From an optimization exercise on the open Yosys and OpenROAD flow, aimed at small area and a short achievable clock period; shortcuts taken in it are not production practice. RTL that was checked went through simulation tests only; none was proved equivalent to the original. Some runs may be left out. An edit can pass the tests and still lose a function that they never use. Only the layout flow was run in runs 2 to 4; the RTL was not checked for function there.

### Placement density heat map, run 1

The bar under the picture is 200 um long. The die is cut into 28 by 28 equal tiles; white is low, dark blue is high, 0 to 100% covered.
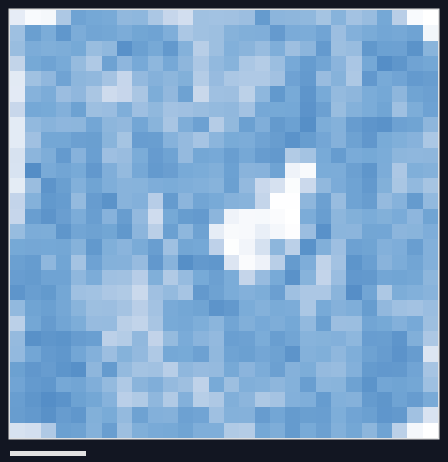
### Sequential cells colored by netlist name, run 1

The bar under the picture is 200 um long.
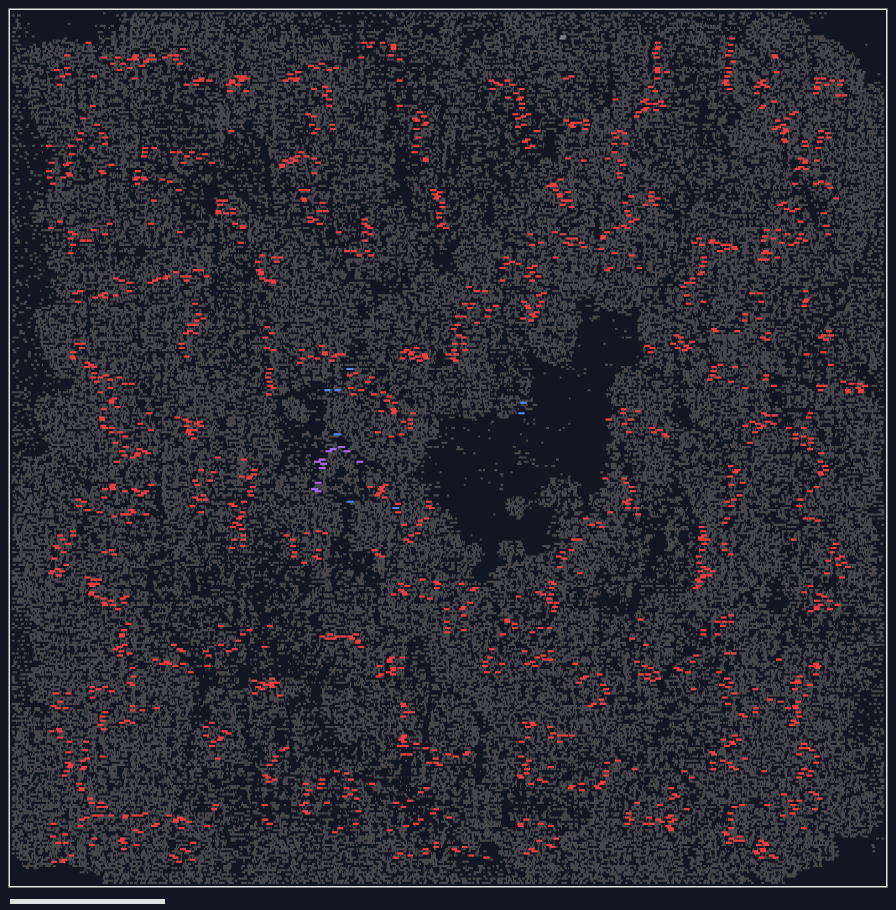
### CTS result over the die, run 1

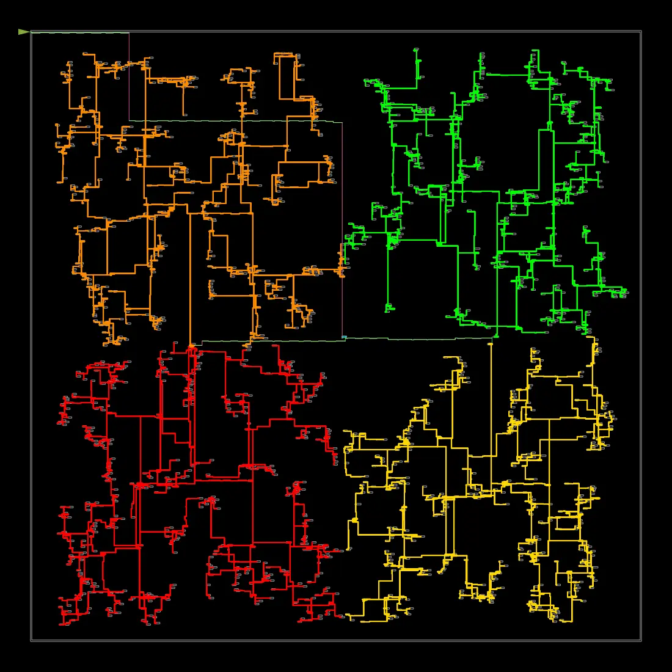
[flow/run.sh]
#!/bin/bash
# synth_recipe.tcl (not shown) runs the flow's synth.tcl, then flattens the netlist and writes it again
# the make line also repeats each setting of config.mk as NAME=value (left out here)
make -C /OpenROAD-flow-scripts/flow DESIGN_CONFIG=/design/flow/config.mk WORK_HOME=/design/flow/orfs CLKGATE_MAP_FILE= SYNTH_SCRIPT=/design/flow/synth_recipe.tcl finish
[flow/config.mk]
export PLATFORM = sky130hd
export DESIGN_NAME = sgbm_aggr_right_left
export DESIGN_NICKNAME = sgbm_aggr_right_left
export VERILOG_FILES = /design/flow/design.v
export SDC_FILE = /design/flow/constraint.sdc
export NUM_CORES = 8
export LEC_CHECK = 0
export CAP_MARGIN = 35
export CORE_MARGIN = 2
export CORE_UTILIZATION = 40
export SLEW_MARGIN = 35
[flow/constraint.sdc]
create_clock -name core_clock -period 33.0 [get_ports {clk}]
set_input_delay 6.6000 -clock core_clock [delete_from_list [all_inputs] [get_ports {clk}]]
set_output_delay 6.6000 -clock core_clock [all_outputs]
set_load 0.01 [all_outputs]
[flow/design.v]
`timescale 1ns / 1ns  
`default_nettype none
`timescale 1ns / 1ns  
`default_nettype none
module sgbm_aggr_right_left
(
    input wire                           clk,
    input wire                           rst,
    input wire [128*12-1:0]   i_cost,
    input wire                           i_cost_valid,
    input wire  [8-1:0]        i_min_disp,
    input wire  [8-1:0]        i_max_disp,
    input wire                           i_rst_aggr,
    input wire  [12-1:0]         i_P1,
    input wire  [12-1:0]         i_P2,
    output wire [128*12-1:0]   o_cost,
    output wire                          o_valid,
    output reg                           o_aggr_done
);
localparam
DispDHeapHeight = $clog2(128-1)+1,
DispDHeapWidth = 2**(DispDHeapHeight-1),
DispDHeapSize = 2**DispDHeapHeight-1;
wire [0:128-1 ][12-1:0]  cost_w;
assign cost_w = i_cost;
assign o_valid = i_cost_valid;
reg               [12-1:0]  Delta;
reg [0:128+1  ][12-1:0]  Lrp;
reg [0:128*4-1][12  :0]  Lr_p_stage0;
reg [0:128*2-1][12  :0]  Lr_p_stage1;
reg [0:128*1-1][12-1:0]  Lr_p_stage2;
reg [1:DispDHeapSize][12-1:0]  minL_heap;
integer ii;
reg       cost_valid_d1;
always @ (posedge clk) begin
    cost_valid_d1  <= i_cost_valid;
end
always @(posedge clk) begin
    Lrp[0]                <= 12'hfff;
    Lrp[128+1]         <= 12'hfff;
    for (ii = 1; ii <= 128; ii = ii+1) begin
        if (~i_cost_valid) begin
            Lrp[ii]       <= '0;
        end
        else begin
            if (ii<=i_max_disp-i_min_disp)
                Lrp[ii]   <= Lr_p_stage2[ii-1];
            else
                Lrp[ii]   <= 12'hfff;
        end
    end
end
always @(posedge clk) begin
    if (~i_cost_valid) begin
        Delta <= i_P2;
    end
    else begin
        Delta <= minL_heap[1] + i_P2;
    end
end
always @(*) begin
    for (ii = 0; ii < 128; ii = ii+1) begin
        Lr_p_stage0[ii*4+0] = Lrp[ii+0]+i_P1;
        Lr_p_stage0[ii*4+1] = Lrp[ii+1];
        Lr_p_stage0[ii*4+2] = Lrp[ii+2]+i_P1;
        Lr_p_stage0[ii*4+3] = Delta;
    end
end
always @(*) begin
        for (ii = 0; ii < 128; ii = ii+1) begin
            if (Lr_p_stage0[ii*4+0] < Lr_p_stage0[ii*4+1])
                Lr_p_stage1[ii*2+0] = Lr_p_stage0[ii*4+0];
            else
                Lr_p_stage1[ii*2+0] = Lr_p_stage0[ii*4+1];
            if (Lr_p_stage0[ii*4+2] < Lr_p_stage0[ii*4+3])
                Lr_p_stage1[ii*2+1] = Lr_p_stage0[ii*4+2];
            else
                Lr_p_stage1[ii*2+1] = Lr_p_stage0[ii*4+3];
        end
end
always @(*) begin
    for (ii = 0; ii < 128; ii = ii+1) begin
        if (Lr_p_stage1[ii*2+0] < Lr_p_stage1[ii*2+1])
            Lr_p_stage2[ii] = Lr_p_stage1[ii*2+0]+cost_w[ii]-Delta;
        else
            Lr_p_stage2[ii] = Lr_p_stage1[ii*2+1]+cost_w[ii]-Delta;
    end
end
reg  [8-1:0]        disp_range;
always @ (posedge clk)
    disp_range       <= i_max_disp-i_min_disp;
always @(*) begin
    for (ii = 0; ii < DispDHeapWidth; ii = ii + 1) begin
        if (ii < disp_range)
            minL_heap[DispDHeapWidth+ii] = Lr_p_stage2[ii];
        else
            minL_heap[DispDHeapWidth+ii] = 12'hfff;
    end
end
always @(*) begin
    for (ii = DispDHeapWidth-1; ii >0; ii = ii - 1) begin
        if (minL_heap[ii*2] < minL_heap[ii*2+1])
            minL_heap[ii] = minL_heap[ii*2];
        else
            minL_heap[ii] = minL_heap[ii*2+1];
    end
end
assign o_cost = Lr_p_stage2;
always @(posedge clk) begin
    if (rst) begin
        o_aggr_done      <= 1;
    end
    else if (i_rst_aggr) begin
        o_aggr_done      <= 0;
    end
    else if (i_cost_valid==0&&cost_valid_d1==1) begin
        o_aggr_done      <= 1;
    end
end
endmodule
==> results.json, run 1 <==
{
  "crit_path_end_kind": "flop",
  "start_util_pct": 40.1,
  "gp_congestion": 1.14,
  "top_usage_layer": "met2",
  "insertion_delay_ns": 1.17,
  "crit_fanout": 20,
  "cts_tree": "done",
  "synth_cells": 66884,
  "synth_cell_types": 142,
  "r2r_start": "Delta[9]$_DFF_P_",
  "cp.arrival_ns": 32.79,
  "mostFrequentLayoutCells": "12295 x inv_1, 10277 x ha_1, 6414 x a21oi_1",
  "ant_nets": 0,
  "hold_path_startpoint": "cost_valid_d1$_DFF_P_",
  "start_kind": "input port",
  "synthTopCellsByArea": "ha_1 25%, fa_1 12%, inv_1 9.1%",
  "antenna_found_initial": 859,
  "wirelength_mm": 3150,
  "synth_area_leader_cell": "ha_1",
  "holdPathStages": 2,
  "tightest_slew_ns": 1.11,
  "setup_violations": 0,
  "crit_required_ns": 33.99,
  "fin_ws_ns": 1.20,
  "grt_pass1_wl_mm": 4170,
  "ys_warn_count": 1,
  "slew_headroom_pct": 26.0,
  "cpPeakStageDelay_ns": 0.79,
  "async_flop_share_pct": 0,
  "hold_end": "o_aggr_done$_SDFFE_PP1P_",
  "layout-area-overhead-vs-synth_pct": 17.1,
  "vias": 532646,
  "final_layout_size_suffix_gt1_share_pct": 7.62,
  "ys_seq_area_share_pct": 6.13,
  "place_inst": 88706,
  "dominantRegCellSynth": "dfxtp_1",
  "portBuffers": 3117,
  "multi_input_area_um2": 430000,
  "grt_usage_pct": 47.1,
  "first_pass_iters": 8,
  "synth_top_area_share_pct": 25.3,
  "synth_edf_count": 0,
  "drc_errors": 0,
  "timing.critical_path.mode_cell": "buf_4",
  "use_met2_pct": 67.6,
  "setup_tns_ns": 0,
  "grt_use_met3_pct": 14.5,
  "min_path_type": "flop to flop",
  "fp.coreArea_um2": 1270000,
  "std_cell_rows": 414,
  "fillers": 130105,
  "outcome": "complete, no violations",
  "rrSetupSlack_ns": 6.57,
  "grt.overflow.total": 0,
  "first_iter_violations": 59521,
  "max_cap_violations": 0
}
Notes on 'Placement density heat map' above:
mean over tiles	45%
emptiest ninth of the die	middle
nearly empty tiles	0.90%

Notes on 'Sequential cells colored by netlist name' above:
color	name in the netlist	flops
red	Lr_p_stage0	1536
purple	Delta	12
blue	disp_range	8
Sequential Area: 31300 um2
Seq area share: 5.25%
post-layout util: 46.9%

Notes on 'CTS result over the die' above:
H-tree Lvls: 5
CTS Root Cell: clkbuf_16
Num CTS Buffers: 274
FFs & Latches: 1558
CTS sink cnt: 1558

run 1: cells in the mapped netlist, drive strengths merged, types with 84 or more instances:
| cell type | n |
|---|---|
| or2 | 207 |
| o211ai | 300 |
| mux2 | 961 |
| a211o | 174 |
| nand2b | 786 |
| nor3 | 597 |
| o21bai | 1390 |
| nor2b | 727 |
| a211oi | 389 |
| dfxtp | 1558 |
| nand2 | 3458 |
| and2 | 264 |
| and3 | 166 |
| a31oi | 373 |
| buf | 188 |
| o31a | 200 |
| a2111oi | 196 |
| fa | 2946 |
| a21oi | 6506 |
| clkbuf | 1207 |
| xor2 | 775 |
| o31ai | 229 |
| mux2i | 1659 |
| ha | 10278 |
| a31o | 84 |
| o21ai | 3697 |
| xnor2 | 3355 |
| nand4 | 592 |
| or3 | 175 |
| and4 | 106 |
| nand3 | 561 |
| nor2 | 5599 |
| inv | 12317 |
| a21o | 2396 |
| a21boi | 158 |
| nand3b | 96 |
| o2111ai | 171 |
| o21a | 824 |
run 1: per-layer routing:
metal	share of wire, %	vias to the layer above
li1	-	239287
met1	37	255365
met2	40	29500
met3	11	8108
met4	12	386
met5	0.085	-
run 1: worst max path at each step:
stage,startpoint,slack [ns],to,cells after the start
2_1_floorplan,i_P1[1],0.003,Delta[11]$_DFF_P_,129
3_3_place_gp,i_P1[1],-0.22,Delta[11]$_DFF_P_,128
3_5_place_dp,i_P1[1],-0.09,Delta[10]$_DFF_P_,121
4_1_cts,i_P1[1],1.01,Delta[10]$_DFF_P_,121
5_1_grt,i_P1[2],-0.12,Delta[10]$_DFF_P_,132
6_report,i_P1[1],1.20,Delta[10]$_DFF_P_,116
run 1: stage by stage:
stage / hold slack (ns) / util [%] / instance area, um2
2_1_floorplan: 0.467 / - / 510000
3_3_place_gp: 0.490 / 45.8 / 582000
3_5_place_dp: 0.491 / 45.9 / 583000
4_1_cts: 0.510 / 46.7 / 592000
5_1_grt: 0.560 / 46.8 / 595000
6_report: 0.512 / 46.9 / 595000
run 1: critical path: cells and delay by family:
kind | cells | cell delay, ns
simple gates | 35 | 5.37
fa+ha+maj | 12 | 3.78
compound gates | 45 | 10.92
xor+xnor | 2 | 0.47
buf+inv | 16 | 3.45
mux | 6 | 1.95
run 1: cells by family after synthesis:
family	Yosys count	synth area share [%]
adder cells (fa/ha/maj)	13241	36.9
other	2	0.00148
buffers and inverters	13717	10.2
multiplexers	2620	5.40
AO/OA/AOI/OAI	18002	22.1
AND/OR/NAND/NOR	13614	12.2
XOR/XNOR	4130	7.11
flip-flops	1558	6.13
run 1: what timing repair did:
item                                    in CTS  in global routing
buffers inserted                             0                 25
endpoints found under the setup margin       0                  7
resized for setup                            0                209
run 1: flip-flops by register name (all words and copies together) (netlist names):
name,cells
disp_range,8
Lr_p_stage0,1536
Delta,12
cost_valid_d1,1
o_aggr_done,1
run 1: final cells by class:
type                            instances  area share (%)
Clock inverter                        135           0.307
Inverter                            12321            7.78
Sequential cell                      1558            5.25
Antenna cell                          851           0.358
Multi-Input combinational cell      51864            72.2
Tap cell                            16848            3.54
Clock buffer                          351            1.28
Timing Repair Buffer                 6147            9.27
## Run 2: files that changed since run 1, shown whole
==> flow/design.v <==
`timescale 1ns / 1ns  
`default_nettype none
`timescale 1ns / 1ns  
`default_nettype none
module sgbm_aggr_right_left
(
    input wire                           clk,
    input wire                           rst,
    input wire [128*12-1:0]   i_cost,
    input wire                           i_cost_valid,
    input wire  [8-1:0]        i_min_disp,
    input wire  [8-1:0]        i_max_disp,
    input wire                           i_rst_aggr,
    input wire  [12-1:0]         i_P1,
    input wire  [12-1:0]         i_P2,
    output wire [128*12-1:0]   o_cost,
    output wire                          o_valid,
    output reg                           o_aggr_done
);
localparam D  = 128;
localparam W  = 12;
localparam LG = $clog2(D);
function automatic [W:0] add_rc(input [W-1:0] a, input [W-1:0] b, input cin);
    reg c;
    integer i;
    begin
        c = cin;
        for (i = 0; i < W; i = i + 1) begin
            add_rc[i] = a[i] ^ b[i] ^ c;
            c = (a[i] & b[i]) | (c & (a[i] ^ b[i]));
        end
        add_rc[W] = c;
    end
endfunction
function automatic lt_rc12(input [W-1:0] a, input [W-1:0] b);
    reg c;
    integer i;
    begin
        c = 1'b0;
        for (i = 0; i < W; i = i + 1)
            c = (~a[i] & b[i]) | (~(a[i] & ~b[i]) & c);
        lt_rc12 = c;
    end
endfunction
function automatic lt_rc14(input [13:0] a, input [13:0] b);
    reg c;
    integer i;
    begin
        c = 1'b0;
        for (i = 0; i < 14; i = i + 1)
            c = (~a[i] & b[i]) | (~(a[i] & ~b[i]) & c);
        lt_rc14 = c;
    end
endfunction
function automatic lt_tree12(input [W-1:0] a, input [W-1:0] b);
    reg [15:0] lt, gt;
    integer i, s;
    begin
        lt = 16'b0;
        gt = 16'b0;
        for (i = 0; i < W; i = i + 1) begin
            lt[i] = ~a[i] & b[i];
            gt[i] = a[i] & ~b[i];
        end
        for (s = 1; s < 16; s = s * 2)
            for (i = 0; i + s < 16; i = i + 2 * s) begin
                lt[i] = lt[i+s] | (~gt[i+s] & lt[i]);
                gt[i] = gt[i+s] | (~lt[i+s] & gt[i]);
            end
        lt_tree12 = lt[0];
    end
endfunction
function automatic [W-1:0] add_fast(input [W-1:0] a, input [W-1:0] b);
    reg [15:0] g, p, gg, pp;
    integer i, l;
    begin
        g = 16'b0;
        p = 16'b0;
        for (i = 0; i < W; i = i + 1) begin
            g[i] = a[i] & b[i];
            p[i] = a[i] ^ b[i];
        end
        gg = g;
        pp = p;
        for (l = 0; l < 4; l = l + 1)
            for (i = 0; i < 16; i = i + 1)
                if (i[l]) begin
                    gg[i] = gg[i] | (pp[i] & gg[((i >> l) << l) - 1]);
                    pp[i] = pp[i] & pp[((i >> l) << l) - 1];
                end
        add_fast[0] = p[0];
        for (i = 1; i < W; i = i + 1)
            add_fast[i] = p[i] ^ gg[i-1];
    end
endfunction
function automatic [W-1:0] min2(input [W-1:0] a, input [W-1:0] b, input vb);
    begin
        min2 = (vb & lt_tree12(b, a)) ? b : a;
    end
endfunction
function automatic [W-1:0] min4(input [W-1:0] x0, input [W-1:0] x1, input [W-1:0] x2,
                                input [W-1:0] x3, input v1, input v2, input v3);
    reg c01, c02, c03, c12, c13, c23;
    reg s0, s1, s2, s3;
    begin
        c01 = v1 & lt_tree12(x1, x0);
        c02 = v2 & lt_tree12(x2, x0);
        c03 = v3 & lt_tree12(x3, x0);
        c12 = v2 & lt_tree12(x2, x1);
        c13 = v3 & lt_tree12(x3, x1);
        c23 = v3 & lt_tree12(x3, x2);
        s0 = ~c01 & ~c02 & ~c03;
        s1 = c01 & ~c12 & ~c13;
        s2 = c02 & c12 & ~c23;
        s3 = c03 & c13 & c23;
        min4 = ({W{s0}} & x0) | ({W{s1}} & x1) | ({W{s2}} & x2) | ({W{s3}} & x3);
    end
endfunction
assign o_valid = i_cost_valid;
reg  [0:D-1][W-1:0]  Lp;
reg  [W-1:0]         m_r;
reg  [W-1:0]         P1_r;
reg  [W-1:0]         P2_r;
reg  [8-1:0] R_r;
reg                  cost_valid_d1;
wire [0:D-1][W-1:0]  cost_w;
assign cost_w = i_cost;
wire                 first  = ~cost_valid_d1;
wire [W-1:0]         Delta  = m_r + P2_r;
wire [W:0]           K      = {1'b0, P1_r} - {1'b0, Delta};
wire [W-1:0]         nD     = {W{1'b0}} - Delta;
wire [W-1:0]         Dn     = ~Delta;
wire [D-1:0]         lv;
wire [0:D-1][W-1:0]  L;
genvar d, n;
generate
    for (d = 0; d < D; d = d + 1) begin : g_lane
        assign lv[d] = (d < R_r);
        wire [W-1:0] mbc;
        wire         has_n;
        if (d == 0) begin : g_l0
            assign mbc   = Lp[1];
            assign has_n = lv[1];
        end else if (d == D-1) begin : g_ln
            assign mbc   = Lp[D-2];
            assign has_n = 1'b1;
        end else begin : g_lm
            wire take_r = lv[d+1] & lt_rc12(Lp[d+1], Lp[d-1]);
            assign mbc   = take_r ? Lp[d+1] : Lp[d-1];
            assign has_n = 1'b1;
        end
        wire [W:0]  us = add_rc(Lp[d], Dn, 1'b1);
        wire [W:0]  u  = {~us[W], us[W-1:0]};
        wire [W:0]  vs = add_rc(mbc, K[W-1:0], 1'b0);
        wire [13:0] vn = {K[W] & ~vs[W], K[W] ^ vs[W], vs[W-1:0]};
        wire [13:0] ue     = {u[W], u};
        wire        u_lt_v = ~has_n | lt_rc14({~ue[13], ue[12:0]}, {~vn[13], vn[12:0]});
        wire        take_u = ~first & u_lt_v & u[W];
        wire        take_v = ~first & ~u_lt_v & vn[13];
        wire [W-1:0] t     = ({W{take_u}} & u[W-1:0]) | ({W{take_v}} & vn[W-1:0]) | ({W{first}} & nD);
        assign L[d] = add_fast(cost_w[d], t);
    end
endgenerate
wire [0:63][W-1:0] lv1;
wire [0:31][W-1:0] lv2;
wire [0:15][W-1:0] lv3;
wire [0:3][W-1:0]  lv4;
wire [W-1:0]       minL;
generate
    for (n = 0; n < 64; n = n + 1) begin : g_t1
        assign lv1[n] = min2(L[2*n], L[2*n+1], lv[2*n+1]);
    end
    for (n = 0; n < 32; n = n + 1) begin : g_t2
        assign lv2[n] = min2(lv1[2*n], lv1[2*n+1], lv[4*n+2]);
    end
    for (n = 0; n < 16; n = n + 1) begin : g_t3
        assign lv3[n] = min2(lv2[2*n], lv2[2*n+1], lv[8*n+4]);
    end
    for (n = 0; n < 4; n = n + 1) begin : g_t4
        assign lv4[n] = min4(lv3[4*n], lv3[4*n+1], lv3[4*n+2], lv3[4*n+3],
                             lv[32*n+8], lv[32*n+16], lv[32*n+24]);
    end
endgenerate
assign minL = min4(lv4[0], lv4[1], lv4[2], lv4[3], lv[32], lv[64], lv[96]);
assign o_cost = L;
always @(posedge clk) begin
    Lp            <= L;
    m_r           <= i_cost_valid ? minL : {W{1'b0}};
    P1_r          <= i_P1;
    P2_r          <= i_P2;
    R_r           <= i_max_disp - i_min_disp;
    cost_valid_d1 <= i_cost_valid;
end
always @(posedge clk) begin
    if (rst) begin
        o_aggr_done      <= 1;
    end
    else if (i_rst_aggr) begin
        o_aggr_done      <= 0;
    end
    else if (i_cost_valid==0&&cost_valid_d1==1) begin
        o_aggr_done      <= 1;
    end
end
endmodule
==> run 2 against run 1 <==
- the run now fails in I/O pin placement (3_2_place_iop)
- synthesized cell count down 47%
- synthesized area decreased by 44%
==> results.json, run 2 <==
{
  "start_util_pct": 40.1,
  "synth_area_leader_cell": "fa_1",
  "die_w_um": 849,
  "synth_area_um2": 285000,
  "syn_avg_cell_area_um2": 8.08,
  "ys_seq_area_share_pct": 11.1,
  "async_flop_share_pct": 0,
  "stop_error": "[ERROR PPL-0024] Number of IO pins (3118) exceeds maximum number of available positions (3082). Increase the die perimeter from 3394.88um to 4240.48um.",
  "ys_warn_count": 1,
  "outcome": "aborted with a tool error",
  "die_h_um": 849,
  "synth_top_area_share_pct": 23.4,
  "lastStage": "I/O pin placement (3_2_place_iop)",
  "ys_ff_latch": 1582,
  "yosysMostFrequentCell": "o21ai_0",
  "synthTopCellsByArea": "fa_1 23%, dfxtp_1 11%, o21ai_0 7.5%",
  "dominantRegCellSynth": "dfxtp_1",
  "synth_cells": 35313,
  "synth_cell_types": 142,
  "synth_edf_count": 0,
  "std_cell_rows": 310,
  "synth_common_cells": "4250 x o21ai_0, 3872 x inv_1, 3415 x nand2_1"
}
==> run 2: cell types whose count changed after synthesis, moves of 776 or more <==
cell	change
xnor2_1	-2855
nor2_1	-3895
a21oi_1	-3559
o21ai_0	+776
ha_1	-8583
a21o_1	-1953
o21bai_1	-1250
maj3_1	+1108
inv_1	-8435
mux2i_1	-1098
==> run 2: cell families after synthesis <==
family	share of synthesized area [%]
xor+xnor	2.75
mux	3.18
compound gates	29.1
flops	11.1
fa+ha+maj	34.8
buf+inv	6.59
simple gates	12.5
==> run 3: a larger rewrite; changed files in full <==
==> flow/design.v <==
`timescale 1ns / 1ns  
`default_nettype none
`timescale 1ns / 1ns  
`default_nettype none
module sgbm_lt12
(
    input  wire [11:0] a,
    input  wire [11:0] b,
    output wire        lt
);
reg [15:0] l, g;
integer i, s;
always @(*) begin
    l = 16'b0;
    g = 16'b0;
    for (i = 0; i < 12; i = i + 1) begin
        l[i] = ~a[i] & b[i];
        g[i] = a[i] & ~b[i];
    end
    for (s = 1; s < 16; s = s * 2)
        for (i = 0; i + s < 16; i = i + 2 * s) begin
            l[i] = l[i+s] | (~g[i+s] & l[i]);
            g[i] = g[i+s] | (~l[i+s] & g[i]);
        end
end
assign lt = l[0];
endmodule
module sgbm_min2
(
    input  wire [11:0] a,
    input  wire [11:0] b,
    input  wire        vb,
    output wire [11:0] y
);
wire lt;
sgbm_lt12 u_lt (.a(b), .b(a), .lt(lt));
assign y = (vb & lt) ? b : a;
endmodule
module sgbm_min4
(
    input  wire [11:0] x0,
    input  wire [11:0] x1,
    input  wire [11:0] x2,
    input  wire [11:0] x3,
    input  wire        v1,
    input  wire        v2,
    input  wire        v3,
    output wire [11:0] y
);
wire l01, l02, l03, l12, l13, l23;
sgbm_lt12 u01 (.a(x1), .b(x0), .lt(l01));
sgbm_lt12 u02 (.a(x2), .b(x0), .lt(l02));
sgbm_lt12 u03 (.a(x3), .b(x0), .lt(l03));
sgbm_lt12 u12 (.a(x2), .b(x1), .lt(l12));
sgbm_lt12 u13 (.a(x3), .b(x1), .lt(l13));
sgbm_lt12 u23 (.a(x3), .b(x2), .lt(l23));
wire c01 = v1 & l01;
wire c02 = v2 & l02;
wire c03 = v3 & l03;
wire c12 = v2 & l12;
wire c13 = v3 & l13;
wire c23 = v3 & l23;
wire s0 = ~c01 & ~c02 & ~c03;
wire s1 = c01 & ~c12 & ~c13;
wire s2 = c02 & c12 & ~c23;
wire s3 = c03 & c13 & c23;
assign y = ({12{s0}} & x0) | ({12{s1}} & x1) | ({12{s2}} & x2) | ({12{s3}} & x3);
endmodule
module sgbm_add12
(
    input  wire [11:0] a,
    input  wire [11:0] b,
    output wire [11:0] s
);
reg [15:0] g, p, gg, pp;
reg [11:0] r;
integer i, l;
always @(*) begin
    g = 16'b0;
    p = 16'b0;
    for (i = 0; i < 12; i = i + 1) begin
        g[i] = a[i] & b[i];
        p[i] = a[i] ^ b[i];
    end
    gg = g;
    pp = p;
    for (l = 0; l < 4; l = l + 1)
        for (i = 0; i < 16; i = i + 1)
            if (i[l]) begin
                gg[i] = gg[i] | (pp[i] & gg[((i >> l) << l) - 1]);
                pp[i] = pp[i] & pp[((i >> l) << l) - 1];
            end
    r[0] = p[0];
    for (i = 1; i < 12; i = i + 1)
        r[i] = p[i] ^ gg[i-1];
end
assign s = r;
endmodule
module sgbm_lane
#(
    parameter EDGE = 0           
)
(
    input  wire [11:0] lp_l,     
    input  wire [11:0] lp_c,     
    input  wire [11:0] lp_r,     
    input  wire        v_r,      
    input  wire [11:0] Dn,       
    input  wire [12:0] K,        
    input  wire [11:0] nD,       
    input  wire        first,
    input  wire [11:0] c,
    output wire [11:0] L
);
function automatic [12:0] add_rc(input [11:0] a, input [11:0] b, input cin);
    reg cy;
    integer i;
    begin
        cy = cin;
        for (i = 0; i < 12; i = i + 1) begin
            add_rc[i] = a[i] ^ b[i] ^ cy;
            cy = (a[i] & b[i]) | (cy & (a[i] ^ b[i]));
        end
        add_rc[12] = cy;
    end
endfunction
function automatic lt_rc12(input [11:0] a, input [11:0] b);
    reg cy;
    integer i;
    begin
        cy = 1'b0;
        for (i = 0; i < 12; i = i + 1)
            cy = (~a[i] & b[i]) | (~(a[i] & ~b[i]) & cy);
        lt_rc12 = cy;
    end
endfunction
function automatic lt_rc14(input [13:0] a, input [13:0] b);
    reg cy;
    integer i;
    begin
        cy = 1'b0;
        for (i = 0; i < 14; i = i + 1)
            cy = (~a[i] & b[i]) | (~(a[i] & ~b[i]) & cy);
        lt_rc14 = cy;
    end
endfunction
wire [11:0] mbc;
wire        has_n;
generate
    if (EDGE == 1) begin : g_first
        assign mbc   = lp_r;
        assign has_n = v_r;
    end else if (EDGE == 2) begin : g_last
        assign mbc   = lp_l;
        assign has_n = 1'b1;
    end else begin : g_inner
        wire take_r = v_r & lt_rc12(lp_r, lp_l);
        assign mbc   = take_r ? lp_r : lp_l;
        assign has_n = 1'b1;
    end
endgenerate
wire [12:0] us = add_rc(lp_c, Dn, 1'b1);
wire [12:0] u  = {~us[12], us[11:0]};
wire [12:0] vs = add_rc(mbc, K[11:0], 1'b0);
wire [13:0] vn = {K[12] & ~vs[12], K[12] ^ vs[12], vs[11:0]};
wire        u_lt_v = ~has_n | lt_rc14({~u[12], u[12], u[11:0]}, {~vn[13], vn[12:0]});
wire        take_u = ~first & u_lt_v & u[12];
wire        take_v = ~first & ~u_lt_v & vn[13];
wire [11:0] t      = ({12{take_u}} & u[11:0]) | ({12{take_v}} & vn[11:0]) | ({12{first}} & nD);
sgbm_add12 u_add (.a(c), .b(t), .s(L));
endmodule
module sgbm_aggr_right_left
(
    input wire                           clk,
    input wire                           rst,
    input wire [128*12-1:0]   i_cost,
    input wire                           i_cost_valid,
    input wire  [8-1:0]        i_min_disp,
    input wire  [8-1:0]        i_max_disp,
    input wire                           i_rst_aggr,
    input wire  [12-1:0]         i_P1,
    input wire  [12-1:0]         i_P2,
    output wire [128*12-1:0]   o_cost,
    output wire                          o_valid,
    output reg                           o_aggr_done
);
localparam D = 128;
localparam W = 12;
assign o_valid = i_cost_valid;
reg  [0:D-1][W-1:0]    Lp;
reg  [W-1:0]           m_r;
reg  [W-1:0]           P1_r;
reg  [W-1:0]           P2_r;
reg  [8-1:0] R_r;
reg                    cost_valid_d1;
wire [0:D-1][W-1:0]    cost_w;
assign cost_w = i_cost;
wire                   first = ~cost_valid_d1;
wire [W-1:0]           Delta = m_r + P2_r;
wire [W-1:0]           Dn    = ~Delta;
wire [W:0]             K     = {1'b0, P1_r} - {1'b0, Delta};
wire [W-1:0]           nD    = {W{1'b0}} - Delta;
wire [D:0]             lv;
wire [0:D-1][W-1:0]    L;
assign lv[D] = 1'b0;
genvar d, n;
generate
    for (d = 0; d < D; d = d + 1) begin : g_lane
        assign lv[d] = (d < R_r);
        sgbm_lane #(.EDGE(d == 0 ? 1 : (d == D-1 ? 2 : 0))) u_lane (
            .lp_l (Lp[d == 0 ? 0 : d-1]),
            .lp_c (Lp[d]),
            .lp_r (Lp[d == D-1 ? D-1 : d+1]),
            .v_r  (lv[d+1]),
            .Dn   (Dn),
            .K    (K),
            .nD   (nD),
            .first(first),
            .c    (cost_w[d]),
            .L    (L[d])
        );
    end
endgenerate
wire [0:63][W-1:0] t1;
wire [0:15][W-1:0] t2;
wire [0:3][W-1:0]  t3;
wire [W-1:0]       minL;
generate
    for (n = 0; n < 64; n = n + 1) begin : g_t1
        sgbm_min2 u_m (.a(L[2*n]), .b(L[2*n+1]), .vb(lv[2*n+1]), .y(t1[n]));
    end
    for (n = 0; n < 16; n = n + 1) begin : g_t2
        sgbm_min4 u_m (.x0(t1[4*n]), .x1(t1[4*n+1]), .x2(t1[4*n+2]), .x3(t1[4*n+3]),
                       .v1(lv[8*n+2]), .v2(lv[8*n+4]), .v3(lv[8*n+6]), .y(t2[n]));
    end
    for (n = 0; n < 4; n = n + 1) begin : g_t3
        sgbm_min4 u_m (.x0(t2[4*n]), .x1(t2[4*n+1]), .x2(t2[4*n+2]), .x3(t2[4*n+3]),
                       .v1(lv[32*n+8]), .v2(lv[32*n+16]), .v3(lv[32*n+24]), .y(t3[n]));
    end
endgenerate
sgbm_min4 u_root (.x0(t3[0]), .x1(t3[1]), .x2(t3[2]), .x3(t3[3]),
                  .v1(lv[32]), .v2(lv[64]), .v3(lv[96]), .y(minL));
assign o_cost = L;
always @(posedge clk) begin
    Lp            <= L;
    m_r           <= i_cost_valid ? minL : {W{1'b0}};
    P1_r          <= i_P1;
    P2_r          <= i_P2;
    R_r           <= i_max_disp - i_min_disp;
    cost_valid_d1 <= i_cost_valid;
end
always @(posedge clk) begin
    if (rst) begin
        o_aggr_done      <= 1;
    end
    else if (i_rst_aggr) begin
        o_aggr_done      <= 0;
    end
    else if (i_cost_valid==0&&cost_valid_d1==1) begin
        o_aggr_done      <= 1;
    end
end
endmodule
==> flow/config.mk <==
export PLATFORM = sky130hd
export DESIGN_NAME = sgbm_aggr_right_left
export DESIGN_NICKNAME = sgbm_aggr_right_left
export VERILOG_FILES = /design/flow/design.v
export SDC_FILE = /design/flow/constraint.sdc
export NUM_CORES = 8
export LEC_CHECK = 0
export CAP_MARGIN = 35
export CORE_AREA = 5 5 1095 1095
export DIE_AREA = 0 0 1100 1100
export SLEW_MARGIN = 35
### CTS result over the die, run 3

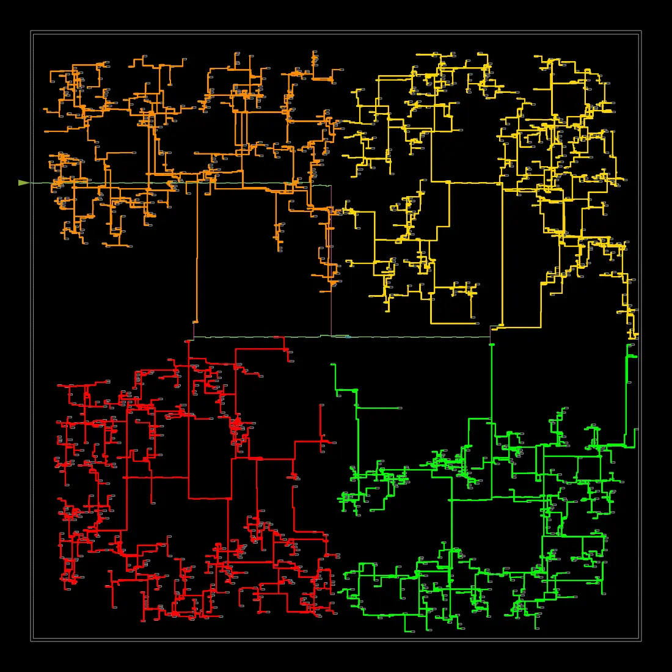
CTS sink cnt: 1582
Num CTS Buffers: 272
FFs & Latches: 1582

### Critical path on the layout, run 3

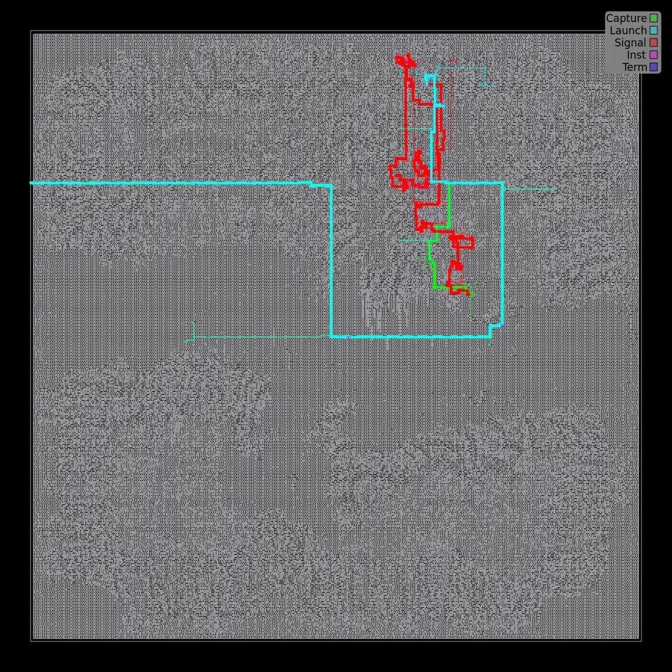
final non-filler cell total: 56891
Setup WS post-layout: 7.67 ns
final critical-path required period: 25.33 ns

==> run 3 against run 2 <==
- now clean on timing, DRC and antenna
- synthesized area up 3.4%
- synthesized cell count rose by 3.6%
==> results.json, run 3 <==
{
  "gp_congestion": 1.16,
  "synth_edf_count": 0,
  "hold_path_startpoint": "o_aggr_done$_SDFFE_PP1P_",
  "die_h_mm": 1.10,
  "antenna_found_initial": 718,
  "synth_cells": 36597,
  "insertion_delay_ns": 1.11,
  "crit_path_end_kind": "flop",
  "async_flop_share_pct": 0,
  "grt_pass1_wl_mm": 3350,
  "tightest_slew_ns": 1.15,
  "crit_required_ns": 33.96,
  "synth_area_leader_cell": "fa_1",
  "outcome": "complete, no violations",
  "setup_tns_ns": 0,
  "synth_cell_types": 159,
  "r2r_start": "Lp[456]$_DFF_P_",
  "hold_end": "o_aggr_done$_SDFFE_PP1P_",
  "synth_common_cells": "4190 x o21ai_0, 3884 x inv_1, 3418 x nand2_1",
  "place_inst": 55676,
  "startpoint": "Lp[456]$_DFF_P_",
  "drc_errors": 0,
  "grt.overflow.total": 0,
  "wirelength_mm": 2650,
  "cts-root-buf": "clkbuf_16",
  "cts_resized": 0,
  "min_path_type": "flop to flop",
  "mostFrequentLayoutCells": "4093 x o21ai_0, 3872 x inv_1, 3400 x nand2_1",
  "synthTopCellsByArea": "fa_1 23%, dfxtp_1 11%, ha_1 7.2%",
  "max_cap_violations": 0,
  "synth_area_um2": 295000,
  "grt_usage_pct": 41.7,
  "crit_fanout": 24,
  "timing.critical_path.mode_cell": "fa_1",
  "cp.arrival_ns": 26.29,
  "portBuffers": 3117,
  "cpPeakStageDelay_ns": 0.93,
  "yosysMostFrequentCell": "o21ai_0",
  "ys_seq_area_share_pct": 10.7,
  "vias": 356578
}
-- run 3: cell types whose count changed after synthesis, moves of 73 or more --
cell      delta
xnor2_1     -91
mux2_2      -81
maj3_1     +195
a221o_1     +73
o221ai_1    +77
mux2i_1    -137
o22ai_1    +134
nand3_1     +97
nor2_1     +151
-- run 3: cell families after synthesis --
family,share of synthesized area [%]
AO/OA/AOI/OAI,30.5
XOR/XNOR,2.44
adder cells (fa/ha/maj),34.4
buffers and inverters,6.52
flip-flops,10.7
multiplexers,2.44
AND/OR/NAND/NOR,13.0
-- run 3: worst max path at each step --
| stage | to | slack (ns) |
|---|---|---|
| finish | m_r[8]$_SDFF_PN0_ | 7.67 |
| global route | m_r[8]$_SDFF_PN0_ | 7.45 |
| CTS | m_r[8]$_SDFF_PN0_ | 8.30 |
| detailed placement | m_r[8]$_SDFF_PN0_ | 8.39 |
| global placement | m_r[8]$_SDFF_PN0_ | 8.17 |
| floorplan | m_r[10]$_SDFF_PN0_ | 1.34 |
-- run 3: final cells by class --
type                       instances  area [um2]  share of cell area (%)
antenna                          715        1790                   0.488
timing repair buffer            4477       41800                    11.4
sequential                      1582       31700                    8.65
multi-input combinational      30060      248000                    67.6
clock inverter                   145        1810                   0.494
clock buffer                     335        7550                    2.06
tap                            15678       19600                    5.35
inverter                        3899       14700                    4.00
-- run 3: worst max-delay path: cells and delay by family (launching register included) --
kind	cells	cell delay, ns
AOI/OAI and AO/OA	41	11.26
xor gates and xnor gates	1	0.24
adders and majority gates	21	7.79
buffers and inverters	5	1.38
DFF	1	0.44
muxes	1	0.87
and+or+nand+nor	13	3.08
-- run 3: metal layers --
layer	vias to the layer above	share of wire (%)	wire, um	GRT usage (%)
met5	-	0.091	2420	0.523
met4	312	12	320000	40.8
met3	8107	14	364000	18.9
met2	29474	39	1030000	57.1
met1	176627	35	930000	47.2
li1	142058	-	-	-
-- run 3: through the flow --
step | cell area [um2] | util, % | hold WS [ns]
after floorplan | 295000 | - | 0.532
after global placement | 354000 | 29.8 | 0.564
after detailed placement | 355000 | 30.0 | 0.557
after CTS | 364000 | 30.7 | 0.578
after global routing | 366000 | 30.9 | 0.631
final | 367000 | 30.9 | 0.565
### Placement density heat map, run 3

The bar under the picture is 200 um long. The die is cut into 28 by 28 equal tiles; white is low, dark blue is high, 0 to 100% covered.
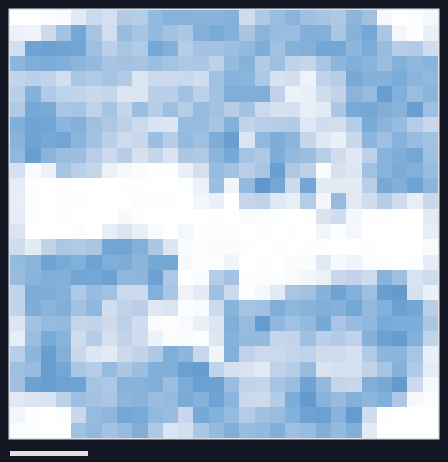

## Run 4: files that changed since run 3, shown whole
removed: flow/run.sh
==> flow/design.v <==
`timescale 1ns / 1ns  
`default_nettype none
`timescale 1ns / 1ns  
`default_nettype none
module sgbm_lt12
(
    input  wire [11:0] a,
    input  wire [11:0] b,
    output wire        lt
);
reg     c;
integer i;
always @(*) begin
    c = 1'b0;
    for (i = 0; i < 12; i = i + 1)
        c = (~a[i] & b[i]) | (~(a[i] & ~b[i]) & c);
end
assign lt = c;
endmodule
module sgbm_min2
(
    input  wire [11:0] a,
    input  wire [11:0] b,
    input  wire        vb,
    output wire [11:0] y
);
wire lt;
sgbm_lt12 u_lt (.a(b), .b(a), .lt(lt));
assign y = (vb & lt) ? b : a;
endmodule
module sgbm_min4
(
    input  wire [11:0] x0,
    input  wire [11:0] x1,
    input  wire [11:0] x2,
    input  wire [11:0] x3,
    input  wire        v1,
    input  wire        v2,
    input  wire        v3,
    output wire [11:0] y
);
wire l01, l02, l03, l12, l13, l23;
sgbm_lt12 u01 (.a(x1), .b(x0), .lt(l01));
sgbm_lt12 u02 (.a(x2), .b(x0), .lt(l02));
sgbm_lt12 u03 (.a(x3), .b(x0), .lt(l03));
sgbm_lt12 u12 (.a(x2), .b(x1), .lt(l12));
sgbm_lt12 u13 (.a(x3), .b(x1), .lt(l13));
sgbm_lt12 u23 (.a(x3), .b(x2), .lt(l23));
wire c01 = v1 & l01;
wire c02 = v2 & l02;
wire c03 = v3 & l03;
wire c12 = v2 & l12;
wire c13 = v3 & l13;
wire c23 = v3 & l23;
wire s0 = ~c01 & ~c02 & ~c03;
wire s1 = c01 & ~c12 & ~c13;
wire s2 = c02 & c12 & ~c23;
wire s3 = c03 & c13 & c23;
assign y = ({12{s0}} & x0) | ({12{s1}} & x1) | ({12{s2}} & x2) | ({12{s3}} & x3);
endmodule
module sgbm_add12
(
    input  wire [11:0] a,
    input  wire [11:0] b,
    output wire [11:0] s
);
reg [15:0] g, p, gg, pp;
reg [11:0] r;
integer i, l;
always @(*) begin
    g = 16'b0;
    p = 16'b0;
    for (i = 0; i < 12; i = i + 1) begin
        g[i] = a[i] & b[i];
        p[i] = a[i] ^ b[i];
    end
    gg = g;
    pp = p;
    for (l = 0; l < 4; l = l + 1)
        for (i = 0; i < 16; i = i + 1)
            if (i[l]) begin
                gg[i] = gg[i] | (pp[i] & gg[((i >> l) << l) - 1]);
                pp[i] = pp[i] & pp[((i >> l) << l) - 1];
            end
    r[0] = p[0];
    for (i = 1; i < 12; i = i + 1)
        r[i] = p[i] ^ gg[i-1];
end
assign s = r;
endmodule
module sgbm_aggr_right_left
(
    input wire                           clk,
    input wire                           rst,
    input wire [128*12-1:0]   i_cost,
    input wire                           i_cost_valid,
    input wire  [8-1:0]        i_min_disp,
    input wire  [8-1:0]        i_max_disp,
    input wire                           i_rst_aggr,
    input wire  [12-1:0]         i_P1,
    input wire  [12-1:0]         i_P2,
    output wire [128*12-1:0]   o_cost,
    output wire                          o_valid,
    output reg                           o_aggr_done
);
localparam D = 128;
localparam W = 12;
function automatic [W:0] add_rc(input [W-1:0] a, input [W-1:0] b, input cin);
    reg cy;
    integer i;
    begin
        cy = cin;
        for (i = 0; i < W; i = i + 1) begin
            add_rc[i] = a[i] ^ b[i] ^ cy;
            cy = (a[i] & b[i]) | (cy & (a[i] ^ b[i]));
        end
        add_rc[W] = cy;
    end
endfunction
assign o_valid = i_cost_valid;
reg  [0:D-1][W-1:0]    Lp;
reg  [W-1:0]           m_r;
reg  [W-1:0]           P2_r;      
reg  [W:0]             PP_r;      
reg  [W-1:0]           nP2_r;     
reg  [8-1:0] R_r;
reg                    cost_valid_d1;
wire [0:D-1][W-1:0]    cost_w;
assign cost_w = i_cost;
wire                   first = ~cost_valid_d1;
wire [W:0]             S     = {1'b0, m_r} + {1'b0, P2_r};
wire [W-1:0]           Dn    = ~S[W-1:0];
wire [W+1:0]           X     = {PP_r[W], PP_r} - {2'b00, m_r};
wire [W:0]             K     = {X[W] ^ S[W], X[W-1:0]};
wire [W-1:0]           nD    = nP2_r - m_r;
wire [D:0]             lv;
wire [0:D-1][W-1:0]    L;
assign lv[D] = 1'b0;
wire [0:D-1][W:0]      u;
wire [0:D-1][W+1:0]    v;
genvar d, n;
generate
    for (d = 0; d < D; d = d + 1) begin : g_reg
        assign lv[d] = (d < R_r);
        wire [W:0] us = add_rc(Lp[d], Dn, 1'b1);
        assign u[d] = {~us[W], us[W-1:0]};
        wire [W:0] vs = add_rc(Lp[d], K[W-1:0], 1'b0);
        assign v[d] = {K[W] & ~vs[W], K[W] ^ vs[W], vs[W-1:0]};
    end
    for (d = 0; d < D; d = d + 1) begin : g_lane
        wire [W+1:0] vn;
        wire         vneg;
        if (d == 0) begin : g_l0
            assign vn   = v[1];
            assign vneg = lv[1] & v[1][W+1];
        end else if (d == D-1) begin : g_ln
            assign vn   = v[D-2];
            assign vneg = v[D-2][W+1];
        end else begin : g_lm
            wire take_r = lv[d+1] & (Lp[d+1] < Lp[d-1]);
            assign vn   = take_r ? v[d+1] : v[d-1];
            assign vneg = vn[W+1];
        end
        wire         uneg   = u[d][W];
        wire         lo_lt  = u[d][W-1:0] < vn[W-1:0];
        wire         take_u = ~first & uneg & (~vneg | lo_lt);
        wire         take_v = ~first & vneg & ~(uneg & lo_lt);
        wire [W-1:0] t      = ({W{take_u}} & u[d][W-1:0]) | ({W{take_v}} & vn[W-1:0]) | ({W{first}} & nD);
        sgbm_add12 u_add (.a(cost_w[d]), .b(t), .s(L[d]));
    end
endgenerate
wire [0:63][W-1:0] t1;
wire [0:15][W-1:0] t2;
wire [0:3][W-1:0]  t3;
wire [W-1:0]       minL;
generate
    for (n = 0; n < 64; n = n + 1) begin : g_t1
        sgbm_min2 u_m (.a(L[2*n]), .b(L[2*n+1]), .vb(lv[2*n+1]), .y(t1[n]));
    end
    for (n = 0; n < 16; n = n + 1) begin : g_t2
        sgbm_min4 u_m (.x0(t1[4*n]), .x1(t1[4*n+1]), .x2(t1[4*n+2]), .x3(t1[4*n+3]),
                       .v1(lv[8*n+2]), .v2(lv[8*n+4]), .v3(lv[8*n+6]), .y(t2[n]));
    end
    for (n = 0; n < 4; n = n + 1) begin : g_t3
        sgbm_min4 u_m (.x0(t2[4*n]), .x1(t2[4*n+1]), .x2(t2[4*n+2]), .x3(t2[4*n+3]),
                       .v1(lv[32*n+8]), .v2(lv[32*n+16]), .v3(lv[32*n+24]), .y(t3[n]));
    end
endgenerate
sgbm_min4 u_root (.x0(t3[0]), .x1(t3[1]), .x2(t3[2]), .x3(t3[3]),
                  .v1(lv[32]), .v2(lv[64]), .v3(lv[96]), .y(minL));
assign o_cost = L;
always @(posedge clk) begin
    Lp            <= L;
    m_r           <= i_cost_valid ? minL : {W{1'b0}};
    P2_r          <= i_P2;
    PP_r          <= {1'b0, i_P1} - {1'b0, i_P2};
    nP2_r         <= {W{1'b0}} - i_P2;
    R_r           <= i_max_disp - i_min_disp;
    cost_valid_d1 <= i_cost_valid;
end
always @(posedge clk) begin
    if (rst) begin
        o_aggr_done      <= 1;
    end
    else if (i_rst_aggr) begin
        o_aggr_done      <= 0;
    end
    else if (i_cost_valid==0&&cost_valid_d1==1) begin
        o_aggr_done      <= 1;
    end
end
endmodule
==> flow/flow/run.sh <==
#!/bin/bash
# Layout flow: the standard ORFS flow (standard.sh), with small port buffers
# and timing repair aimed below the clock period.
set -euo pipefail
bash standard.sh "BUFFER_PORTS_ARGS=-buffer_cell sky130_fd_sc_hd__buf_2" SETUP_SLACK_MARGIN=12 finish > flow_make.log 2>&1
==> flow/standard.sh <==
#!/bin/bash
# synth_recipe.tcl (not shown) runs the flow's synth.tcl, then flattens the netlist and writes it again
# the make line also repeats each setting of config.mk as NAME=value (left out here)
make -C /OpenROAD-flow-scripts/flow DESIGN_CONFIG=/design/flow/config.mk WORK_HOME=/design/flow/orfs CLKGATE_MAP_FILE= SYNTH_SCRIPT=/design/flow/synth_recipe.tcl "${@:-finish}"
==> flow/config.mk <==
export PLATFORM = sky130hd
export DESIGN_NAME = sgbm_aggr_right_left
export DESIGN_NICKNAME = sgbm_aggr_right_left
export VERILOG_FILES = /design/flow/design.v
export SDC_FILE = /design/flow/constraint.sdc
export NUM_CORES = 8
export LEC_CHECK = 0
export CAP_MARGIN = 35
export CORE_AREA = 5 5 1095 1095
export DIE_AREA = 0 0 1100 1100
export SLEW_MARGIN = 35
export SYNTH_HIERARCHICAL = 1
### Placement density heat map, run 4

The bar under the picture is 200 um long. The die is cut into 28 by 28 equal tiles; white is low, dark blue is high, 0 to 100% covered.
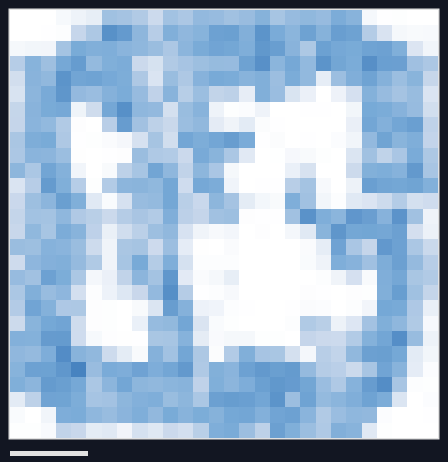
fullest tile	66%
mean over tiles	30%
nearly empty tiles	17%
emptiest ninth of the die	middle

### CTS result over the die, run 4

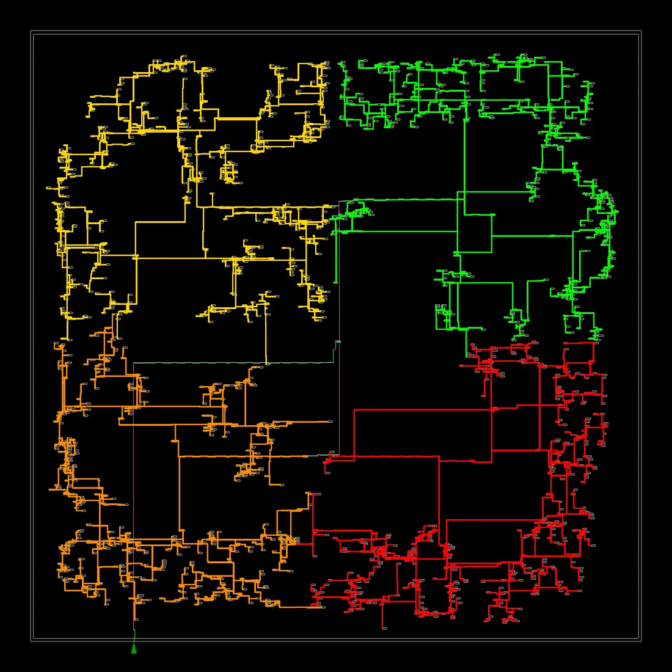
H-tree Lvls: 4
Num CTS Buffers: 241
CTS sink cnt: 1594
FFs & Latches: 1594

==> run 4 against run 3 <==
- routed wire length fell by 7.6%
- synthesized cell count grew 0.98%
- clock skew increased by 0.020 ns
- die area unchanged
- global-route usage fell by 3.1 points
- fmax rose by 23%
- still clean
- via count is 5.6% lower
- cell count increased by 1.0%
- utilization is 1.4 points higher
==> results.json, run 4 <==
{
  "crit_fanout": 23,
  "cpPeakStageDelay_ns": 0.65,
  "dominantRegCellSynth": "dfxtp_1",
  "die_w_mm": 1.10,
  "critPathTopFamily": "adder cells",
  "cts_tree": "done",
  "ant_nets": 0,
  "ys_warn_count": 9,
  "max_cap_violations": 0,
  "start_kind": "flop",
  "fp.coreArea_um2": 1190000,
  "synthTopCellsByArea": "fa_1 20%, ha_1 17%, dfxtp_1 9.7%",
  "largest_reg_flops": 1536,
  "synth_area_leader_cell": "fa_1",
  "start_util_pct": 27.7,
  "grt_pass1_wl_mm": 3120,
  "first_pass_iters": 10,
  "crit_path_end_kind": "flop",
  "mostFrequentLayoutCells": "7873 x inv_1, 4385 x ha_1, 3330 x fa_1",
  "final_layout_size_suffix_gt1_share_pct": 18.2,
  "insertion_delay_ns": 1.17,
  "cp.arrival_ns": 21.58,
  "first_iter_violations": 45449,
  "crit_required_ns": 34.01,
  "std_cell_rows": 400,
  "drc_errors": 0,
  "final_core_util_pct": 32.4,
  "outcome": "complete, no violations",
  "fillers": 125563
}
-- run 4: tightest hold or removal path: stages, from the launching register on --
cell      delay [ns]
dfxtp_1         0.35
a21oi_1         0.05
o21bai_1        0.10
-- run 4: final timing paths --
check | start | endpoint | slack (ns) | depth (start not counted)
worst max-delay path | m_r[0]$_SDFF_PN0_ | m_r[1]$_SDFF_PN0_ | 12.43 | 80
worst min-delay path | o_aggr_done$_SDFFE_PP1P_ | o_aggr_done$_SDFFE_PP1P_ | 0.52 | 2
worst max register to register | m_r[0]$_SDFF_PN0_ | m_r[1]$_SDFF_PN0_ | 12.43 | 80
worst min register to register | o_aggr_done$_SDFFE_PP1P_ | o_aggr_done$_SDFFE_PP1P_ | 0.52 | 2
-- run 4: layer usage --
layer,GRT usage (%),up-vias
met5,0.00786,-
met4,39.0,290
met3,15.9,7914
met2,53.9,25179
met1,43.5,164976
li1,-,138377
-- run 4: final cells by class --
type                       instances  area share (%)
clock inverter                   150           0.538
antenna                          866           0.565
inverter                        7884            7.73
clock buffer                     290            1.70
multi-input combinational      26484            69.0
tap                            15678            5.11
sequential                      1594            8.33
timing repair buffer            4530            7.06
-- run 4: metrics by stage --
step / std cells / hold slack, ns / instance area (um2)
after detailed placement: 56012 / 0.505 / 370000
after global routing: 57088 / 0.573 / 383000
after CTS: 56465 / 0.525 / 379000
after floorplan: 36957 / 0.531 / 329000
after global placement: 55977 / 0.485 / 370000
final: 57476 / 0.522 / 384000
-- run 4: kinds of logic (layout without fill, tap and decap cells) --
| group | count (synthesis) | count (layout) | share of synthesized area, % |
|---|---|---|---|
| xor+xnor | 1082 | 1082 | 2.89 |
| buf+inv | 8879 | 12854 | 10.6 |
| other cells | 0 | 866 | 0 |
| simple gates | 6309 | 6309 | 10.6 |
| compound gates | 8053 | 8053 | 17.8 |
| fa+ha+maj | 8668 | 8668 | 40.1 |
| flops | 1594 | 1594 | 9.72 |
| mux | 2372 | 2372 | 8.34 |
-- run 4: timing repair --
action	4_1_cts	5_1_grt
hold buffers	0	0
resized for setup	6	115
cloned	0	0
buffers inserted	13	136
setup endpoints to repair	12	12
pin swaps	5	56
-- run 4: Yosys stat by module, one instance, submodules excluded --
module / copies in the design / cells / cell area, um2 / flops+latches
sgbm_aggr_right_left: 1 / 20685 / 207000 / 1594
sgbm_add12: 128 / 59 / 472 / 0
sgbm_min4: 21 / 74 / 390 / 0
sgbm_lt12: 190 / 33 / 213 / 0
sgbm_min2: 64 / 14 / 190 / 0
### Sequential cells colored by netlist name, run 4

The bar under the picture is 200 um long.
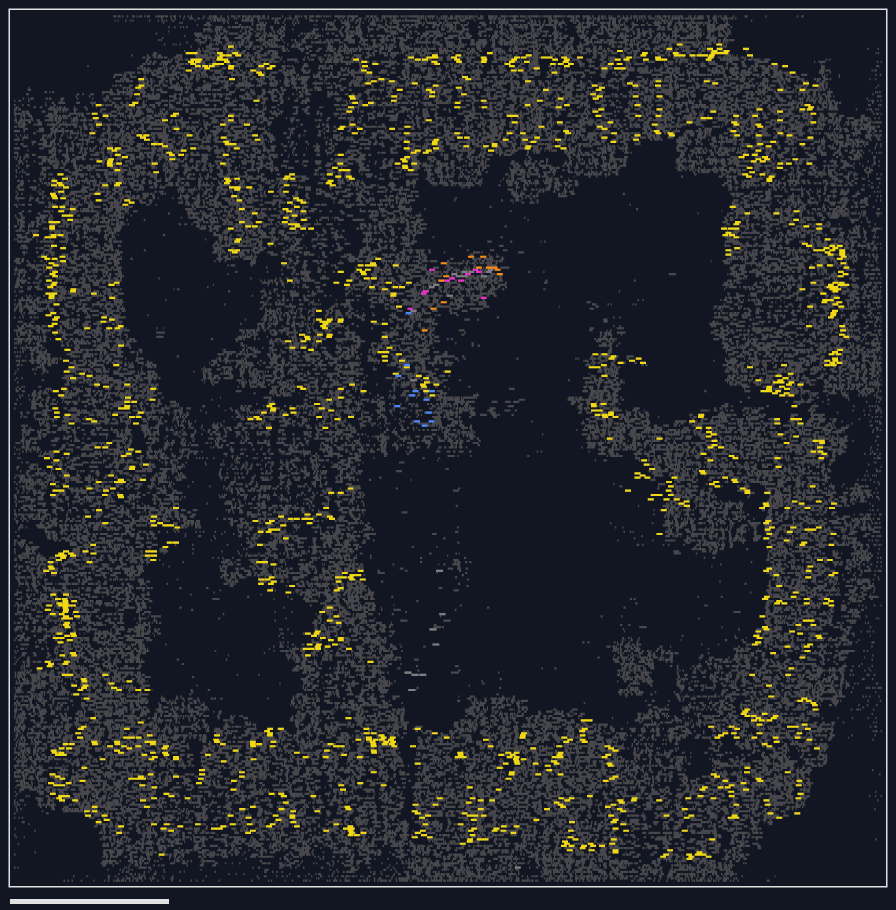

==> run 5, diff against run 4 <==
--- a/flow/design.v
+++ b/flow/design.v
@@ -60,2 +60,46 @@
 endmodule
+module sgbm_min8
+(
+    input  wire [8*12-1:0] x,
+    input  wire [7:1]      v,
+    output wire [11:0]     y
+);
+wire [7:0] c [0:7];
+wire [7:0] s;
+genvar i, j;
+generate
+    for (i = 0; i < 8; i = i + 1) begin : g_i
+        for (j = 0; j < 8; j = j + 1) begin : g_j
+            if (j > i) begin : g_c
+                wire l;
+                sgbm_lt12 u_lt (.a(x[j*12 +: 12]), .b(x[i*12 +: 12]), .lt(l));
+                assign c[i][j] = v[j] & l;
+            end else begin : g_z
+                assign c[i][j] = 1'b0;
+            end
+        end
+    end
+    for (i = 0; i < 8; i = i + 1) begin : g_s
+        wire [7:0] w;
+        for (j = 0; j < 8; j = j + 1) begin : g_w
+            if (j < i) begin : g_e
+                assign w[j] = c[j][i];
+            end else if (j > i) begin : g_l
+                assign w[j] = ~c[i][j];
+            end else begin : g_o
+                assign w[j] = 1'b1;
+            end
+        end
+        assign s[i] = &w;
+    end
+endgenerate
+reg [11:0] r;
+integer k;
+always @(*) begin
+    r = 12'b0;
+    for (k = 0; k < 8; k = k + 1)
+        r = r | ({12{s[k]}} & x[k*12 +: 12]);
+end
+assign y = r;
+endmodule
 module sgbm_add12
@@ -66,8 +110,6 @@
 );
-reg [15:0] g, p, gg, pp;
+reg [11:0] g, p, G, P;
 reg [11:0] r;
-integer i, l;
+integer i, k;
 always @(*) begin
-    g = 16'b0;
-    p = 16'b0;
     for (i = 0; i < 12; i = i + 1) begin
@@ -76,13 +118,17 @@
     end
-    gg = g;
-    pp = p;
-    for (l = 0; l < 4; l = l + 1)
-        for (i = 0; i < 16; i = i + 1)
-            if (i[l]) begin
-                gg[i] = gg[i] | (pp[i] & gg[((i >> l) << l) - 1]);
-                pp[i] = pp[i] & pp[((i >> l) << l) - 1];
-            end
+    G = g;
+    P = p;
+    for (k = 1; k < 12; k = k * 2)
+        for (i = 2*k-1; i < 12; i = i + 2*k) begin
+            G[i] = G[i] | (P[i] & G[i-k]);
+            P[i] = P[i] & P[i-k];
+        end
+    for (k = 4; k >= 1; k = k / 2)
+        for (i = 3*k-1; i < 12; i = i + 2*k) begin
+            G[i] = G[i] | (P[i] & G[i-k]);
+            P[i] = P[i] & P[i-k];
+        end
     r[0] = p[0];
     for (i = 1; i < 12; i = i + 1)
-        r[i] = p[i] ^ gg[i-1];
+        r[i] = p[i] ^ G[i-1];
 end
@@ -117,2 +163,12 @@
         add_rc[W] = cy;
+    end
+endfunction
+function automatic lt_rc(input [W-1:0] a, input [W-1:0] b);
+    reg cy;
+    integer i;
+    begin
+        cy = 1'b0;
+        for (i = 0; i < W; i = i + 1)
+            cy = (~a[i] & b[i]) | (~(a[i] & ~b[i]) & cy);
+        lt_rc = cy;
     end
@@ -159,3 +215,3 @@
         end else begin : g_lm
-            wire take_r = lv[d+1] & (Lp[d+1] < Lp[d-1]);
+            wire take_r = lv[d+1] & lt_rc(Lp[d+1], Lp[d-1]);
             assign vn   = take_r ? v[d+1] : v[d-1];
@@ -164,3 +220,3 @@
         wire         uneg   = u[d][W];
-        wire         lo_lt  = u[d][W-1:0] < vn[W-1:0];
+        wire         lo_lt  = lt_rc(u[d][W-1:0], vn[W-1:0]);
         wire         take_u = ~first & uneg & (~vneg | lo_lt);
@@ -171,21 +227,17 @@
 endgenerate
-wire [0:63][W-1:0] t1;
-wire [0:15][W-1:0] t2;
-wire [0:3][W-1:0]  t3;
+wire [0:31][W-1:0] t1;
+wire [0:7][W-1:0]  t2;
 wire [W-1:0]       minL;
 generate
-    for (n = 0; n < 64; n = n + 1) begin : g_t1
-        sgbm_min2 u_m (.a(L[2*n]), .b(L[2*n+1]), .vb(lv[2*n+1]), .y(t1[n]));
-    end
-    for (n = 0; n < 16; n = n + 1) begin : g_t2
+    for (n = 0; n < 32; n = n + 1) begin : g_t1
+        sgbm_min4 u_m (.x0(L[4*n]), .x1(L[4*n+1]), .x2(L[4*n+2]), .x3(L[4*n+3]),
+                       .v1(lv[4*n+1]), .v2(lv[4*n+2]), .v3(lv[4*n+3]), .y(t1[n]));
+    end
+    for (n = 0; n < 8; n = n + 1) begin : g_t2
         sgbm_min4 u_m (.x0(t1[4*n]), .x1(t1[4*n+1]), .x2(t1[4*n+2]), .x3(t1[4*n+3]),
-                       .v1(lv[8*n+2]), .v2(lv[8*n+4]), .v3(lv[8*n+6]), .y(t2[n]));
-    end
-    for (n = 0; n < 4; n = n + 1) begin : g_t3
-        sgbm_min4 u_m (.x0(t2[4*n]), .x1(t2[4*n+1]), .x2(t2[4*n+2]), .x3(t2[4*n+3]),
-                       .v1(lv[32*n+8]), .v2(lv[32*n+16]), .v3(lv[32*n+24]), .y(t3[n]));
+                       .v1(lv[16*n+4]), .v2(lv[16*n+8]), .v3(lv[16*n+12]), .y(t2[n]));
     end
 endgenerate
-sgbm_min4 u_root (.x0(t3[0]), .x1(t3[1]), .x2(t3[2]), .x3(t3[3]),
-                  .v1(lv[32]), .v2(lv[64]), .v3(lv[96]), .y(minL));
+sgbm_min8 u_root (.x({t2[7], t2[6], t2[5], t2[4], t2[3], t2[2], t2[1], t2[0]}),
+                  .v({lv[112], lv[96], lv[80], lv[64], lv[48], lv[32], lv[16]}), .y(minL));
 assign o_cost = L;
### Sequential cells colored by netlist name, run 5

The bar under the picture is 200 um long.
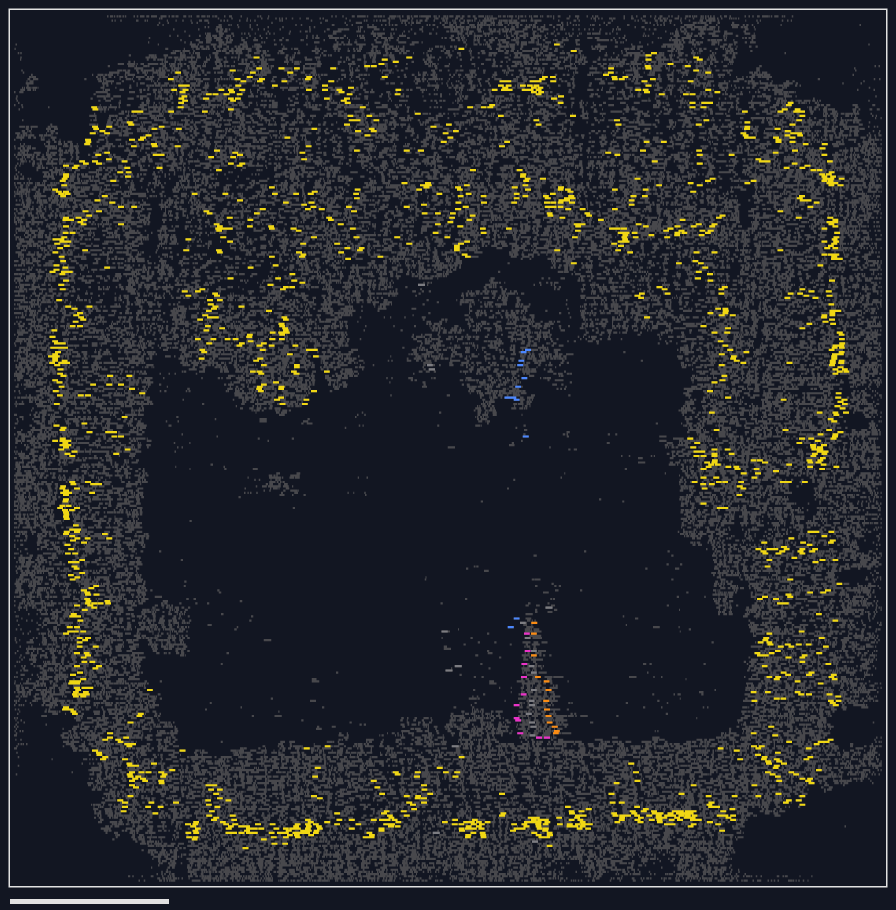
color	name in the netlist	flops	where
blue	m_r	12	middle
yellow	Lp	1536	all over the die
magenta	P2_r	11	bottom middle
orange	PP_r	13	bottom middle
not colored	22
Seq area share: 8.58%
post-layout util: 31.4%

### Placement density heat map, run 5

The bar under the picture is 200 um long. The die is cut into 28 by 28 equal tiles; white is low, dark blue is high, 0 to 100% covered.
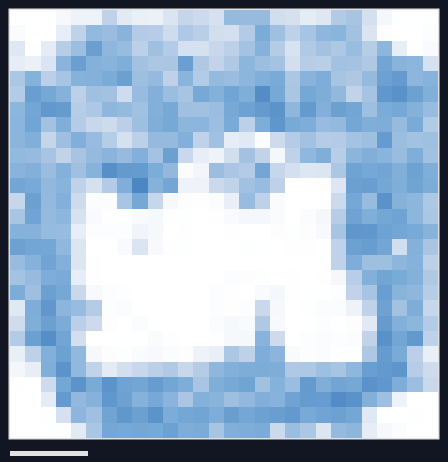
nearly empty tiles	22%
fullest tile	65%
mean over tiles	29%
emptiest ninth of the die	middle
Initial Util: 26.8%
core area: 1190000 um2

==> run 5 against run 4 <==
- routed wire length decreased by 0.23%
- via count increased by 3.8%
- die area unchanged
- count of clock-buffer cells in the layout decreased by 12
- sequential share of layout area increased by 0.25 points
- still clean
- cell count increased by 0.79%
- sequential cell count unchanged
- largest cell class unchanged
- fmax increased by 0.38%
==> results.json, run 5 <==
{
  "reg2reg_to": "m_r[1]$_SDFF_PN0_",
  "synth_common_cells": "7124 x inv_1, 3589 x fa_1, 2577 x nand2_1",
  "reg2regPathDepth": 65,
  "start_kind": "flop",
  "mostFrequentLayoutCells": "7118 x inv_1, 3582 x fa_1, 3131 x buf_2",
  "cts_buffers": 232,
  "tightest_slew_ns": 1.12,
  "drc_errors": 0,
  "cpPeakStageDelay_ns": 0.91,
  "final_area_um2": 372000,
  "setup_tns_ns": 0,
  "cts-root-buf": "clkbuf_16",
  "syn_avg_cell_area_um2": 8.47,
  "min_path_type": "flop to flop",
  "die_w_mm": 1.10,
  "vias": 349536,
  "synth_edf_count": 0,
  "outcome": "complete, no violations",
  "cts_max_level": 4,
  "cp.arrival_ns": 21.48,
  "rrSetupSlack_ns": 12.50,
  "synth_area_um2": 318000,
  "cts_tree": "done",
  "final_layout_size_suffix_gt1_share_pct": 17.7,
  "async_flop_share_pct": 0,
  "synth_cells": 37502,
  "fin_crit_ns": 20.50,
  "startpoint": "m_r[0]$_SDFF_PN0_",
  "std_cell_rows": 400,
  "r2r_start": "m_r[0]$_SDFF_PN0_",
  "crit_required_ns": 33.98,
  "layout-area-overhead-vs-synth_pct": 17.1,
  "max_cap_violations": 0,
  "dominantRegCellSynth": "dfxtp_1",
  "timing.critical_path.mode_cell": "fa_1",
  "gp_congestion": 1.19,
  "insertion_delay_ns": 1.20,
  "synth_top_area_share_pct": 22.6,
  "synthTopCellsByArea": "fa_1 23%, dfxtp_1 10%, inv_1 8.4%",
  "ys_ff_latch": 1594,
  "cts-hold-fix-buffers": 0,
  "crit_path_end_kind": "flop"
}
## run 5: changes by cell type in the layout (fill, tap and decap cells not counted), sizes merged, moves of 364 or more
cell | before | now
inv | 7908 | 7162
maj3 | 950 | 2318
mux2 | 978 | 614
ha | 4385 | 1463
a21o | 622 | 234
nand2b | 994 | 1461
nand2 | 1745 | 2581
## run 5: repair_timing
action                     4_1_cts  5_1_grt
setup buffers                    0        7
setup endpoints to repair        0       12
resized for setup                0        5
## run 5: cell families (layout without fill, tap and decap cells)
kind of cell               after synthesis  in the layout  synth area share (%)
DFF                                   1594           1594                  10.0
other                                    0            890                     0
buffers and inverters                 8226          12084                  9.99
adders and majority gates             7370           7370                  35.9
AOI/OAI and AO/OA                     8853           8853                  20.7
and+or+nand+nor                       8834           8834                  15.1
muxes                                 1797           1797                  5.90
xor gates and xnor gates               828            828                  2.28
## run 5: per-layer routing
layer	part of all wire, %	vias up	track usage, %
li1	-	141785	-
met1	34	171216	43.2
met2	39	27930	53.5
met3	13	8268	15.9
met4	13	337	38.7
met5	0.18	-	1.58
## run 5: stage by stage
step,instances,setup WS (ns)
after floorplan,37502,12.95
after CTS,57012,12.44
after global routing,57657,12.00
final,57928,12.50
after detailed placement,56593,12.53
after global placement,56558,12.22
## run 5: final cells by class
class / instances / area (um2)
fillers: 126476 / 813000
multi-input cells: 27682 / 257000
flip-flops and latches: 1594 / 31900
inverters: 7131 / 26800
repair buffers: 4534 / 26700
well taps: 15678 / 19600
clock buffers: 278 / 6290
diodes: 890 / 2230
clock inverters: 141 / 1700
## run 5: worst max path at each step
stage	to	slack [ns]	depth (start not counted)
finish	m_r[1]$_SDFF_PN0_	12.50	65
detailed placement	m_r[1]$_SDFF_PN0_	12.53	67
floorplan	m_r[5]$_SDFF_PN0_	12.95	62
CTS	m_r[1]$_SDFF_PN0_	12.44	66
global route	m_r[1]$_SDFF_PN0_	12.00	69
global placement	m_r[1]$_SDFF_PN0_	12.22	63
## run 5: critical path: cells and delay by family, from the launching register on
family | cells | cell delay, ns
flops | 1 | 0.43
xor+xnor | 1 | 0.13
simple gates | 14 | 3.63
compound gates | 18 | 4.65
fa+ha+maj | 23 | 9.20
buf+inv | 8 | 1.83
mux | 1 | 0.20
## run 5: modules after synthesis (local to each module, per instance)
module / area, um2 / copies in the design / flops+latches
sgbm_add12: 427 / 128 / 0
sgbm_min8: 870 / 1 / 0
sgbm_aggr_right_left: 190000 / 1 / 1594
sgbm_min4: 390 / 40 / 0
sgbm_lt12: 213 / 268 / 0
### CTS result over the die, run 5

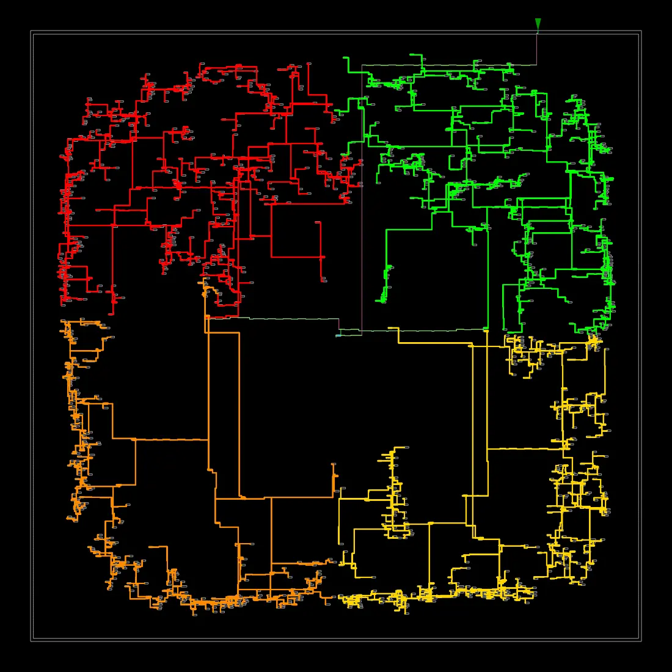

==> run 6: a larger rewrite; changed files in full <==
==> flow/design.v <==
`timescale 1ns / 1ns  
`default_nettype none
`timescale 1ns / 1ns  
`default_nettype none
module sgbm_lt12
(
    input  wire [11:0] a,
    input  wire [11:0] b,
    output wire        lt
);
reg     c;
integer i;
always @(*) begin
    c = 1'b0;
    for (i = 0; i < 12; i = i + 1)
        c = (~a[i] & b[i]) | (~(a[i] & ~b[i]) & c);
end
assign lt = c;
endmodule
module sgbm_mstage
(
    input  wire A,
    input  wire B,
    input  wire a,
    input  wire b,
    output wire An,
    output wire Bn,
    output wire y
);
assign y  = (A | b) & (B | a);
assign An = A | (~B & ~a & b);
assign Bn = B | (~A & a & ~b);
endmodule
module sgbm_mlast
(
    input  wire A,
    input  wire B,
    input  wire a,
    input  wire b,
    output wire y
);
assign y = (A | b) & (B | a);
endmodule
module sgbm_min2s
(
    input  wire [11:0] a,
    input  wire [11:0] b,
    input  wire        vb,
    output wire [11:0] y
);
wire [12:0] A, B;
assign A[12] = ~vb;
assign B[12] = 1'b0;
genvar i;
generate
    for (i = 11; i > 0; i = i - 1) begin : g_bit
        sgbm_mstage u_s (.A(A[i+1]), .B(B[i+1]), .a(a[i]), .b(b[i]),
                         .An(A[i]), .Bn(B[i]), .y(y[i]));
    end
endgenerate
sgbm_mlast u_l (.A(A[1]), .B(B[1]), .a(a[0]), .b(b[0]), .y(y[0]));
endmodule
module sgbm_glob
(
    input  wire [11:0] m,
    input  wire [11:0] P2,
    input  wire [12:0] PP,       
    input  wire [11:0] nP2,      
    output wire [11:0] Dn,
    output wire [12:0] K,
    output wire [11:0] nD
);
reg [12:0] S;
reg [13:0] X;
reg [11:0] N;
reg        cs, cx, cn;
integer    i;
always @(*) begin
    cs = 1'b0;
    cx = 1'b1;
    cn = 1'b1;
    for (i = 0; i < 12; i = i + 1) begin
        S[i] = m[i] ^ P2[i] ^ cs;
        cs   = (m[i] & P2[i]) | (cs & (m[i] ^ P2[i]));
        X[i] = PP[i] ^ ~m[i] ^ cx;
        cx   = (PP[i] & ~m[i]) | (cx & (PP[i] ^ ~m[i]));
        N[i] = nP2[i] ^ ~m[i] ^ cn;
        cn   = (nP2[i] & ~m[i]) | (cn & (nP2[i] ^ ~m[i]));
    end
    S[12]  = cs;
    X[12]  = PP[12] ^ 1'b1 ^ cx;
    X[13]  = 1'b0;
end
assign Dn = ~S[11:0];
assign K  = {X[12] ^ S[12], X[11:0]};
assign nD = N;
endmodule
module sgbm_add12
(
    input  wire [11:0] a,
    input  wire [11:0] b,
    output wire [11:0] s
);
reg [11:0] g, p, G, P;
reg [11:0] r;
integer i, k;
always @(*) begin
    for (i = 0; i < 12; i = i + 1) begin
        g[i] = a[i] & b[i];
        p[i] = a[i] ^ b[i];
    end
    G = g;
    P = p;
    for (k = 1; k < 12; k = k * 2)
        for (i = 2*k-1; i < 12; i = i + 2*k) begin
            G[i] = G[i] | (P[i] & G[i-k]);
            P[i] = P[i] & P[i-k];
        end
    for (k = 4; k >= 1; k = k / 2)
        for (i = 3*k-1; i < 12; i = i + 2*k) begin
            G[i] = G[i] | (P[i] & G[i-k]);
            P[i] = P[i] & P[i-k];
        end
    r[0] = p[0];
    for (i = 1; i < 12; i = i + 1)
        r[i] = p[i] ^ G[i-1];
end
assign s = r;
endmodule
module sgbm_aggr_right_left
(
    input wire                           clk,
    input wire                           rst,
    input wire [128*12-1:0]   i_cost,
    input wire                           i_cost_valid,
    input wire  [8-1:0]        i_min_disp,
    input wire  [8-1:0]        i_max_disp,
    input wire                           i_rst_aggr,
    input wire  [12-1:0]         i_P1,
    input wire  [12-1:0]         i_P2,
    output wire [128*12-1:0]   o_cost,
    output wire                          o_valid,
    output reg                           o_aggr_done
);
localparam D = 128;
localparam W = 12;
function automatic [W:0] add_rc(input [W-1:0] a, input [W-1:0] b, input cin);
    reg cy;
    integer i;
    begin
        cy = cin;
        for (i = 0; i < W; i = i + 1) begin
            add_rc[i] = a[i] ^ b[i] ^ cy;
            cy = (a[i] & b[i]) | (cy & (a[i] ^ b[i]));
        end
        add_rc[W] = cy;
    end
endfunction
function automatic lt_rc(input [W-1:0] a, input [W-1:0] b);
    reg cy;
    integer i;
    begin
        cy = 1'b0;
        for (i = 0; i < W; i = i + 1)
            cy = (~a[i] & b[i]) | (~(a[i] & ~b[i]) & cy);
        lt_rc = cy;
    end
endfunction
assign o_valid = i_cost_valid;
reg  [0:D-1][W-1:0]    Lp;
reg  [W-1:0]           m_r;
reg  [W-1:0]           P2_r;      
reg  [W:0]             PP_r;      
reg  [W-1:0]           nP2_r;     
reg  [8-1:0] R_r;
reg                    cost_valid_d1;
wire [0:D-1][W-1:0]    cost_w;
assign cost_w = i_cost;
wire                   first = ~cost_valid_d1;
localparam NG = 8;
wire [NG-1:0][W-1:0]   Dn_g;
wire [NG-1:0][W:0]     K_g;
wire [NG-1:0][W-1:0]   nD_g;
genvar gi;
generate
    for (gi = 0; gi < NG; gi = gi + 1) begin : g_glob
        sgbm_glob u_glob (.m(m_r), .P2(P2_r), .PP(PP_r), .nP2(nP2_r),
                          .Dn(Dn_g[gi]), .K(K_g[gi]), .nD(nD_g[gi]));
    end
endgenerate
wire [D:0]             lv;
wire [0:D-1][W-1:0]    L;
assign lv[D] = 1'b0;
wire [0:D-1][W:0]      u;
wire [0:D-1][W+1:0]    v;
genvar d, n;
generate
    for (d = 0; d < D; d = d + 1) begin : g_reg
        assign lv[d] = (d < R_r);
        wire [W:0] us = add_rc(Lp[d], Dn_g[d/16], 1'b1);
        assign u[d] = {~us[W], us[W-1:0]};
        wire [W:0] vs = add_rc(Lp[d], K_g[d/16][W-1:0], 1'b0);
        assign v[d] = {K_g[d/16][W] & ~vs[W], K_g[d/16][W] ^ vs[W], vs[W-1:0]};
    end
    for (d = 0; d < D; d = d + 1) begin : g_lane
        wire [W+1:0] vn;
        wire         vneg;
        if (d == 0) begin : g_l0
            assign vn   = v[1];
            assign vneg = lv[1] & v[1][W+1];
        end else if (d == D-1) begin : g_ln
            assign vn   = v[D-2];
            assign vneg = v[D-2][W+1];
        end else begin : g_lm
            wire take_r = lv[d+1] & lt_rc(Lp[d+1], Lp[d-1]);
            assign vn   = take_r ? v[d+1] : v[d-1];
            assign vneg = vn[W+1];
        end
        wire         uneg   = u[d][W];
        wire         lo_lt;
        sgbm_lt12 u_lo (.a(u[d][W-1:0]), .b(vn[W-1:0]), .lt(lo_lt));
        wire         take_u = ~first & uneg & (~vneg | lo_lt);
        wire         take_v = ~first & vneg & ~(uneg & lo_lt);
        wire [W-1:0] t      = ({W{take_u}} & u[d][W-1:0]) | ({W{take_v}} & vn[W-1:0]) | ({W{first}} & nD_g[d/16]);
        sgbm_add12 u_add (.a(cost_w[d]), .b(t), .s(L[d]));
    end
endgenerate
wire [0:63][W-1:0] t1;
wire [0:31][W-1:0] t2;
wire [0:15][W-1:0] t3;
wire [0:7][W-1:0]  t4;
wire [0:3][W-1:0]  t5;
wire [0:1][W-1:0]  t6;
wire [W-1:0]       minL;
generate
    for (n = 0; n < 64; n = n + 1) begin : g_t1
        sgbm_min2s u_m (.a(L[2*n]), .b(L[2*n+1]), .vb(lv[2*n+1]), .y(t1[n]));
    end
    for (n = 0; n < 32; n = n + 1) begin : g_t2
        sgbm_min2s u_m (.a(t1[2*n]), .b(t1[2*n+1]), .vb(lv[4*n+2]), .y(t2[n]));
    end
    for (n = 0; n < 16; n = n + 1) begin : g_t3
        sgbm_min2s u_m (.a(t2[2*n]), .b(t2[2*n+1]), .vb(lv[8*n+4]), .y(t3[n]));
    end
    for (n = 0; n < 8; n = n + 1) begin : g_t4
        sgbm_min2s u_m (.a(t3[2*n]), .b(t3[2*n+1]), .vb(lv[16*n+8]), .y(t4[n]));
    end
    for (n = 0; n < 4; n = n + 1) begin : g_t5
        sgbm_min2s u_m (.a(t4[2*n]), .b(t4[2*n+1]), .vb(lv[32*n+16]), .y(t5[n]));
    end
    for (n = 0; n < 2; n = n + 1) begin : g_t6
        sgbm_min2s u_m (.a(t5[2*n]), .b(t5[2*n+1]), .vb(lv[64*n+32]), .y(t6[n]));
    end
endgenerate
sgbm_min2s u_root (.a(t6[0]), .b(t6[1]), .vb(lv[64]), .y(minL));
assign o_cost = L;
always @(posedge clk) begin
    Lp            <= L;
    m_r           <= i_cost_valid ? minL : {W{1'b0}};
    P2_r          <= i_P2;
    PP_r          <= {1'b0, i_P1} - {1'b0, i_P2};
    nP2_r         <= {W{1'b0}} - i_P2;
    R_r           <= i_max_disp - i_min_disp;
    cost_valid_d1 <= i_cost_valid;
end
always @(posedge clk) begin
    if (rst) begin
        o_aggr_done      <= 1;
    end
    else if (i_rst_aggr) begin
        o_aggr_done      <= 0;
    end
    else if (i_cost_valid==0&&cost_valid_d1==1) begin
        o_aggr_done      <= 1;
    end
end
endmodule
==> flow/flow/run.sh <==
#!/bin/bash
# Layout flow: the standard ORFS flow (standard.sh), with small port buffers
# and timing repair aimed below the clock period.
set -euo pipefail
bash standard.sh "BUFFER_PORTS_ARGS=-buffer_cell sky130_fd_sc_hd__buf_2" "PLACE_PINS_ARGS=-min_distance 1 -min_distance_in_tracks" SETUP_SLACK_MARGIN=14 finish > flow_make.log 2>&1
==> flow/config.mk <==
export PLATFORM = sky130hd
export DESIGN_NAME = sgbm_aggr_right_left
export DESIGN_NICKNAME = sgbm_aggr_right_left
export VERILOG_FILES = /design/flow/design.v
export SDC_FILE = /design/flow/constraint.sdc
export NUM_CORES = 8
export LEC_CHECK = 0
export CAP_MARGIN = 35
export CORE_AREA = 5 5 895 895
export DIE_AREA = 0 0 900 900
export SLEW_MARGIN = 35
export SYNTH_HIERARCHICAL = 1
### CTS result over the die, run 6

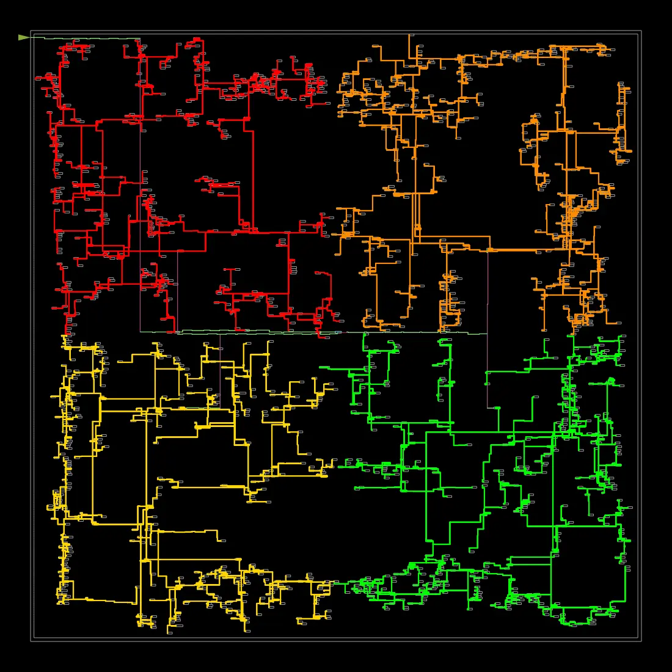
Num CTS Buffers: 228

==> run 6 against run 5 <==
- worst hold slack worse by 0.059 ns
- synthesized cell count up 3.5%
- design area shrank 5.0%
- utilization up 13 points
- global-route usage is 9.9 points higher
- count of clock-buffer cells in the layout is 9 lower
- sequential cell count unchanged
==> results.json, run 6 <==
{
  "outcome": "complete, no violations",
  "fp.coreArea_um2": 791000,
  "layout-area-overhead-vs-synth_pct": 13.6,
  "reg2reg_to": "m_r[0]$_SDFF_PN0_",
  "synth_compound_area_share_pct": 22.4,
  "final_layout_size_suffix_gt1_share_pct": 13.7,
  "reg2regPathDepth": 69,
  "grt.overflow.total": 0,
  "grt_pass1_wl_mm": 2690,
  "post-place-ws_ns": 14.63,
  "cp.arrival_ns": 12.36,
  "ys_ff_latch": 1594,
  "synth_common_cells": "7172 x inv_1, 5876 x nor2_1, 3842 x fa_1",
  "min_path_type": "flop to flop",
  "clock_sink_count": 1594,
  "synth_area_leader_cell": "fa_1",
  "ys_seq_area_share_pct": 10.3,
  "synth-adder-area-share_pct": 34.2,
  "synth_xor_area_share_pct": 2.34,
  "final_cells": 53310,
  "setup_tns_ns": 0,
  "insertion_delay_ns": 1.16,
  "fillers": 79425,
  "start_kind": "flop",
  "cts-hold-fix-buffers": 0,
  "synth_top_family_by_area": "adder cells",
  "regArea_um2": 32100,
  "synthTopCellsByArea": "fa_1 25%, dfxtp_1 10%, inv_1 8.7%",
  "gp_congestion": 1.16,
  "rrSetupSlack_ns": 15.01,
  "async_flop_share_pct": 0,
  "syn_avg_cell_area_um2": 8.02,
  "portBuffers": 3117,
  "slew_headroom_pct": 14.5,
  "synth_edf_count": 0,
  "start_util_pct": 39.3,
  "r2r_start": "PP_r[0]$_DFF_P_",
  "timing.critical_path.mode_cell": "fa_1",
  "setup_violations": 0,
  "synth_area_um2": 311000
}
### Sequential cells colored by netlist name, run 6

The bar under the picture is 200 um long.
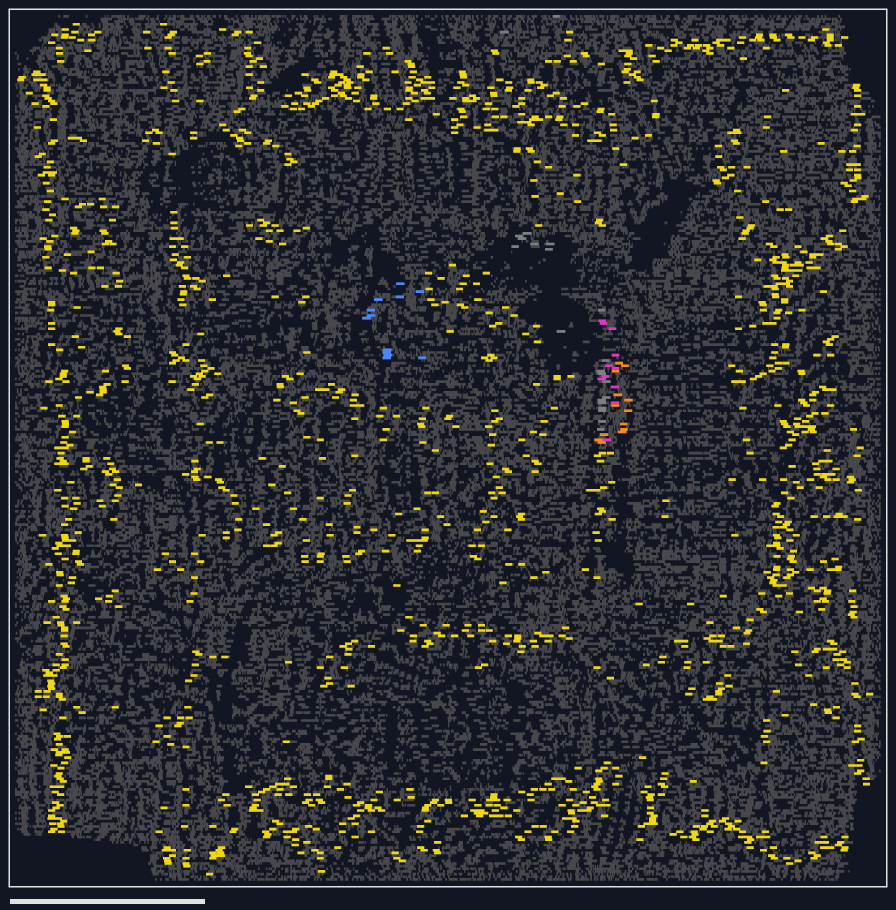
color	name in the netlist	flops
blue	m_r	12
orange	PP_r	13
magenta	P2_r	11
yellow	Lp	1536
Seq area share: 9.07%

run 6: logic make-up (layout without fill, tap and decap cells):
group / count (synthesis) / after routing
fa+ha+maj: 6372 / 6372
xor+xnor: 805 / 805
other cells: 127 / 1025
compound gates: 9281 / 9281
mux: 1518 / 1518
flops: 1594 / 1594
simple gates: 10723 / 10723
buf+inv: 8388 / 11464
run 6: metal layers:
metal  vias to the layer above  share of wire [%]  GRT usage, %
met2                     24817                 40          67.1
met5                         -               0.27          4.96
met4                       206                 11          43.0
met1                    163815                 36          55.9
li1                     137640                  -             -
met3                      6600                 14          20.8
run 6: worst max path at each step:
| stage | start | to | cells after the start |
|---|---|---|---|
| 6_report | PP_r[0]$_DFF_P_ | o_cost[401] | 36 |
| 5_1_grt | PP_r[0]$_DFF_P_ | o_cost[1339] | 35 |
| 4_1_cts | PP_r[0]$_DFF_P_ | o_cost[1341] | 32 |
| 3_5_place_dp | PP_r[0]$_DFF_P_ | o_cost[1341] | 31 |
| 3_3_place_gp | PP_r[0]$_DFF_P_ | o_cost[1329] | 30 |
| 2_1_floorplan | m_r[1]$_SDFF_PN0_ | o_cost[959] | 34 |
run 6: stage by stage:
| stage | cell area, um2 | hold slack [ns] |
|---|---|---|
| 3_5_place_dp | 342000 | 0.507 |
| 5_1_grt | 353000 | 0.567 |
| 3_3_place_gp | 341000 | 0.481 |
| 4_1_cts | 350000 | 0.524 |
| 2_1_floorplan | 312000 | 0.531 |
| 6_report | 353000 | 0.522 |
run 6: timing repair:
| item | 4_1_cts | 5_1_grt |
|---|---|---|
| hold endpoints to repair | 0 | 0 |
| setup endpoints to repair | 158 | 385 |
| buffers inserted | 3 | 29 |
| gates resized for setup | 24 | 69 |
| pin swaps | 0 | 4 |
run 6: area by class of cell:
class / count / area share [%]
multi-input cells: 28953 / 70.6
flip-flops and latches: 1594 / 9.07
inverters: 7173 / 7.63
repair buffers: 3868 / 6.11
well taps: 10528 / 3.73
clock buffers: 269 / 1.74
clock inverters: 154 / 0.579
diodes: 771 / 0.546
run 6: worst max-delay path: cells and delay by family, from the launching register on:
kind	cells	cell delay (ns)
muxes	1	0.11
DFF	1	0.37
adders and majority gates	16	7.02
and+or+nand+nor	5	0.99
xor gates and xnor gates	1	0.41
AOI/OAI and AO/OA	5	0.93
buffers and inverters	8	1.36
run 6: modules after synthesis (local to each module, per instance):
module | area (um2) | flip-flops and latches
sgbm_min2s | 7.51 | 0
sgbm_mlast | 8.76 | 0
sgbm_aggr_right_left | 183000 | 1594
sgbm_glob | 988 | 0
sgbm_mstage | 26.3 | 0
sgbm_add12 | 427 | 0
sgbm_lt12 | 213 | 0
### Placement density heat map, run 6

The bar under the picture is 200 um long. The die is cut into 22 by 22 equal tiles; white is low, dark blue is high, 0 to 100% covered.
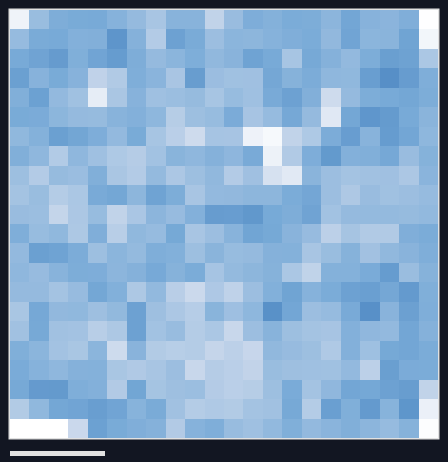

==> run 7, diff against run 6 <==
--- a/flow/design.v
+++ b/flow/design.v
@@ -4,3 +4,12 @@
 `default_nettype none
-module sgbm_lt12
+module sgbm_ltbit
+(
+    input  wire a,
+    input  wire b,
+    input  wire c,
+    output wire lt
+);
+assign lt = (~a & b) | (~(a & ~b) & c);
+endmodule
+module sgbm_lt12r
 (
@@ -10,10 +19,11 @@
 );
-reg     c;
-integer i;
-always @(*) begin
-    c = 1'b0;
-    for (i = 0; i < 12; i = i + 1)
-        c = (~a[i] & b[i]) | (~(a[i] & ~b[i]) & c);
-end
-assign lt = c;
+wire [12:0] c;
+assign c[0] = 1'b0;
+genvar i;
+generate
+    for (i = 0; i < 12; i = i + 1) begin : g_bit
+        sgbm_ltbit u_b (.a(a[i]), .b(b[i]), .c(c[i]), .lt(c[i+1]));
+    end
+endgenerate
+assign lt = c[12];
 endmodule
@@ -220,3 +230,3 @@
         wire         lo_lt;
-        sgbm_lt12 u_lo (.a(u[d][W-1:0]), .b(vn[W-1:0]), .lt(lo_lt));
+        sgbm_lt12r u_lo (.a(u[d][W-1:0]), .b(vn[W-1:0]), .lt(lo_lt));
         wire         take_u = ~first & uneg & (~vneg | lo_lt);
==> flow/flow/run.sh (replaced) <==
#!/bin/bash
# Layout flow: the standard ORFS flow (standard.sh), with small port buffers
# and timing repair aimed below the clock period.
set -euo pipefail
bash standard.sh "BUFFER_PORTS_ARGS=-buffer_cell sky130_fd_sc_hd__buf_1" "PLACE_PINS_ARGS=-min_distance 1 -min_distance_in_tracks" SETUP_SLACK_MARGIN=15 finish > flow_make.log 2>&1
### Placement density heat map, run 7

The bar under the picture is 200 um long. The die is cut into 22 by 22 equal tiles; white is low, dark blue is high, 0 to 100% covered.
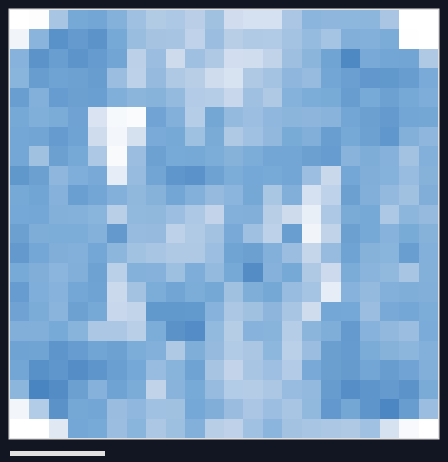
nearly empty tiles	1.9%
emptiest ninth of the die	top middle
mean over tiles	43%
fullest tile	66%
core area: 791000 um2
Initial Util: 38.7%
post-layout util: 45.6%

### Critical path on the layout, run 7

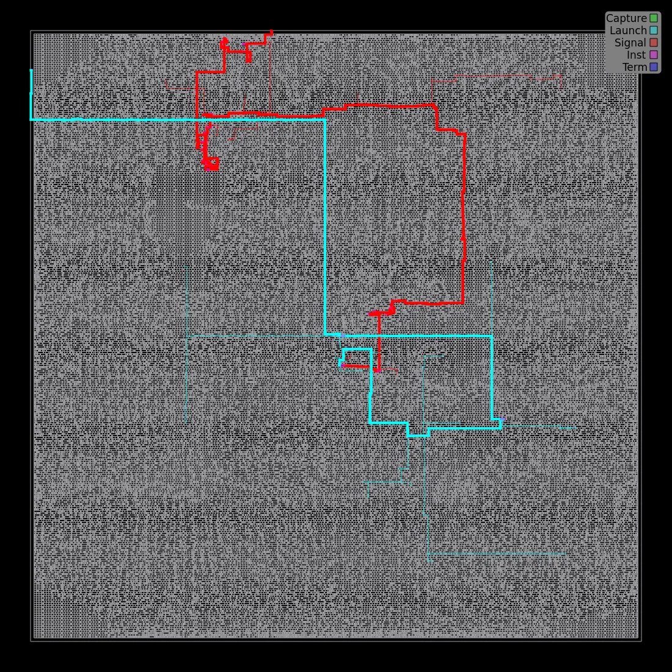
final non-filler cell total: 52611
setup TNS: 0 ns
final critical-path required period: 18.02 ns
Setup WS post-layout: 14.98 ns

==> run 7 against run 6 <==
- still clean on timing, DRC and antenna
- non-clock buffer count increased by 570
- sequential cell count unchanged
- sequential share of layout area decreased by 0.16 points
- fmax increased by 5.2%
- global-route usage decreased by 0.82 points
- critical path type unchanged
==> results.json, run 7 <==
{
  "outcome": "complete, no violations",
  "async_flop_share_pct": 0,
  "synthTopCellsByArea": "fa_1 25%, dfxtp_1 10%, inv_1 8.8%",
  "die_w_um": 900,
  "cts_tree": "done",
  "min_path_type": "flop to flop",
  "synth_xor_area_share_pct": 2.39,
  "synth_common_cells": "7168 x inv_1, 5905 x nor2_1, 3842 x fa_1",
  "synth_area_leader_cell": "fa_1",
  "ys_warn_count": 9,
  "final_area_um2": 360000,
  "die_h_um": 900,
  "tightest_slew_ns": 1.22,
  "place_inst": 51097,
  "first_iter_violations": 41992,
  "setup_violations": 0,
  "largest_reg_flops": 1536,
  "final_layout_size_suffix_gt1_share_pct": 13.8,
  "synth_area_um2": 306000,
  "vias": 324801,
  "std_cell_rows": 327,
  "cp.arrival_ns": 11.42,
  "grt_usage_pct": 47.5
}
## run 7: cell count changes after synthesis, moves of 129 or more
cell	previous run	this run
nand2b_1	975	469
a222oi_1	293	37
nand2_1	1948	1800
o2bb2ai_1	257	4
a31oi_1	240	105
maj3_2	296	1568
maj3_1	782	392
nor3b_1	142	13
## run 7: what timing repair did
item,CTS,global route
setup buffers,169,397
resized for setup,1150,1316
pin swaps,104,309
cloned,4,52
setup endpoints to repair,997,925
## run 7: stage by stage
| stage | setup slack (ns) |
|---|---|
| after global placement | 14.48 |
| after detailed placement | 14.70 |
| after CTS | 14.81 |
| after global routing | 14.74 |
| final | 14.98 |
| after floorplan | 16.68 |
## run 7: final timing paths
path,from,cells past startpoint,endpoint,slack (ns)
worst min-delay path,o_aggr_done$_SDFFE_PP1P_,2,o_aggr_done$_SDFFE_PP1P_,0.52
worst max register to register,m_r[0]$_SDFF_PN0_,66,m_r[0]$_SDFF_PN0_,15.36
worst min register to register,o_aggr_done$_SDFFE_PP1P_,2,o_aggr_done$_SDFFE_PP1P_,0.52
worst max-delay path,m_r[0]$_SDFF_PN0_,34,o_cost[154],14.98
## run 7: critical path, delay by kind of cell, from the launching register on
kind	cells	cell delay, ns
buffers and inverters	8	0.84
adders and majority gates	17	6.93
DFF	1	0.46
and+or+nand+nor	4	0.73
AOI/OAI and AO/OA	5	1.10
## run 7: logic make-up after synthesis
logic type               count (synthesis)
multiplexers                          1477
XOR/XNOR                               807
other                                  255
flip-flops                            1594
adder cells (fa/ha/maj)               7254
buffers and inverters                 8312
AND/OR/NAND/NOR                       9742
AO/OA/AOI/OAI                         8304
## run 7: Yosys stat by module, one instance, submodules excluded
module	flops+latches	cells	area (um2)
sgbm_add12	0	46	427
sgbm_min2s	0	2	7.51
sgbm_ltbit	0	2	15.0
sgbm_aggr_right_left	1594	20451	182000
sgbm_glob	0	105	981
sgbm_mstage	0	5	26.3
sgbm_mlast	0	1	8.76
sgbm_lt12r	0	1	3.75
## run 7: area by class of cell
cell class                      count  area (um2)  area share (%)
Clock inverter                    154        1950           0.542
Antenna cell                      436        1090           0.303
Tap cell                        10528       13200            3.65
Sequential cell                  1594       32100            8.91
Clock buffer                      295        6600            1.83
Inverter                         7169       27100            7.52
Multi-Input combinational cell  27994      254000            70.5
Timing Repair inverter              3        17.5         0.00486
Timing Repair Buffer             4438       24100            6.69
## run 7: routing by layer
layer,vias to the layer above,GRT usage (%),wire length [um]
met4,232,41.7,233000
met2,23164,67.7,809000
met5,-,2.86,4210
li1,133851,-,-
met3,7172,19.3,261000
met1,160382,54.6,709000
### CTS result over the die, run 7

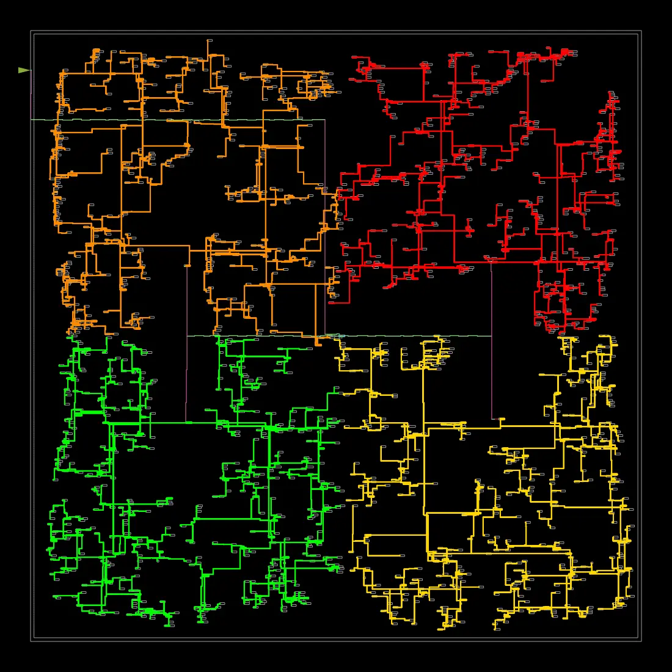

==> run 8, diff against run 7 <==
==> flow/flow/run.sh (replaced) <==
#!/bin/bash
# Layout flow: the standard ORFS flow (standard.sh), with small port buffers
# and timing repair aimed below the clock period.
set -euo pipefail
bash standard.sh "BUFFER_PORTS_ARGS=-buffer_cell sky130_fd_sc_hd__buf_1" "PLACE_PINS_ARGS=-min_distance 1 -min_distance_in_tracks" SETUP_SLACK_MARGIN=14 finish > flow_make.log 2>&1
### CTS result over the die, run 8

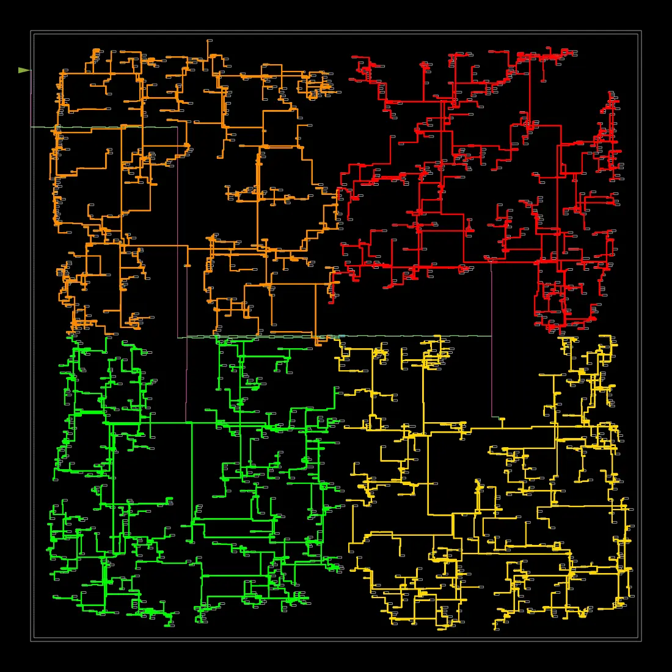
Num CTS Buffers: 241

==> run 8 against run 7 <==
- largest cell class unchanged
- critical path depth down 4
- critical path type unchanged
- non-clock buffer count down 573
- critical endpoint is now o_cost[1330]
- routed wire length is 1.5% lower
- sequential share of layout area up 0.37 points
- worst hold slack worse by 0.0096 ns
==> results.json, run 8 <==
{
  "slew_headroom_pct": 14.0,
  "antenna_found_initial": 514,
  "final_layout_size_suffix_gt1_share_pct": 9.50,
  "ys_seq_area_share_pct": 10.4,
  "insertion_delay_ns": 1.15,
  "crit_required_ns": 26.40,
  "cp.arrival_ns": 12.44,
  "fillers": 79714,
  "mostFrequentLayoutCells": "7107 x inv_1, 5883 x nor2_1, 3838 x fa_1",
  "setup_violations": 0,
  "syn_avg_cell_area_um2": 8.12,
  "clock_sink_count": 1594,
  "ys_warn_count": 9,
  "layout-area-overhead-vs-synth_pct": 12.6,
  "fp.coreArea_um2": 791000,
  "die_h_um": 900,
  "crit_path_end_kind": "output pin",
  "vias": 319381,
  "outcome": "complete, no violations",
  "largest_reg_flops": 1536,
  "grt_usage_pct": 47.2,
  "setup_tns_ns": 0,
  "start_util_pct": 38.7,
  "synth_edf_count": 0,
  "synth_cells": 37745,
  "synth_common_cells": "7168 x inv_1, 5905 x nor2_1, 3842 x fa_1",
  "cts_max_level": 4,
  "dominantRegCellSynth": "dfxtp_1",
  "max_cap_violations": 0,
  "fin_crit_ns": 19.04,
  "ys_ff_latch": 1594,
  "first_iter_violations": 40439,
  "ant_nets": 0,
  "wirelength_mm": 1990,
  "synth_top_area_share_pct": 25.1,
  "crit_fanout": 16,
  "synth_area_um2": 306000,
  "die_w_um": 900
}
### Sequential cells colored by netlist name, run 8

The bar under the picture is 200 um long.
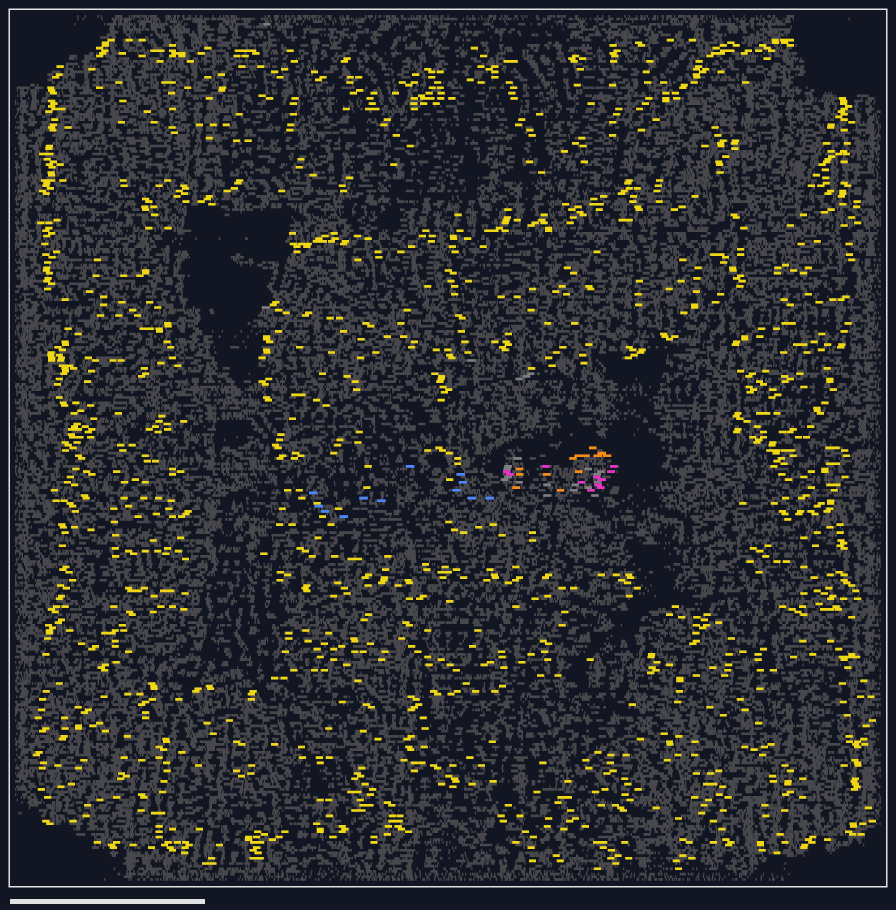
color	name in the netlist	flops
yellow	Lp	1536
blue	m_r	12
orange	PP_r	13
magenta	P2_r	11
not colored	22

==> run 8: changes by cell type in the layout (fill, tap and decap cells not counted), sizes merged, moves of 2 or more <==
cell / change
inv: +17
bufbuf: -2
diode: -36
buf: -525
clkinvlp: -22
clkbuf: -45
clkinv: +2
nand3: -21
==> run 8: cell families after synthesis <==
logic type                 count (synthesis)  synth area share (%)
AOI/OAI and AO/OA                       8304                  20.2
xor gates and xnor gates                 807                  2.39
adders and majority gates               7254                  38.1
buffers and inverters                   8312                  10.4
DFF                                     1594                  10.4
muxes                                   1477                  4.85
other                                    255                 0.312
and+or+nand+nor                         9742                  13.3
==> run 8: Yosys stat by module, one instance, submodules excluded <==
module	times used	flip-flops and latches	cells inside	area, um2
sgbm_mstage	1397	0	5	26.3
sgbm_min2s	127	0	2	7.51
sgbm_aggr_right_left	1	1594	20451	182000
sgbm_ltbit	1536	0	2	15.0
sgbm_mlast	127	0	1	8.76
sgbm_glob	8	0	105	981
sgbm_lt12r	128	0	1	3.75
sgbm_add12	128	0	46	427
==> run 8: metrics by stage <==
stage	hold WS (ns)	std cells	worst slack (ns)	util [%]	area [um2]
CTS	0.503	51546	13.81	43.3	342000
global route	0.549	51853	13.82	43.6	345000
floorplan	0.531	37872	16.68	-	307000
finish	0.515	51971	13.96	43.6	345000
detailed placement	0.488	51097	14.70	42.2	334000
global placement	0.480	51086	14.48	42.1	333000
==> run 8: final timing paths <==
check        depth (start not counted)                       end  slack, ns                startpoint
max reg2reg                         65         m_r[0]$_SDFF_PN0_      14.60          nP2_r[0]$_DFF_P_
max                                 30              o_cost[1330]      13.96          nP2_r[0]$_DFF_P_
min reg2reg                          2  o_aggr_done$_SDFFE_PP1P_       0.51  o_aggr_done$_SDFFE_PP1P_
min                                  2  o_aggr_done$_SDFFE_PP1P_       0.51  o_aggr_done$_SDFFE_PP1P_
==> run 8: critical path: cells and delay by family, from the launching register on <==
kind	cells	cell delay, ns
AND/OR/NAND/NOR	1	0.40
buffers and inverters	7	1.58
AO/OA/AOI/OAI	6	1.60
flip-flops	1	0.66
adder cells (fa/ha/maj)	16	7.08
==> run 8: area by class of cell <==
cell class	count	area [um2]	share of cell area, %
antenna	400	1000	0.290
sequential	1594	32000	9.28
timing repair buffer	3865	17600	5.09
clock inverter	154	1950	0.566
tap	10528	13200	3.82
multi-input combinational	27966	246000	71.2
inverter	7169	26900	7.81
clock buffer	295	6600	1.91
==> run 8: timing repair <==
| action | 4_1_cts | 5_1_grt |
|---|---|---|
| setup endpoints to repair | 56 | 276 |
| endpoints found under the hold margin | 0 | 0 |
| hold buffers | 0 | 0 |
| buffers inserted | 0 | 14 |
| pin swaps | 0 | 5 |
| gates resized for setup | 19 | 165 |
==> run 8: metal layers <==
| layer | up-vias | share of wire (%) | global-route usage, % |
|---|---|---|---|
| li1 | 132594 | - | - |
| met1 | 157593 | 35 | 54.2 |
| met2 | 22286 | 40 | 66.9 |
| met3 | 6650 | 13 | 19.2 |
| met4 | 258 | 12 | 42.2 |
| met5 | - | 0.22 | 3.05 |
==> run 9, diff against run 8 <==
--- a/flow/design.v
+++ b/flow/design.v
@@ -82,26 +82,7 @@
 );
-reg [12:0] S;
-reg [13:0] X;
-reg [11:0] N;
-reg        cs, cx, cn;
-integer    i;
-always @(*) begin
-    cs = 1'b0;
-    cx = 1'b1;
-    cn = 1'b1;
-    for (i = 0; i < 12; i = i + 1) begin
-        S[i] = m[i] ^ P2[i] ^ cs;
-        cs   = (m[i] & P2[i]) | (cs & (m[i] ^ P2[i]));
-        X[i] = PP[i] ^ ~m[i] ^ cx;
-        cx   = (PP[i] & ~m[i]) | (cx & (PP[i] ^ ~m[i]));
-        N[i] = nP2[i] ^ ~m[i] ^ cn;
-        cn   = (nP2[i] & ~m[i]) | (cn & (nP2[i] ^ ~m[i]));
-    end
-    S[12]  = cs;
-    X[12]  = PP[12] ^ 1'b1 ^ cx;
-    X[13]  = 1'b0;
-end
+wire [12:0] S = {1'b0, m} + {1'b0, P2};
+wire [13:0] X = {PP[12], PP} - {2'b00, m};
 assign Dn = ~S[11:0];
 assign K  = {X[12] ^ S[12], X[11:0]};
-assign nD = N;
+assign nD = nP2 - m;
 endmodule
@@ -180,6 +161,2 @@
 reg  [0:D-1][W-1:0]    Lp;
-reg  [W-1:0]           m_r;
-reg  [W-1:0]           P2_r;      
-reg  [W:0]             PP_r;      
-reg  [W-1:0]           nP2_r;     
 reg  [8-1:0] R_r;
@@ -190,12 +167,5 @@
 localparam NG = 8;
-wire [NG-1:0][W-1:0]   Dn_g;
-wire [NG-1:0][W:0]     K_g;
-wire [NG-1:0][W-1:0]   nD_g;
-genvar gi;
-generate
-    for (gi = 0; gi < NG; gi = gi + 1) begin : g_glob
-        sgbm_glob u_glob (.m(m_r), .P2(P2_r), .PP(PP_r), .nP2(nP2_r),
-                          .Dn(Dn_g[gi]), .K(K_g[gi]), .nD(nD_g[gi]));
-    end
-endgenerate
+reg  [NG-1:0][W-1:0]   Dn_g;      
+reg  [NG-1:0][W:0]     K_g;       
+reg  [NG-1:0][W-1:0]   nD_g;      
 wire [D:0]             lv;
@@ -265,2 +235,9 @@
 sgbm_min2s u_root (.a(t6[0]), .b(t6[1]), .vb(lv[64]), .y(minL));
+wire [W-1:0]           m_n = i_cost_valid ? minL : {W{1'b0}};
+wire [W:0]             PP  = {1'b0, i_P1} - {1'b0, i_P2};
+wire [W-1:0]           nP2 = {W{1'b0}} - i_P2;
+wire [W-1:0]           Dn_n;
+wire [W:0]             K_n;
+wire [W-1:0]           nD_n;
+sgbm_glob u_glob (.m(m_n), .P2(i_P2), .PP(PP), .nP2(nP2), .Dn(Dn_n), .K(K_n), .nD(nD_n));
 assign o_cost = L;
@@ -268,6 +245,5 @@
     Lp            <= L;
-    m_r           <= i_cost_valid ? minL : {W{1'b0}};
-    P2_r          <= i_P2;
-    PP_r          <= {1'b0, i_P1} - {1'b0, i_P2};
-    nP2_r         <= {W{1'b0}} - i_P2;
+    Dn_g          <= {NG{Dn_n}};
+    K_g           <= {NG{K_n}};
+    nD_g          <= {NG{nD_n}};
     R_r           <= i_max_disp - i_min_disp;
==> flow/flow/run.sh (replaced) <==
#!/bin/bash
# Layout flow: the standard ORFS flow (standard.sh), with small port buffers
# and timing repair aimed below the clock period.
set -euo pipefail
bash standard.sh "BUFFER_PORTS_ARGS=-buffer_cell sky130_fd_sc_hd__buf_2" "PLACE_PINS_ARGS=-min_distance 1 -min_distance_in_tracks" SETUP_SLACK_MARGIN=15 finish > flow_make.log 2>&1
--- a/flow/config.mk
+++ b/flow/config.mk
@@ -10,2 +10,3 @@
 export DIE_AREA = 0 0 900 900
+export PLACE_DENSITY = 0.75
 export SLEW_MARGIN = 35
==> run 9 against run 8 <==
- the run now fails in global routing (5_1_grt)
- synthesized area is 1.9% lower
- synthesized cell count down 1.0%
==> results.json, run 9 <==
{
  "grt.overflow.total": 42,
  "portBuffers": 3117,
  "yosysMostFrequentCell": "inv_1",
  "first_global_vias": 304269,
  "gp_congestion": 1.20,
  "ys_seq_area_share_pct": 10.5,
  "cts_buffers": 231,
  "async_flop_share_pct": 0,
  "start_util_pct": 38.0,
  "outcome": "aborted with a tool error",
  "clock_sink_count": 1583,
  "cts_max_level": 4,
  "die_h_um": 900,
  "dominantRegCellSynth": "dfxtp_1",
  "grt_pass1_wl_mm": 2590,
  "lastStage": "global routing (5_1_grt)",
  "std_cell_rows": 327,
  "synth_area_leader_cell": "fa_1",
  "synth_edf_count": 0,
  "synth_common_cells": "6445 x inv_1, 6169 x nor2_1, 3589 x fa_1",
  "stop_error": "[ERROR GRT-0116] Global routing finished with congestion. Check the congestion regions in the DRC Viewer.",
  "synth_cells": 37359,
  "ys_ff_latch": 1583,
  "post-place-ws_ns": 12.89,
  "cts-hold-fix-buffers": 0,
  "cts-root-buf": "clkbuf_16",
  "grt_usage_pct": 46.6,
  "ys_warn_count": 8,
  "syn_avg_cell_area_um2": 8.05,
  "synth_top_area_share_pct": 23.9,
  "die_w_um": 900
}
[run 9: cell types whose count changed after synthesis, moves of 137 or more]
cell / change
a211oi_1: +407
nor3_1: +350
inv_1: -723
o21ai_0: -137
nand2_1: -382
o311a_1: -357
nor2_1: +264
o21ai_1: +285
fa_1: -253
o311ai_0: -145
[run 9: kinds of logic after synthesis]
family          after synthesis  synth area share [%]
simple gates              10090                  14.2
mux                        1482                  4.94
xor+xnor                    816                  2.38
compound gates             8414                  20.5
flops                      1583                  10.5
buf+inv                    7704                  9.86
other cells                 255                 0.318
fa+ha+maj                  7015                  37.2
[run 9: what timing repair did]
item / in CTS
gates resized for setup: 464
cloned: 2
buffers inserted: 34
pin swaps: 16
endpoints found under the setup margin: 991
[run 9: metrics by stage]
stage / area (um2) / hold WS (ns) / util, % / instances
floorplan: 302000 / 0.531 / - / 37486
global placement: 332000 / 0.485 / 41.9 / 50612
detailed placement: 332000 / 0.488 / 42.0 / 50618
CTS: 343000 / 0.501 / 43.4 / 51086
[run 9: per-layer routing]
metal,GRT overflow,track usage [%]
met3,0,30.8
met1,1,52.2
met2,27,59.4
met4,14,38.9
met5,0,6.53
[run 9: worst max path at each step]
stage                       to  slack (ns)
2_1_floorplan      o_cost[167]       15.00
3_3_place_gp   K_g[90]$_DFF_P_       12.64
3_5_place_dp   K_g[90]$_DFF_P_       12.89
4_1_cts        K_g[90]$_DFF_P_       14.98
[run 9: Yosys stat by module, one instance, submodules excluded]
module | times used | cell area [um2]
sgbm_aggr_right_left | 1 | 182000
sgbm_glob | 1 | 1610
sgbm_add12 | 128 | 427
sgbm_mstage | 1397 | 26.3
sgbm_ltbit | 1536 | 15.0
sgbm_mlast | 127 | 8.76
sgbm_min2s | 127 | 7.51
sgbm_lt12r | 128 | 3.75
==> run 10, diff against run 9 <==
--- a/flow/config.mk
+++ b/flow/config.mk
@@ -10,3 +10,2 @@
 export DIE_AREA = 0 0 900 900
-export PLACE_DENSITY = 0.75
 export SLEW_MARGIN = 35
### Critical path on the layout, run 10

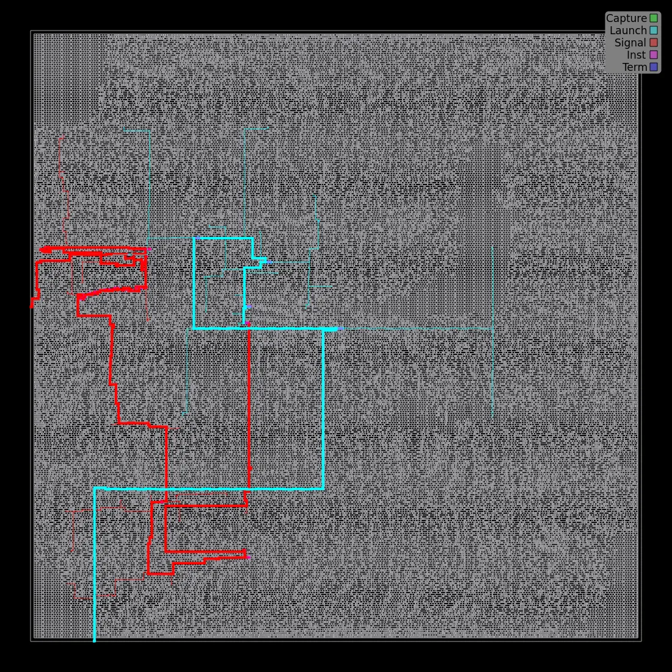
post-layout util: 44.8%
final critical-path required period: 18.15 ns
final non-filler cell total: 51868
Setup WS post-layout: 14.85 ns

==> run 10 against run 9 <==
- the run now finishes clean
- synthesized cell count unchanged
- synthesized area stayed put
==> results.json, run 10 <==
{
  "outcome": "complete, no violations",
  "regArea_um2": 31800,
  "cts_tree": "done",
  "insertion_delay_ns": 1.14,
  "cp.arrival_ns": 11.55,
  "r2r_start": "Lp[468]$_DFF_P_",
  "syn_avg_cell_area_um2": 8.05,
  "grt_pass1_wl_mm": 2650,
  "crit_required_ns": 26.40,
  "dominantRegCellSynth": "dfxtp_1",
  "crit_fanout": 17,
  "die_w_um": 900,
  "synth_top_area_share_pct": 23.9,
  "first_iter_violations": 48189,
  "synth_area_leader_cell": "fa_1",
  "grt.overflow.total": 0,
  "crit_path_end": "o_cost[95]",
  "reg2reg_to": "K_g[90]$_DFF_P_",
  "grt_usage_pct": 48.0,
  "synth_area_um2": 301000,
  "final_layout_size_suffix_gt1_share_pct": 20.1,
  "antenna_found_initial": 443,
  "portBuffers": 3117,
  "timing.critical_path.mode_cell": "fa_1",
  "ys_seq_area_share_pct": 10.5,
  "cpPeakStageDelay_ns": 0.67,
  "ant_nets": 0,
  "fillers": 78635,
  "layout-area-overhead-vs-synth_pct": 17.8,
  "synth_cell_types": 105,
  "start_util_pct": 38.0
}
### CTS result over the die, run 10

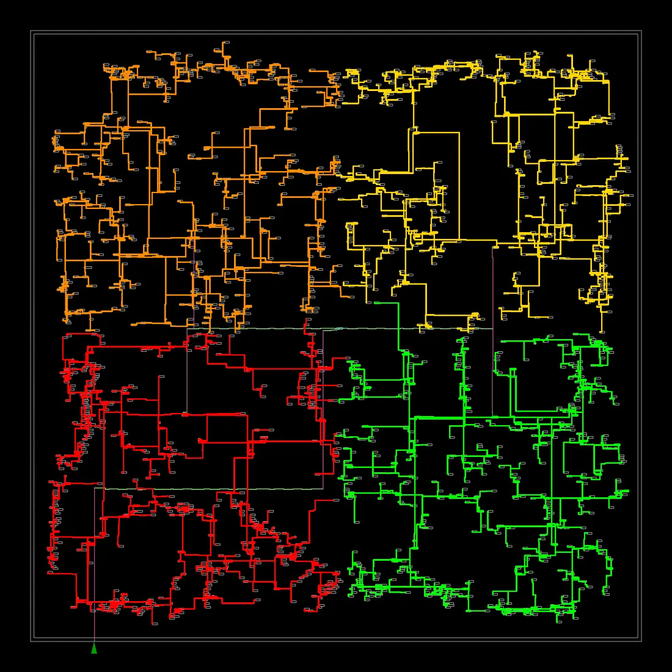
FFs & Latches: 1583
Num CTS Buffers: 238
CTS sink cnt: 1583

[run 10: per-module statistics from Yosys (local to each module, per instance)]
module	cells	times used	flip-flops and latches	cell area [um2]
sgbm_add12	46	128	0	427
sgbm_aggr_right_left	20687	1	1583	182000
sgbm_glob	218	1	0	1610
sgbm_lt12r	1	128	0	3.75
sgbm_ltbit	2	1536	0	15.0
sgbm_min2s	2	127	0	7.51
sgbm_mlast	1	127	0	8.76
sgbm_mstage	5	1397	0	26.3
[run 10: kinds of logic after synthesis]
group | count (synthesis) | synth area share [%]
and+or+nand+nor | 10090 | 14.2
AOI/OAI and AO/OA | 8414 | 20.5
buffers and inverters | 7704 | 9.86
adders and majority gates | 7015 | 37.2
DFF | 1583 | 10.5
muxes | 1482 | 4.94
xor gates and xnor gates | 816 | 2.38
other | 255 | 0.318
[run 10: final cells by class]
type,count,share of cell area [%]
clock inverter,152,0.529
inverter,6456,6.91
clock buffer,290,1.82
timing repair buffer,4193,7.27
timing repair inverter,1,0.00141
multi-input combinational,28203,70.4
sequential,1583,8.99
antenna,462,0.326
tap,10528,3.72
[run 10: repair_timing]
action                     in CTS  in global routing
setup endpoints to repair     894                818
setup buffers                  57                217
pin swaps                      27                150
resized for setup             548               1331
cloned                          0                 23
[run 10: metrics by stage]
step | setup WS, ns | instances | area [um2] | util [%] | hold WS [ns]
finish | 14.85 | 51868 | 354000 | 44.8 | 0.510
global route | 14.64 | 51652 | 354000 | 44.7 | 0.553
CTS | 14.77 | 51163 | 345000 | 43.6 | 0.505
detailed placement | 13.76 | 50664 | 333000 | 42.1 | 0.489
global placement | 13.66 | 50657 | 332000 | 42.0 | 0.491
floorplan | 15.00 | 37486 | 302000 | - | 0.531
[run 10: how the worst min path moves through the flow]
stage	start	to
5_1_grt	o_aggr_done$_SDFFE_PP1P_	o_aggr_done$_SDFFE_PP1P_
2_1_floorplan	o_aggr_done$_SDFFE_PP1P_	o_aggr_done$_SDFFE_PP1P_
3_5_place_dp	o_aggr_done$_SDFFE_PP1P_	o_aggr_done$_SDFFE_PP1P_
6_report	o_aggr_done$_SDFFE_PP1P_	o_aggr_done$_SDFFE_PP1P_
3_3_place_gp	o_aggr_done$_SDFFE_PP1P_	o_aggr_done$_SDFFE_PP1P_
4_1_cts	o_aggr_done$_SDFFE_PP1P_	o_aggr_done$_SDFFE_PP1P_
[run 10: worst max-delay path, delay by kind of cell, from the launching register on]
| family | cells | cell delay (ns) |
|---|---|---|
| muxes | 1 | 0.14 |
| and+or+nand+nor | 3 | 0.76 |
| xor gates and xnor gates | 1 | 0.19 |
| adders and majority gates | 15 | 6.18 |
| buffers and inverters | 7 | 1.28 |
| DFF | 1 | 0.58 |
| AOI/OAI and AO/OA | 5 | 1.17 |
[run 10: metal layers]
layer  global-route usage (%)  share of wire, %
met1                     58.1                36
met2                     63.5                38
met3                     20.8                14
met4                     42.8                11
met5                     3.44              0.19

-- separate check: timing with driven ports --
The flow's constraints put no driver on any port. The routed layouts listed below were extracted and timed again, unchanged, in two steps. Step 1, drivers: a clkbuf_16 drives clk and a buf_2 each remaining input, both assumed. Step 2 moves the port delays by t, midway between the first and last clock arrival at a register: inputs arrive t later, outputs are due t later. That takes back most of the time a late clock gives input paths. a / b / c = no drivers / after step 1 / after step 2; a / b = the first two.
run	t, ns	slack for setup (ns)	hold WS [ns]	worst data-port slew with drivers (ns)	pins driven straight from the clock port
run 1	1.330	1.203 / 1.359 / 0.029	0.512 / 0.512 / 0.512	0.63	1
run 3	1.239	7.669 / 7.669 / 7.669	0.565 / 0.565 / 0.565	0.61	1
run 4	1.262	12.426 / 12.426 / 12.426	0.522 / 0.522 / 0.522	0.71	1
run 5	1.265	12.505 / 12.505 / 12.505	0.581 / 0.581 / 0.581	0.66	1
run 6	1.267	14.038 / 13.867 / 15.014	0.522 / 0.522 / 0.522	0.67	1
run 7	1.247	14.981 / 14.811 / 15.357	0.525 / 0.525 / 0.525	0.80	1
run 8	1.240	13.959 / 13.801 / 14.602	0.515 / 0.515 / 0.515	0.77	1
run 10	1.259	14.847 / 14.673 / 14.988	0.510 / 0.510 / 0.510	0.75	1
After both steps setup and hold are still met in every run listed. The setup slack of run 1, which loses most, moves by +0.156 ns with the drivers and by -1.174 ns with both steps.
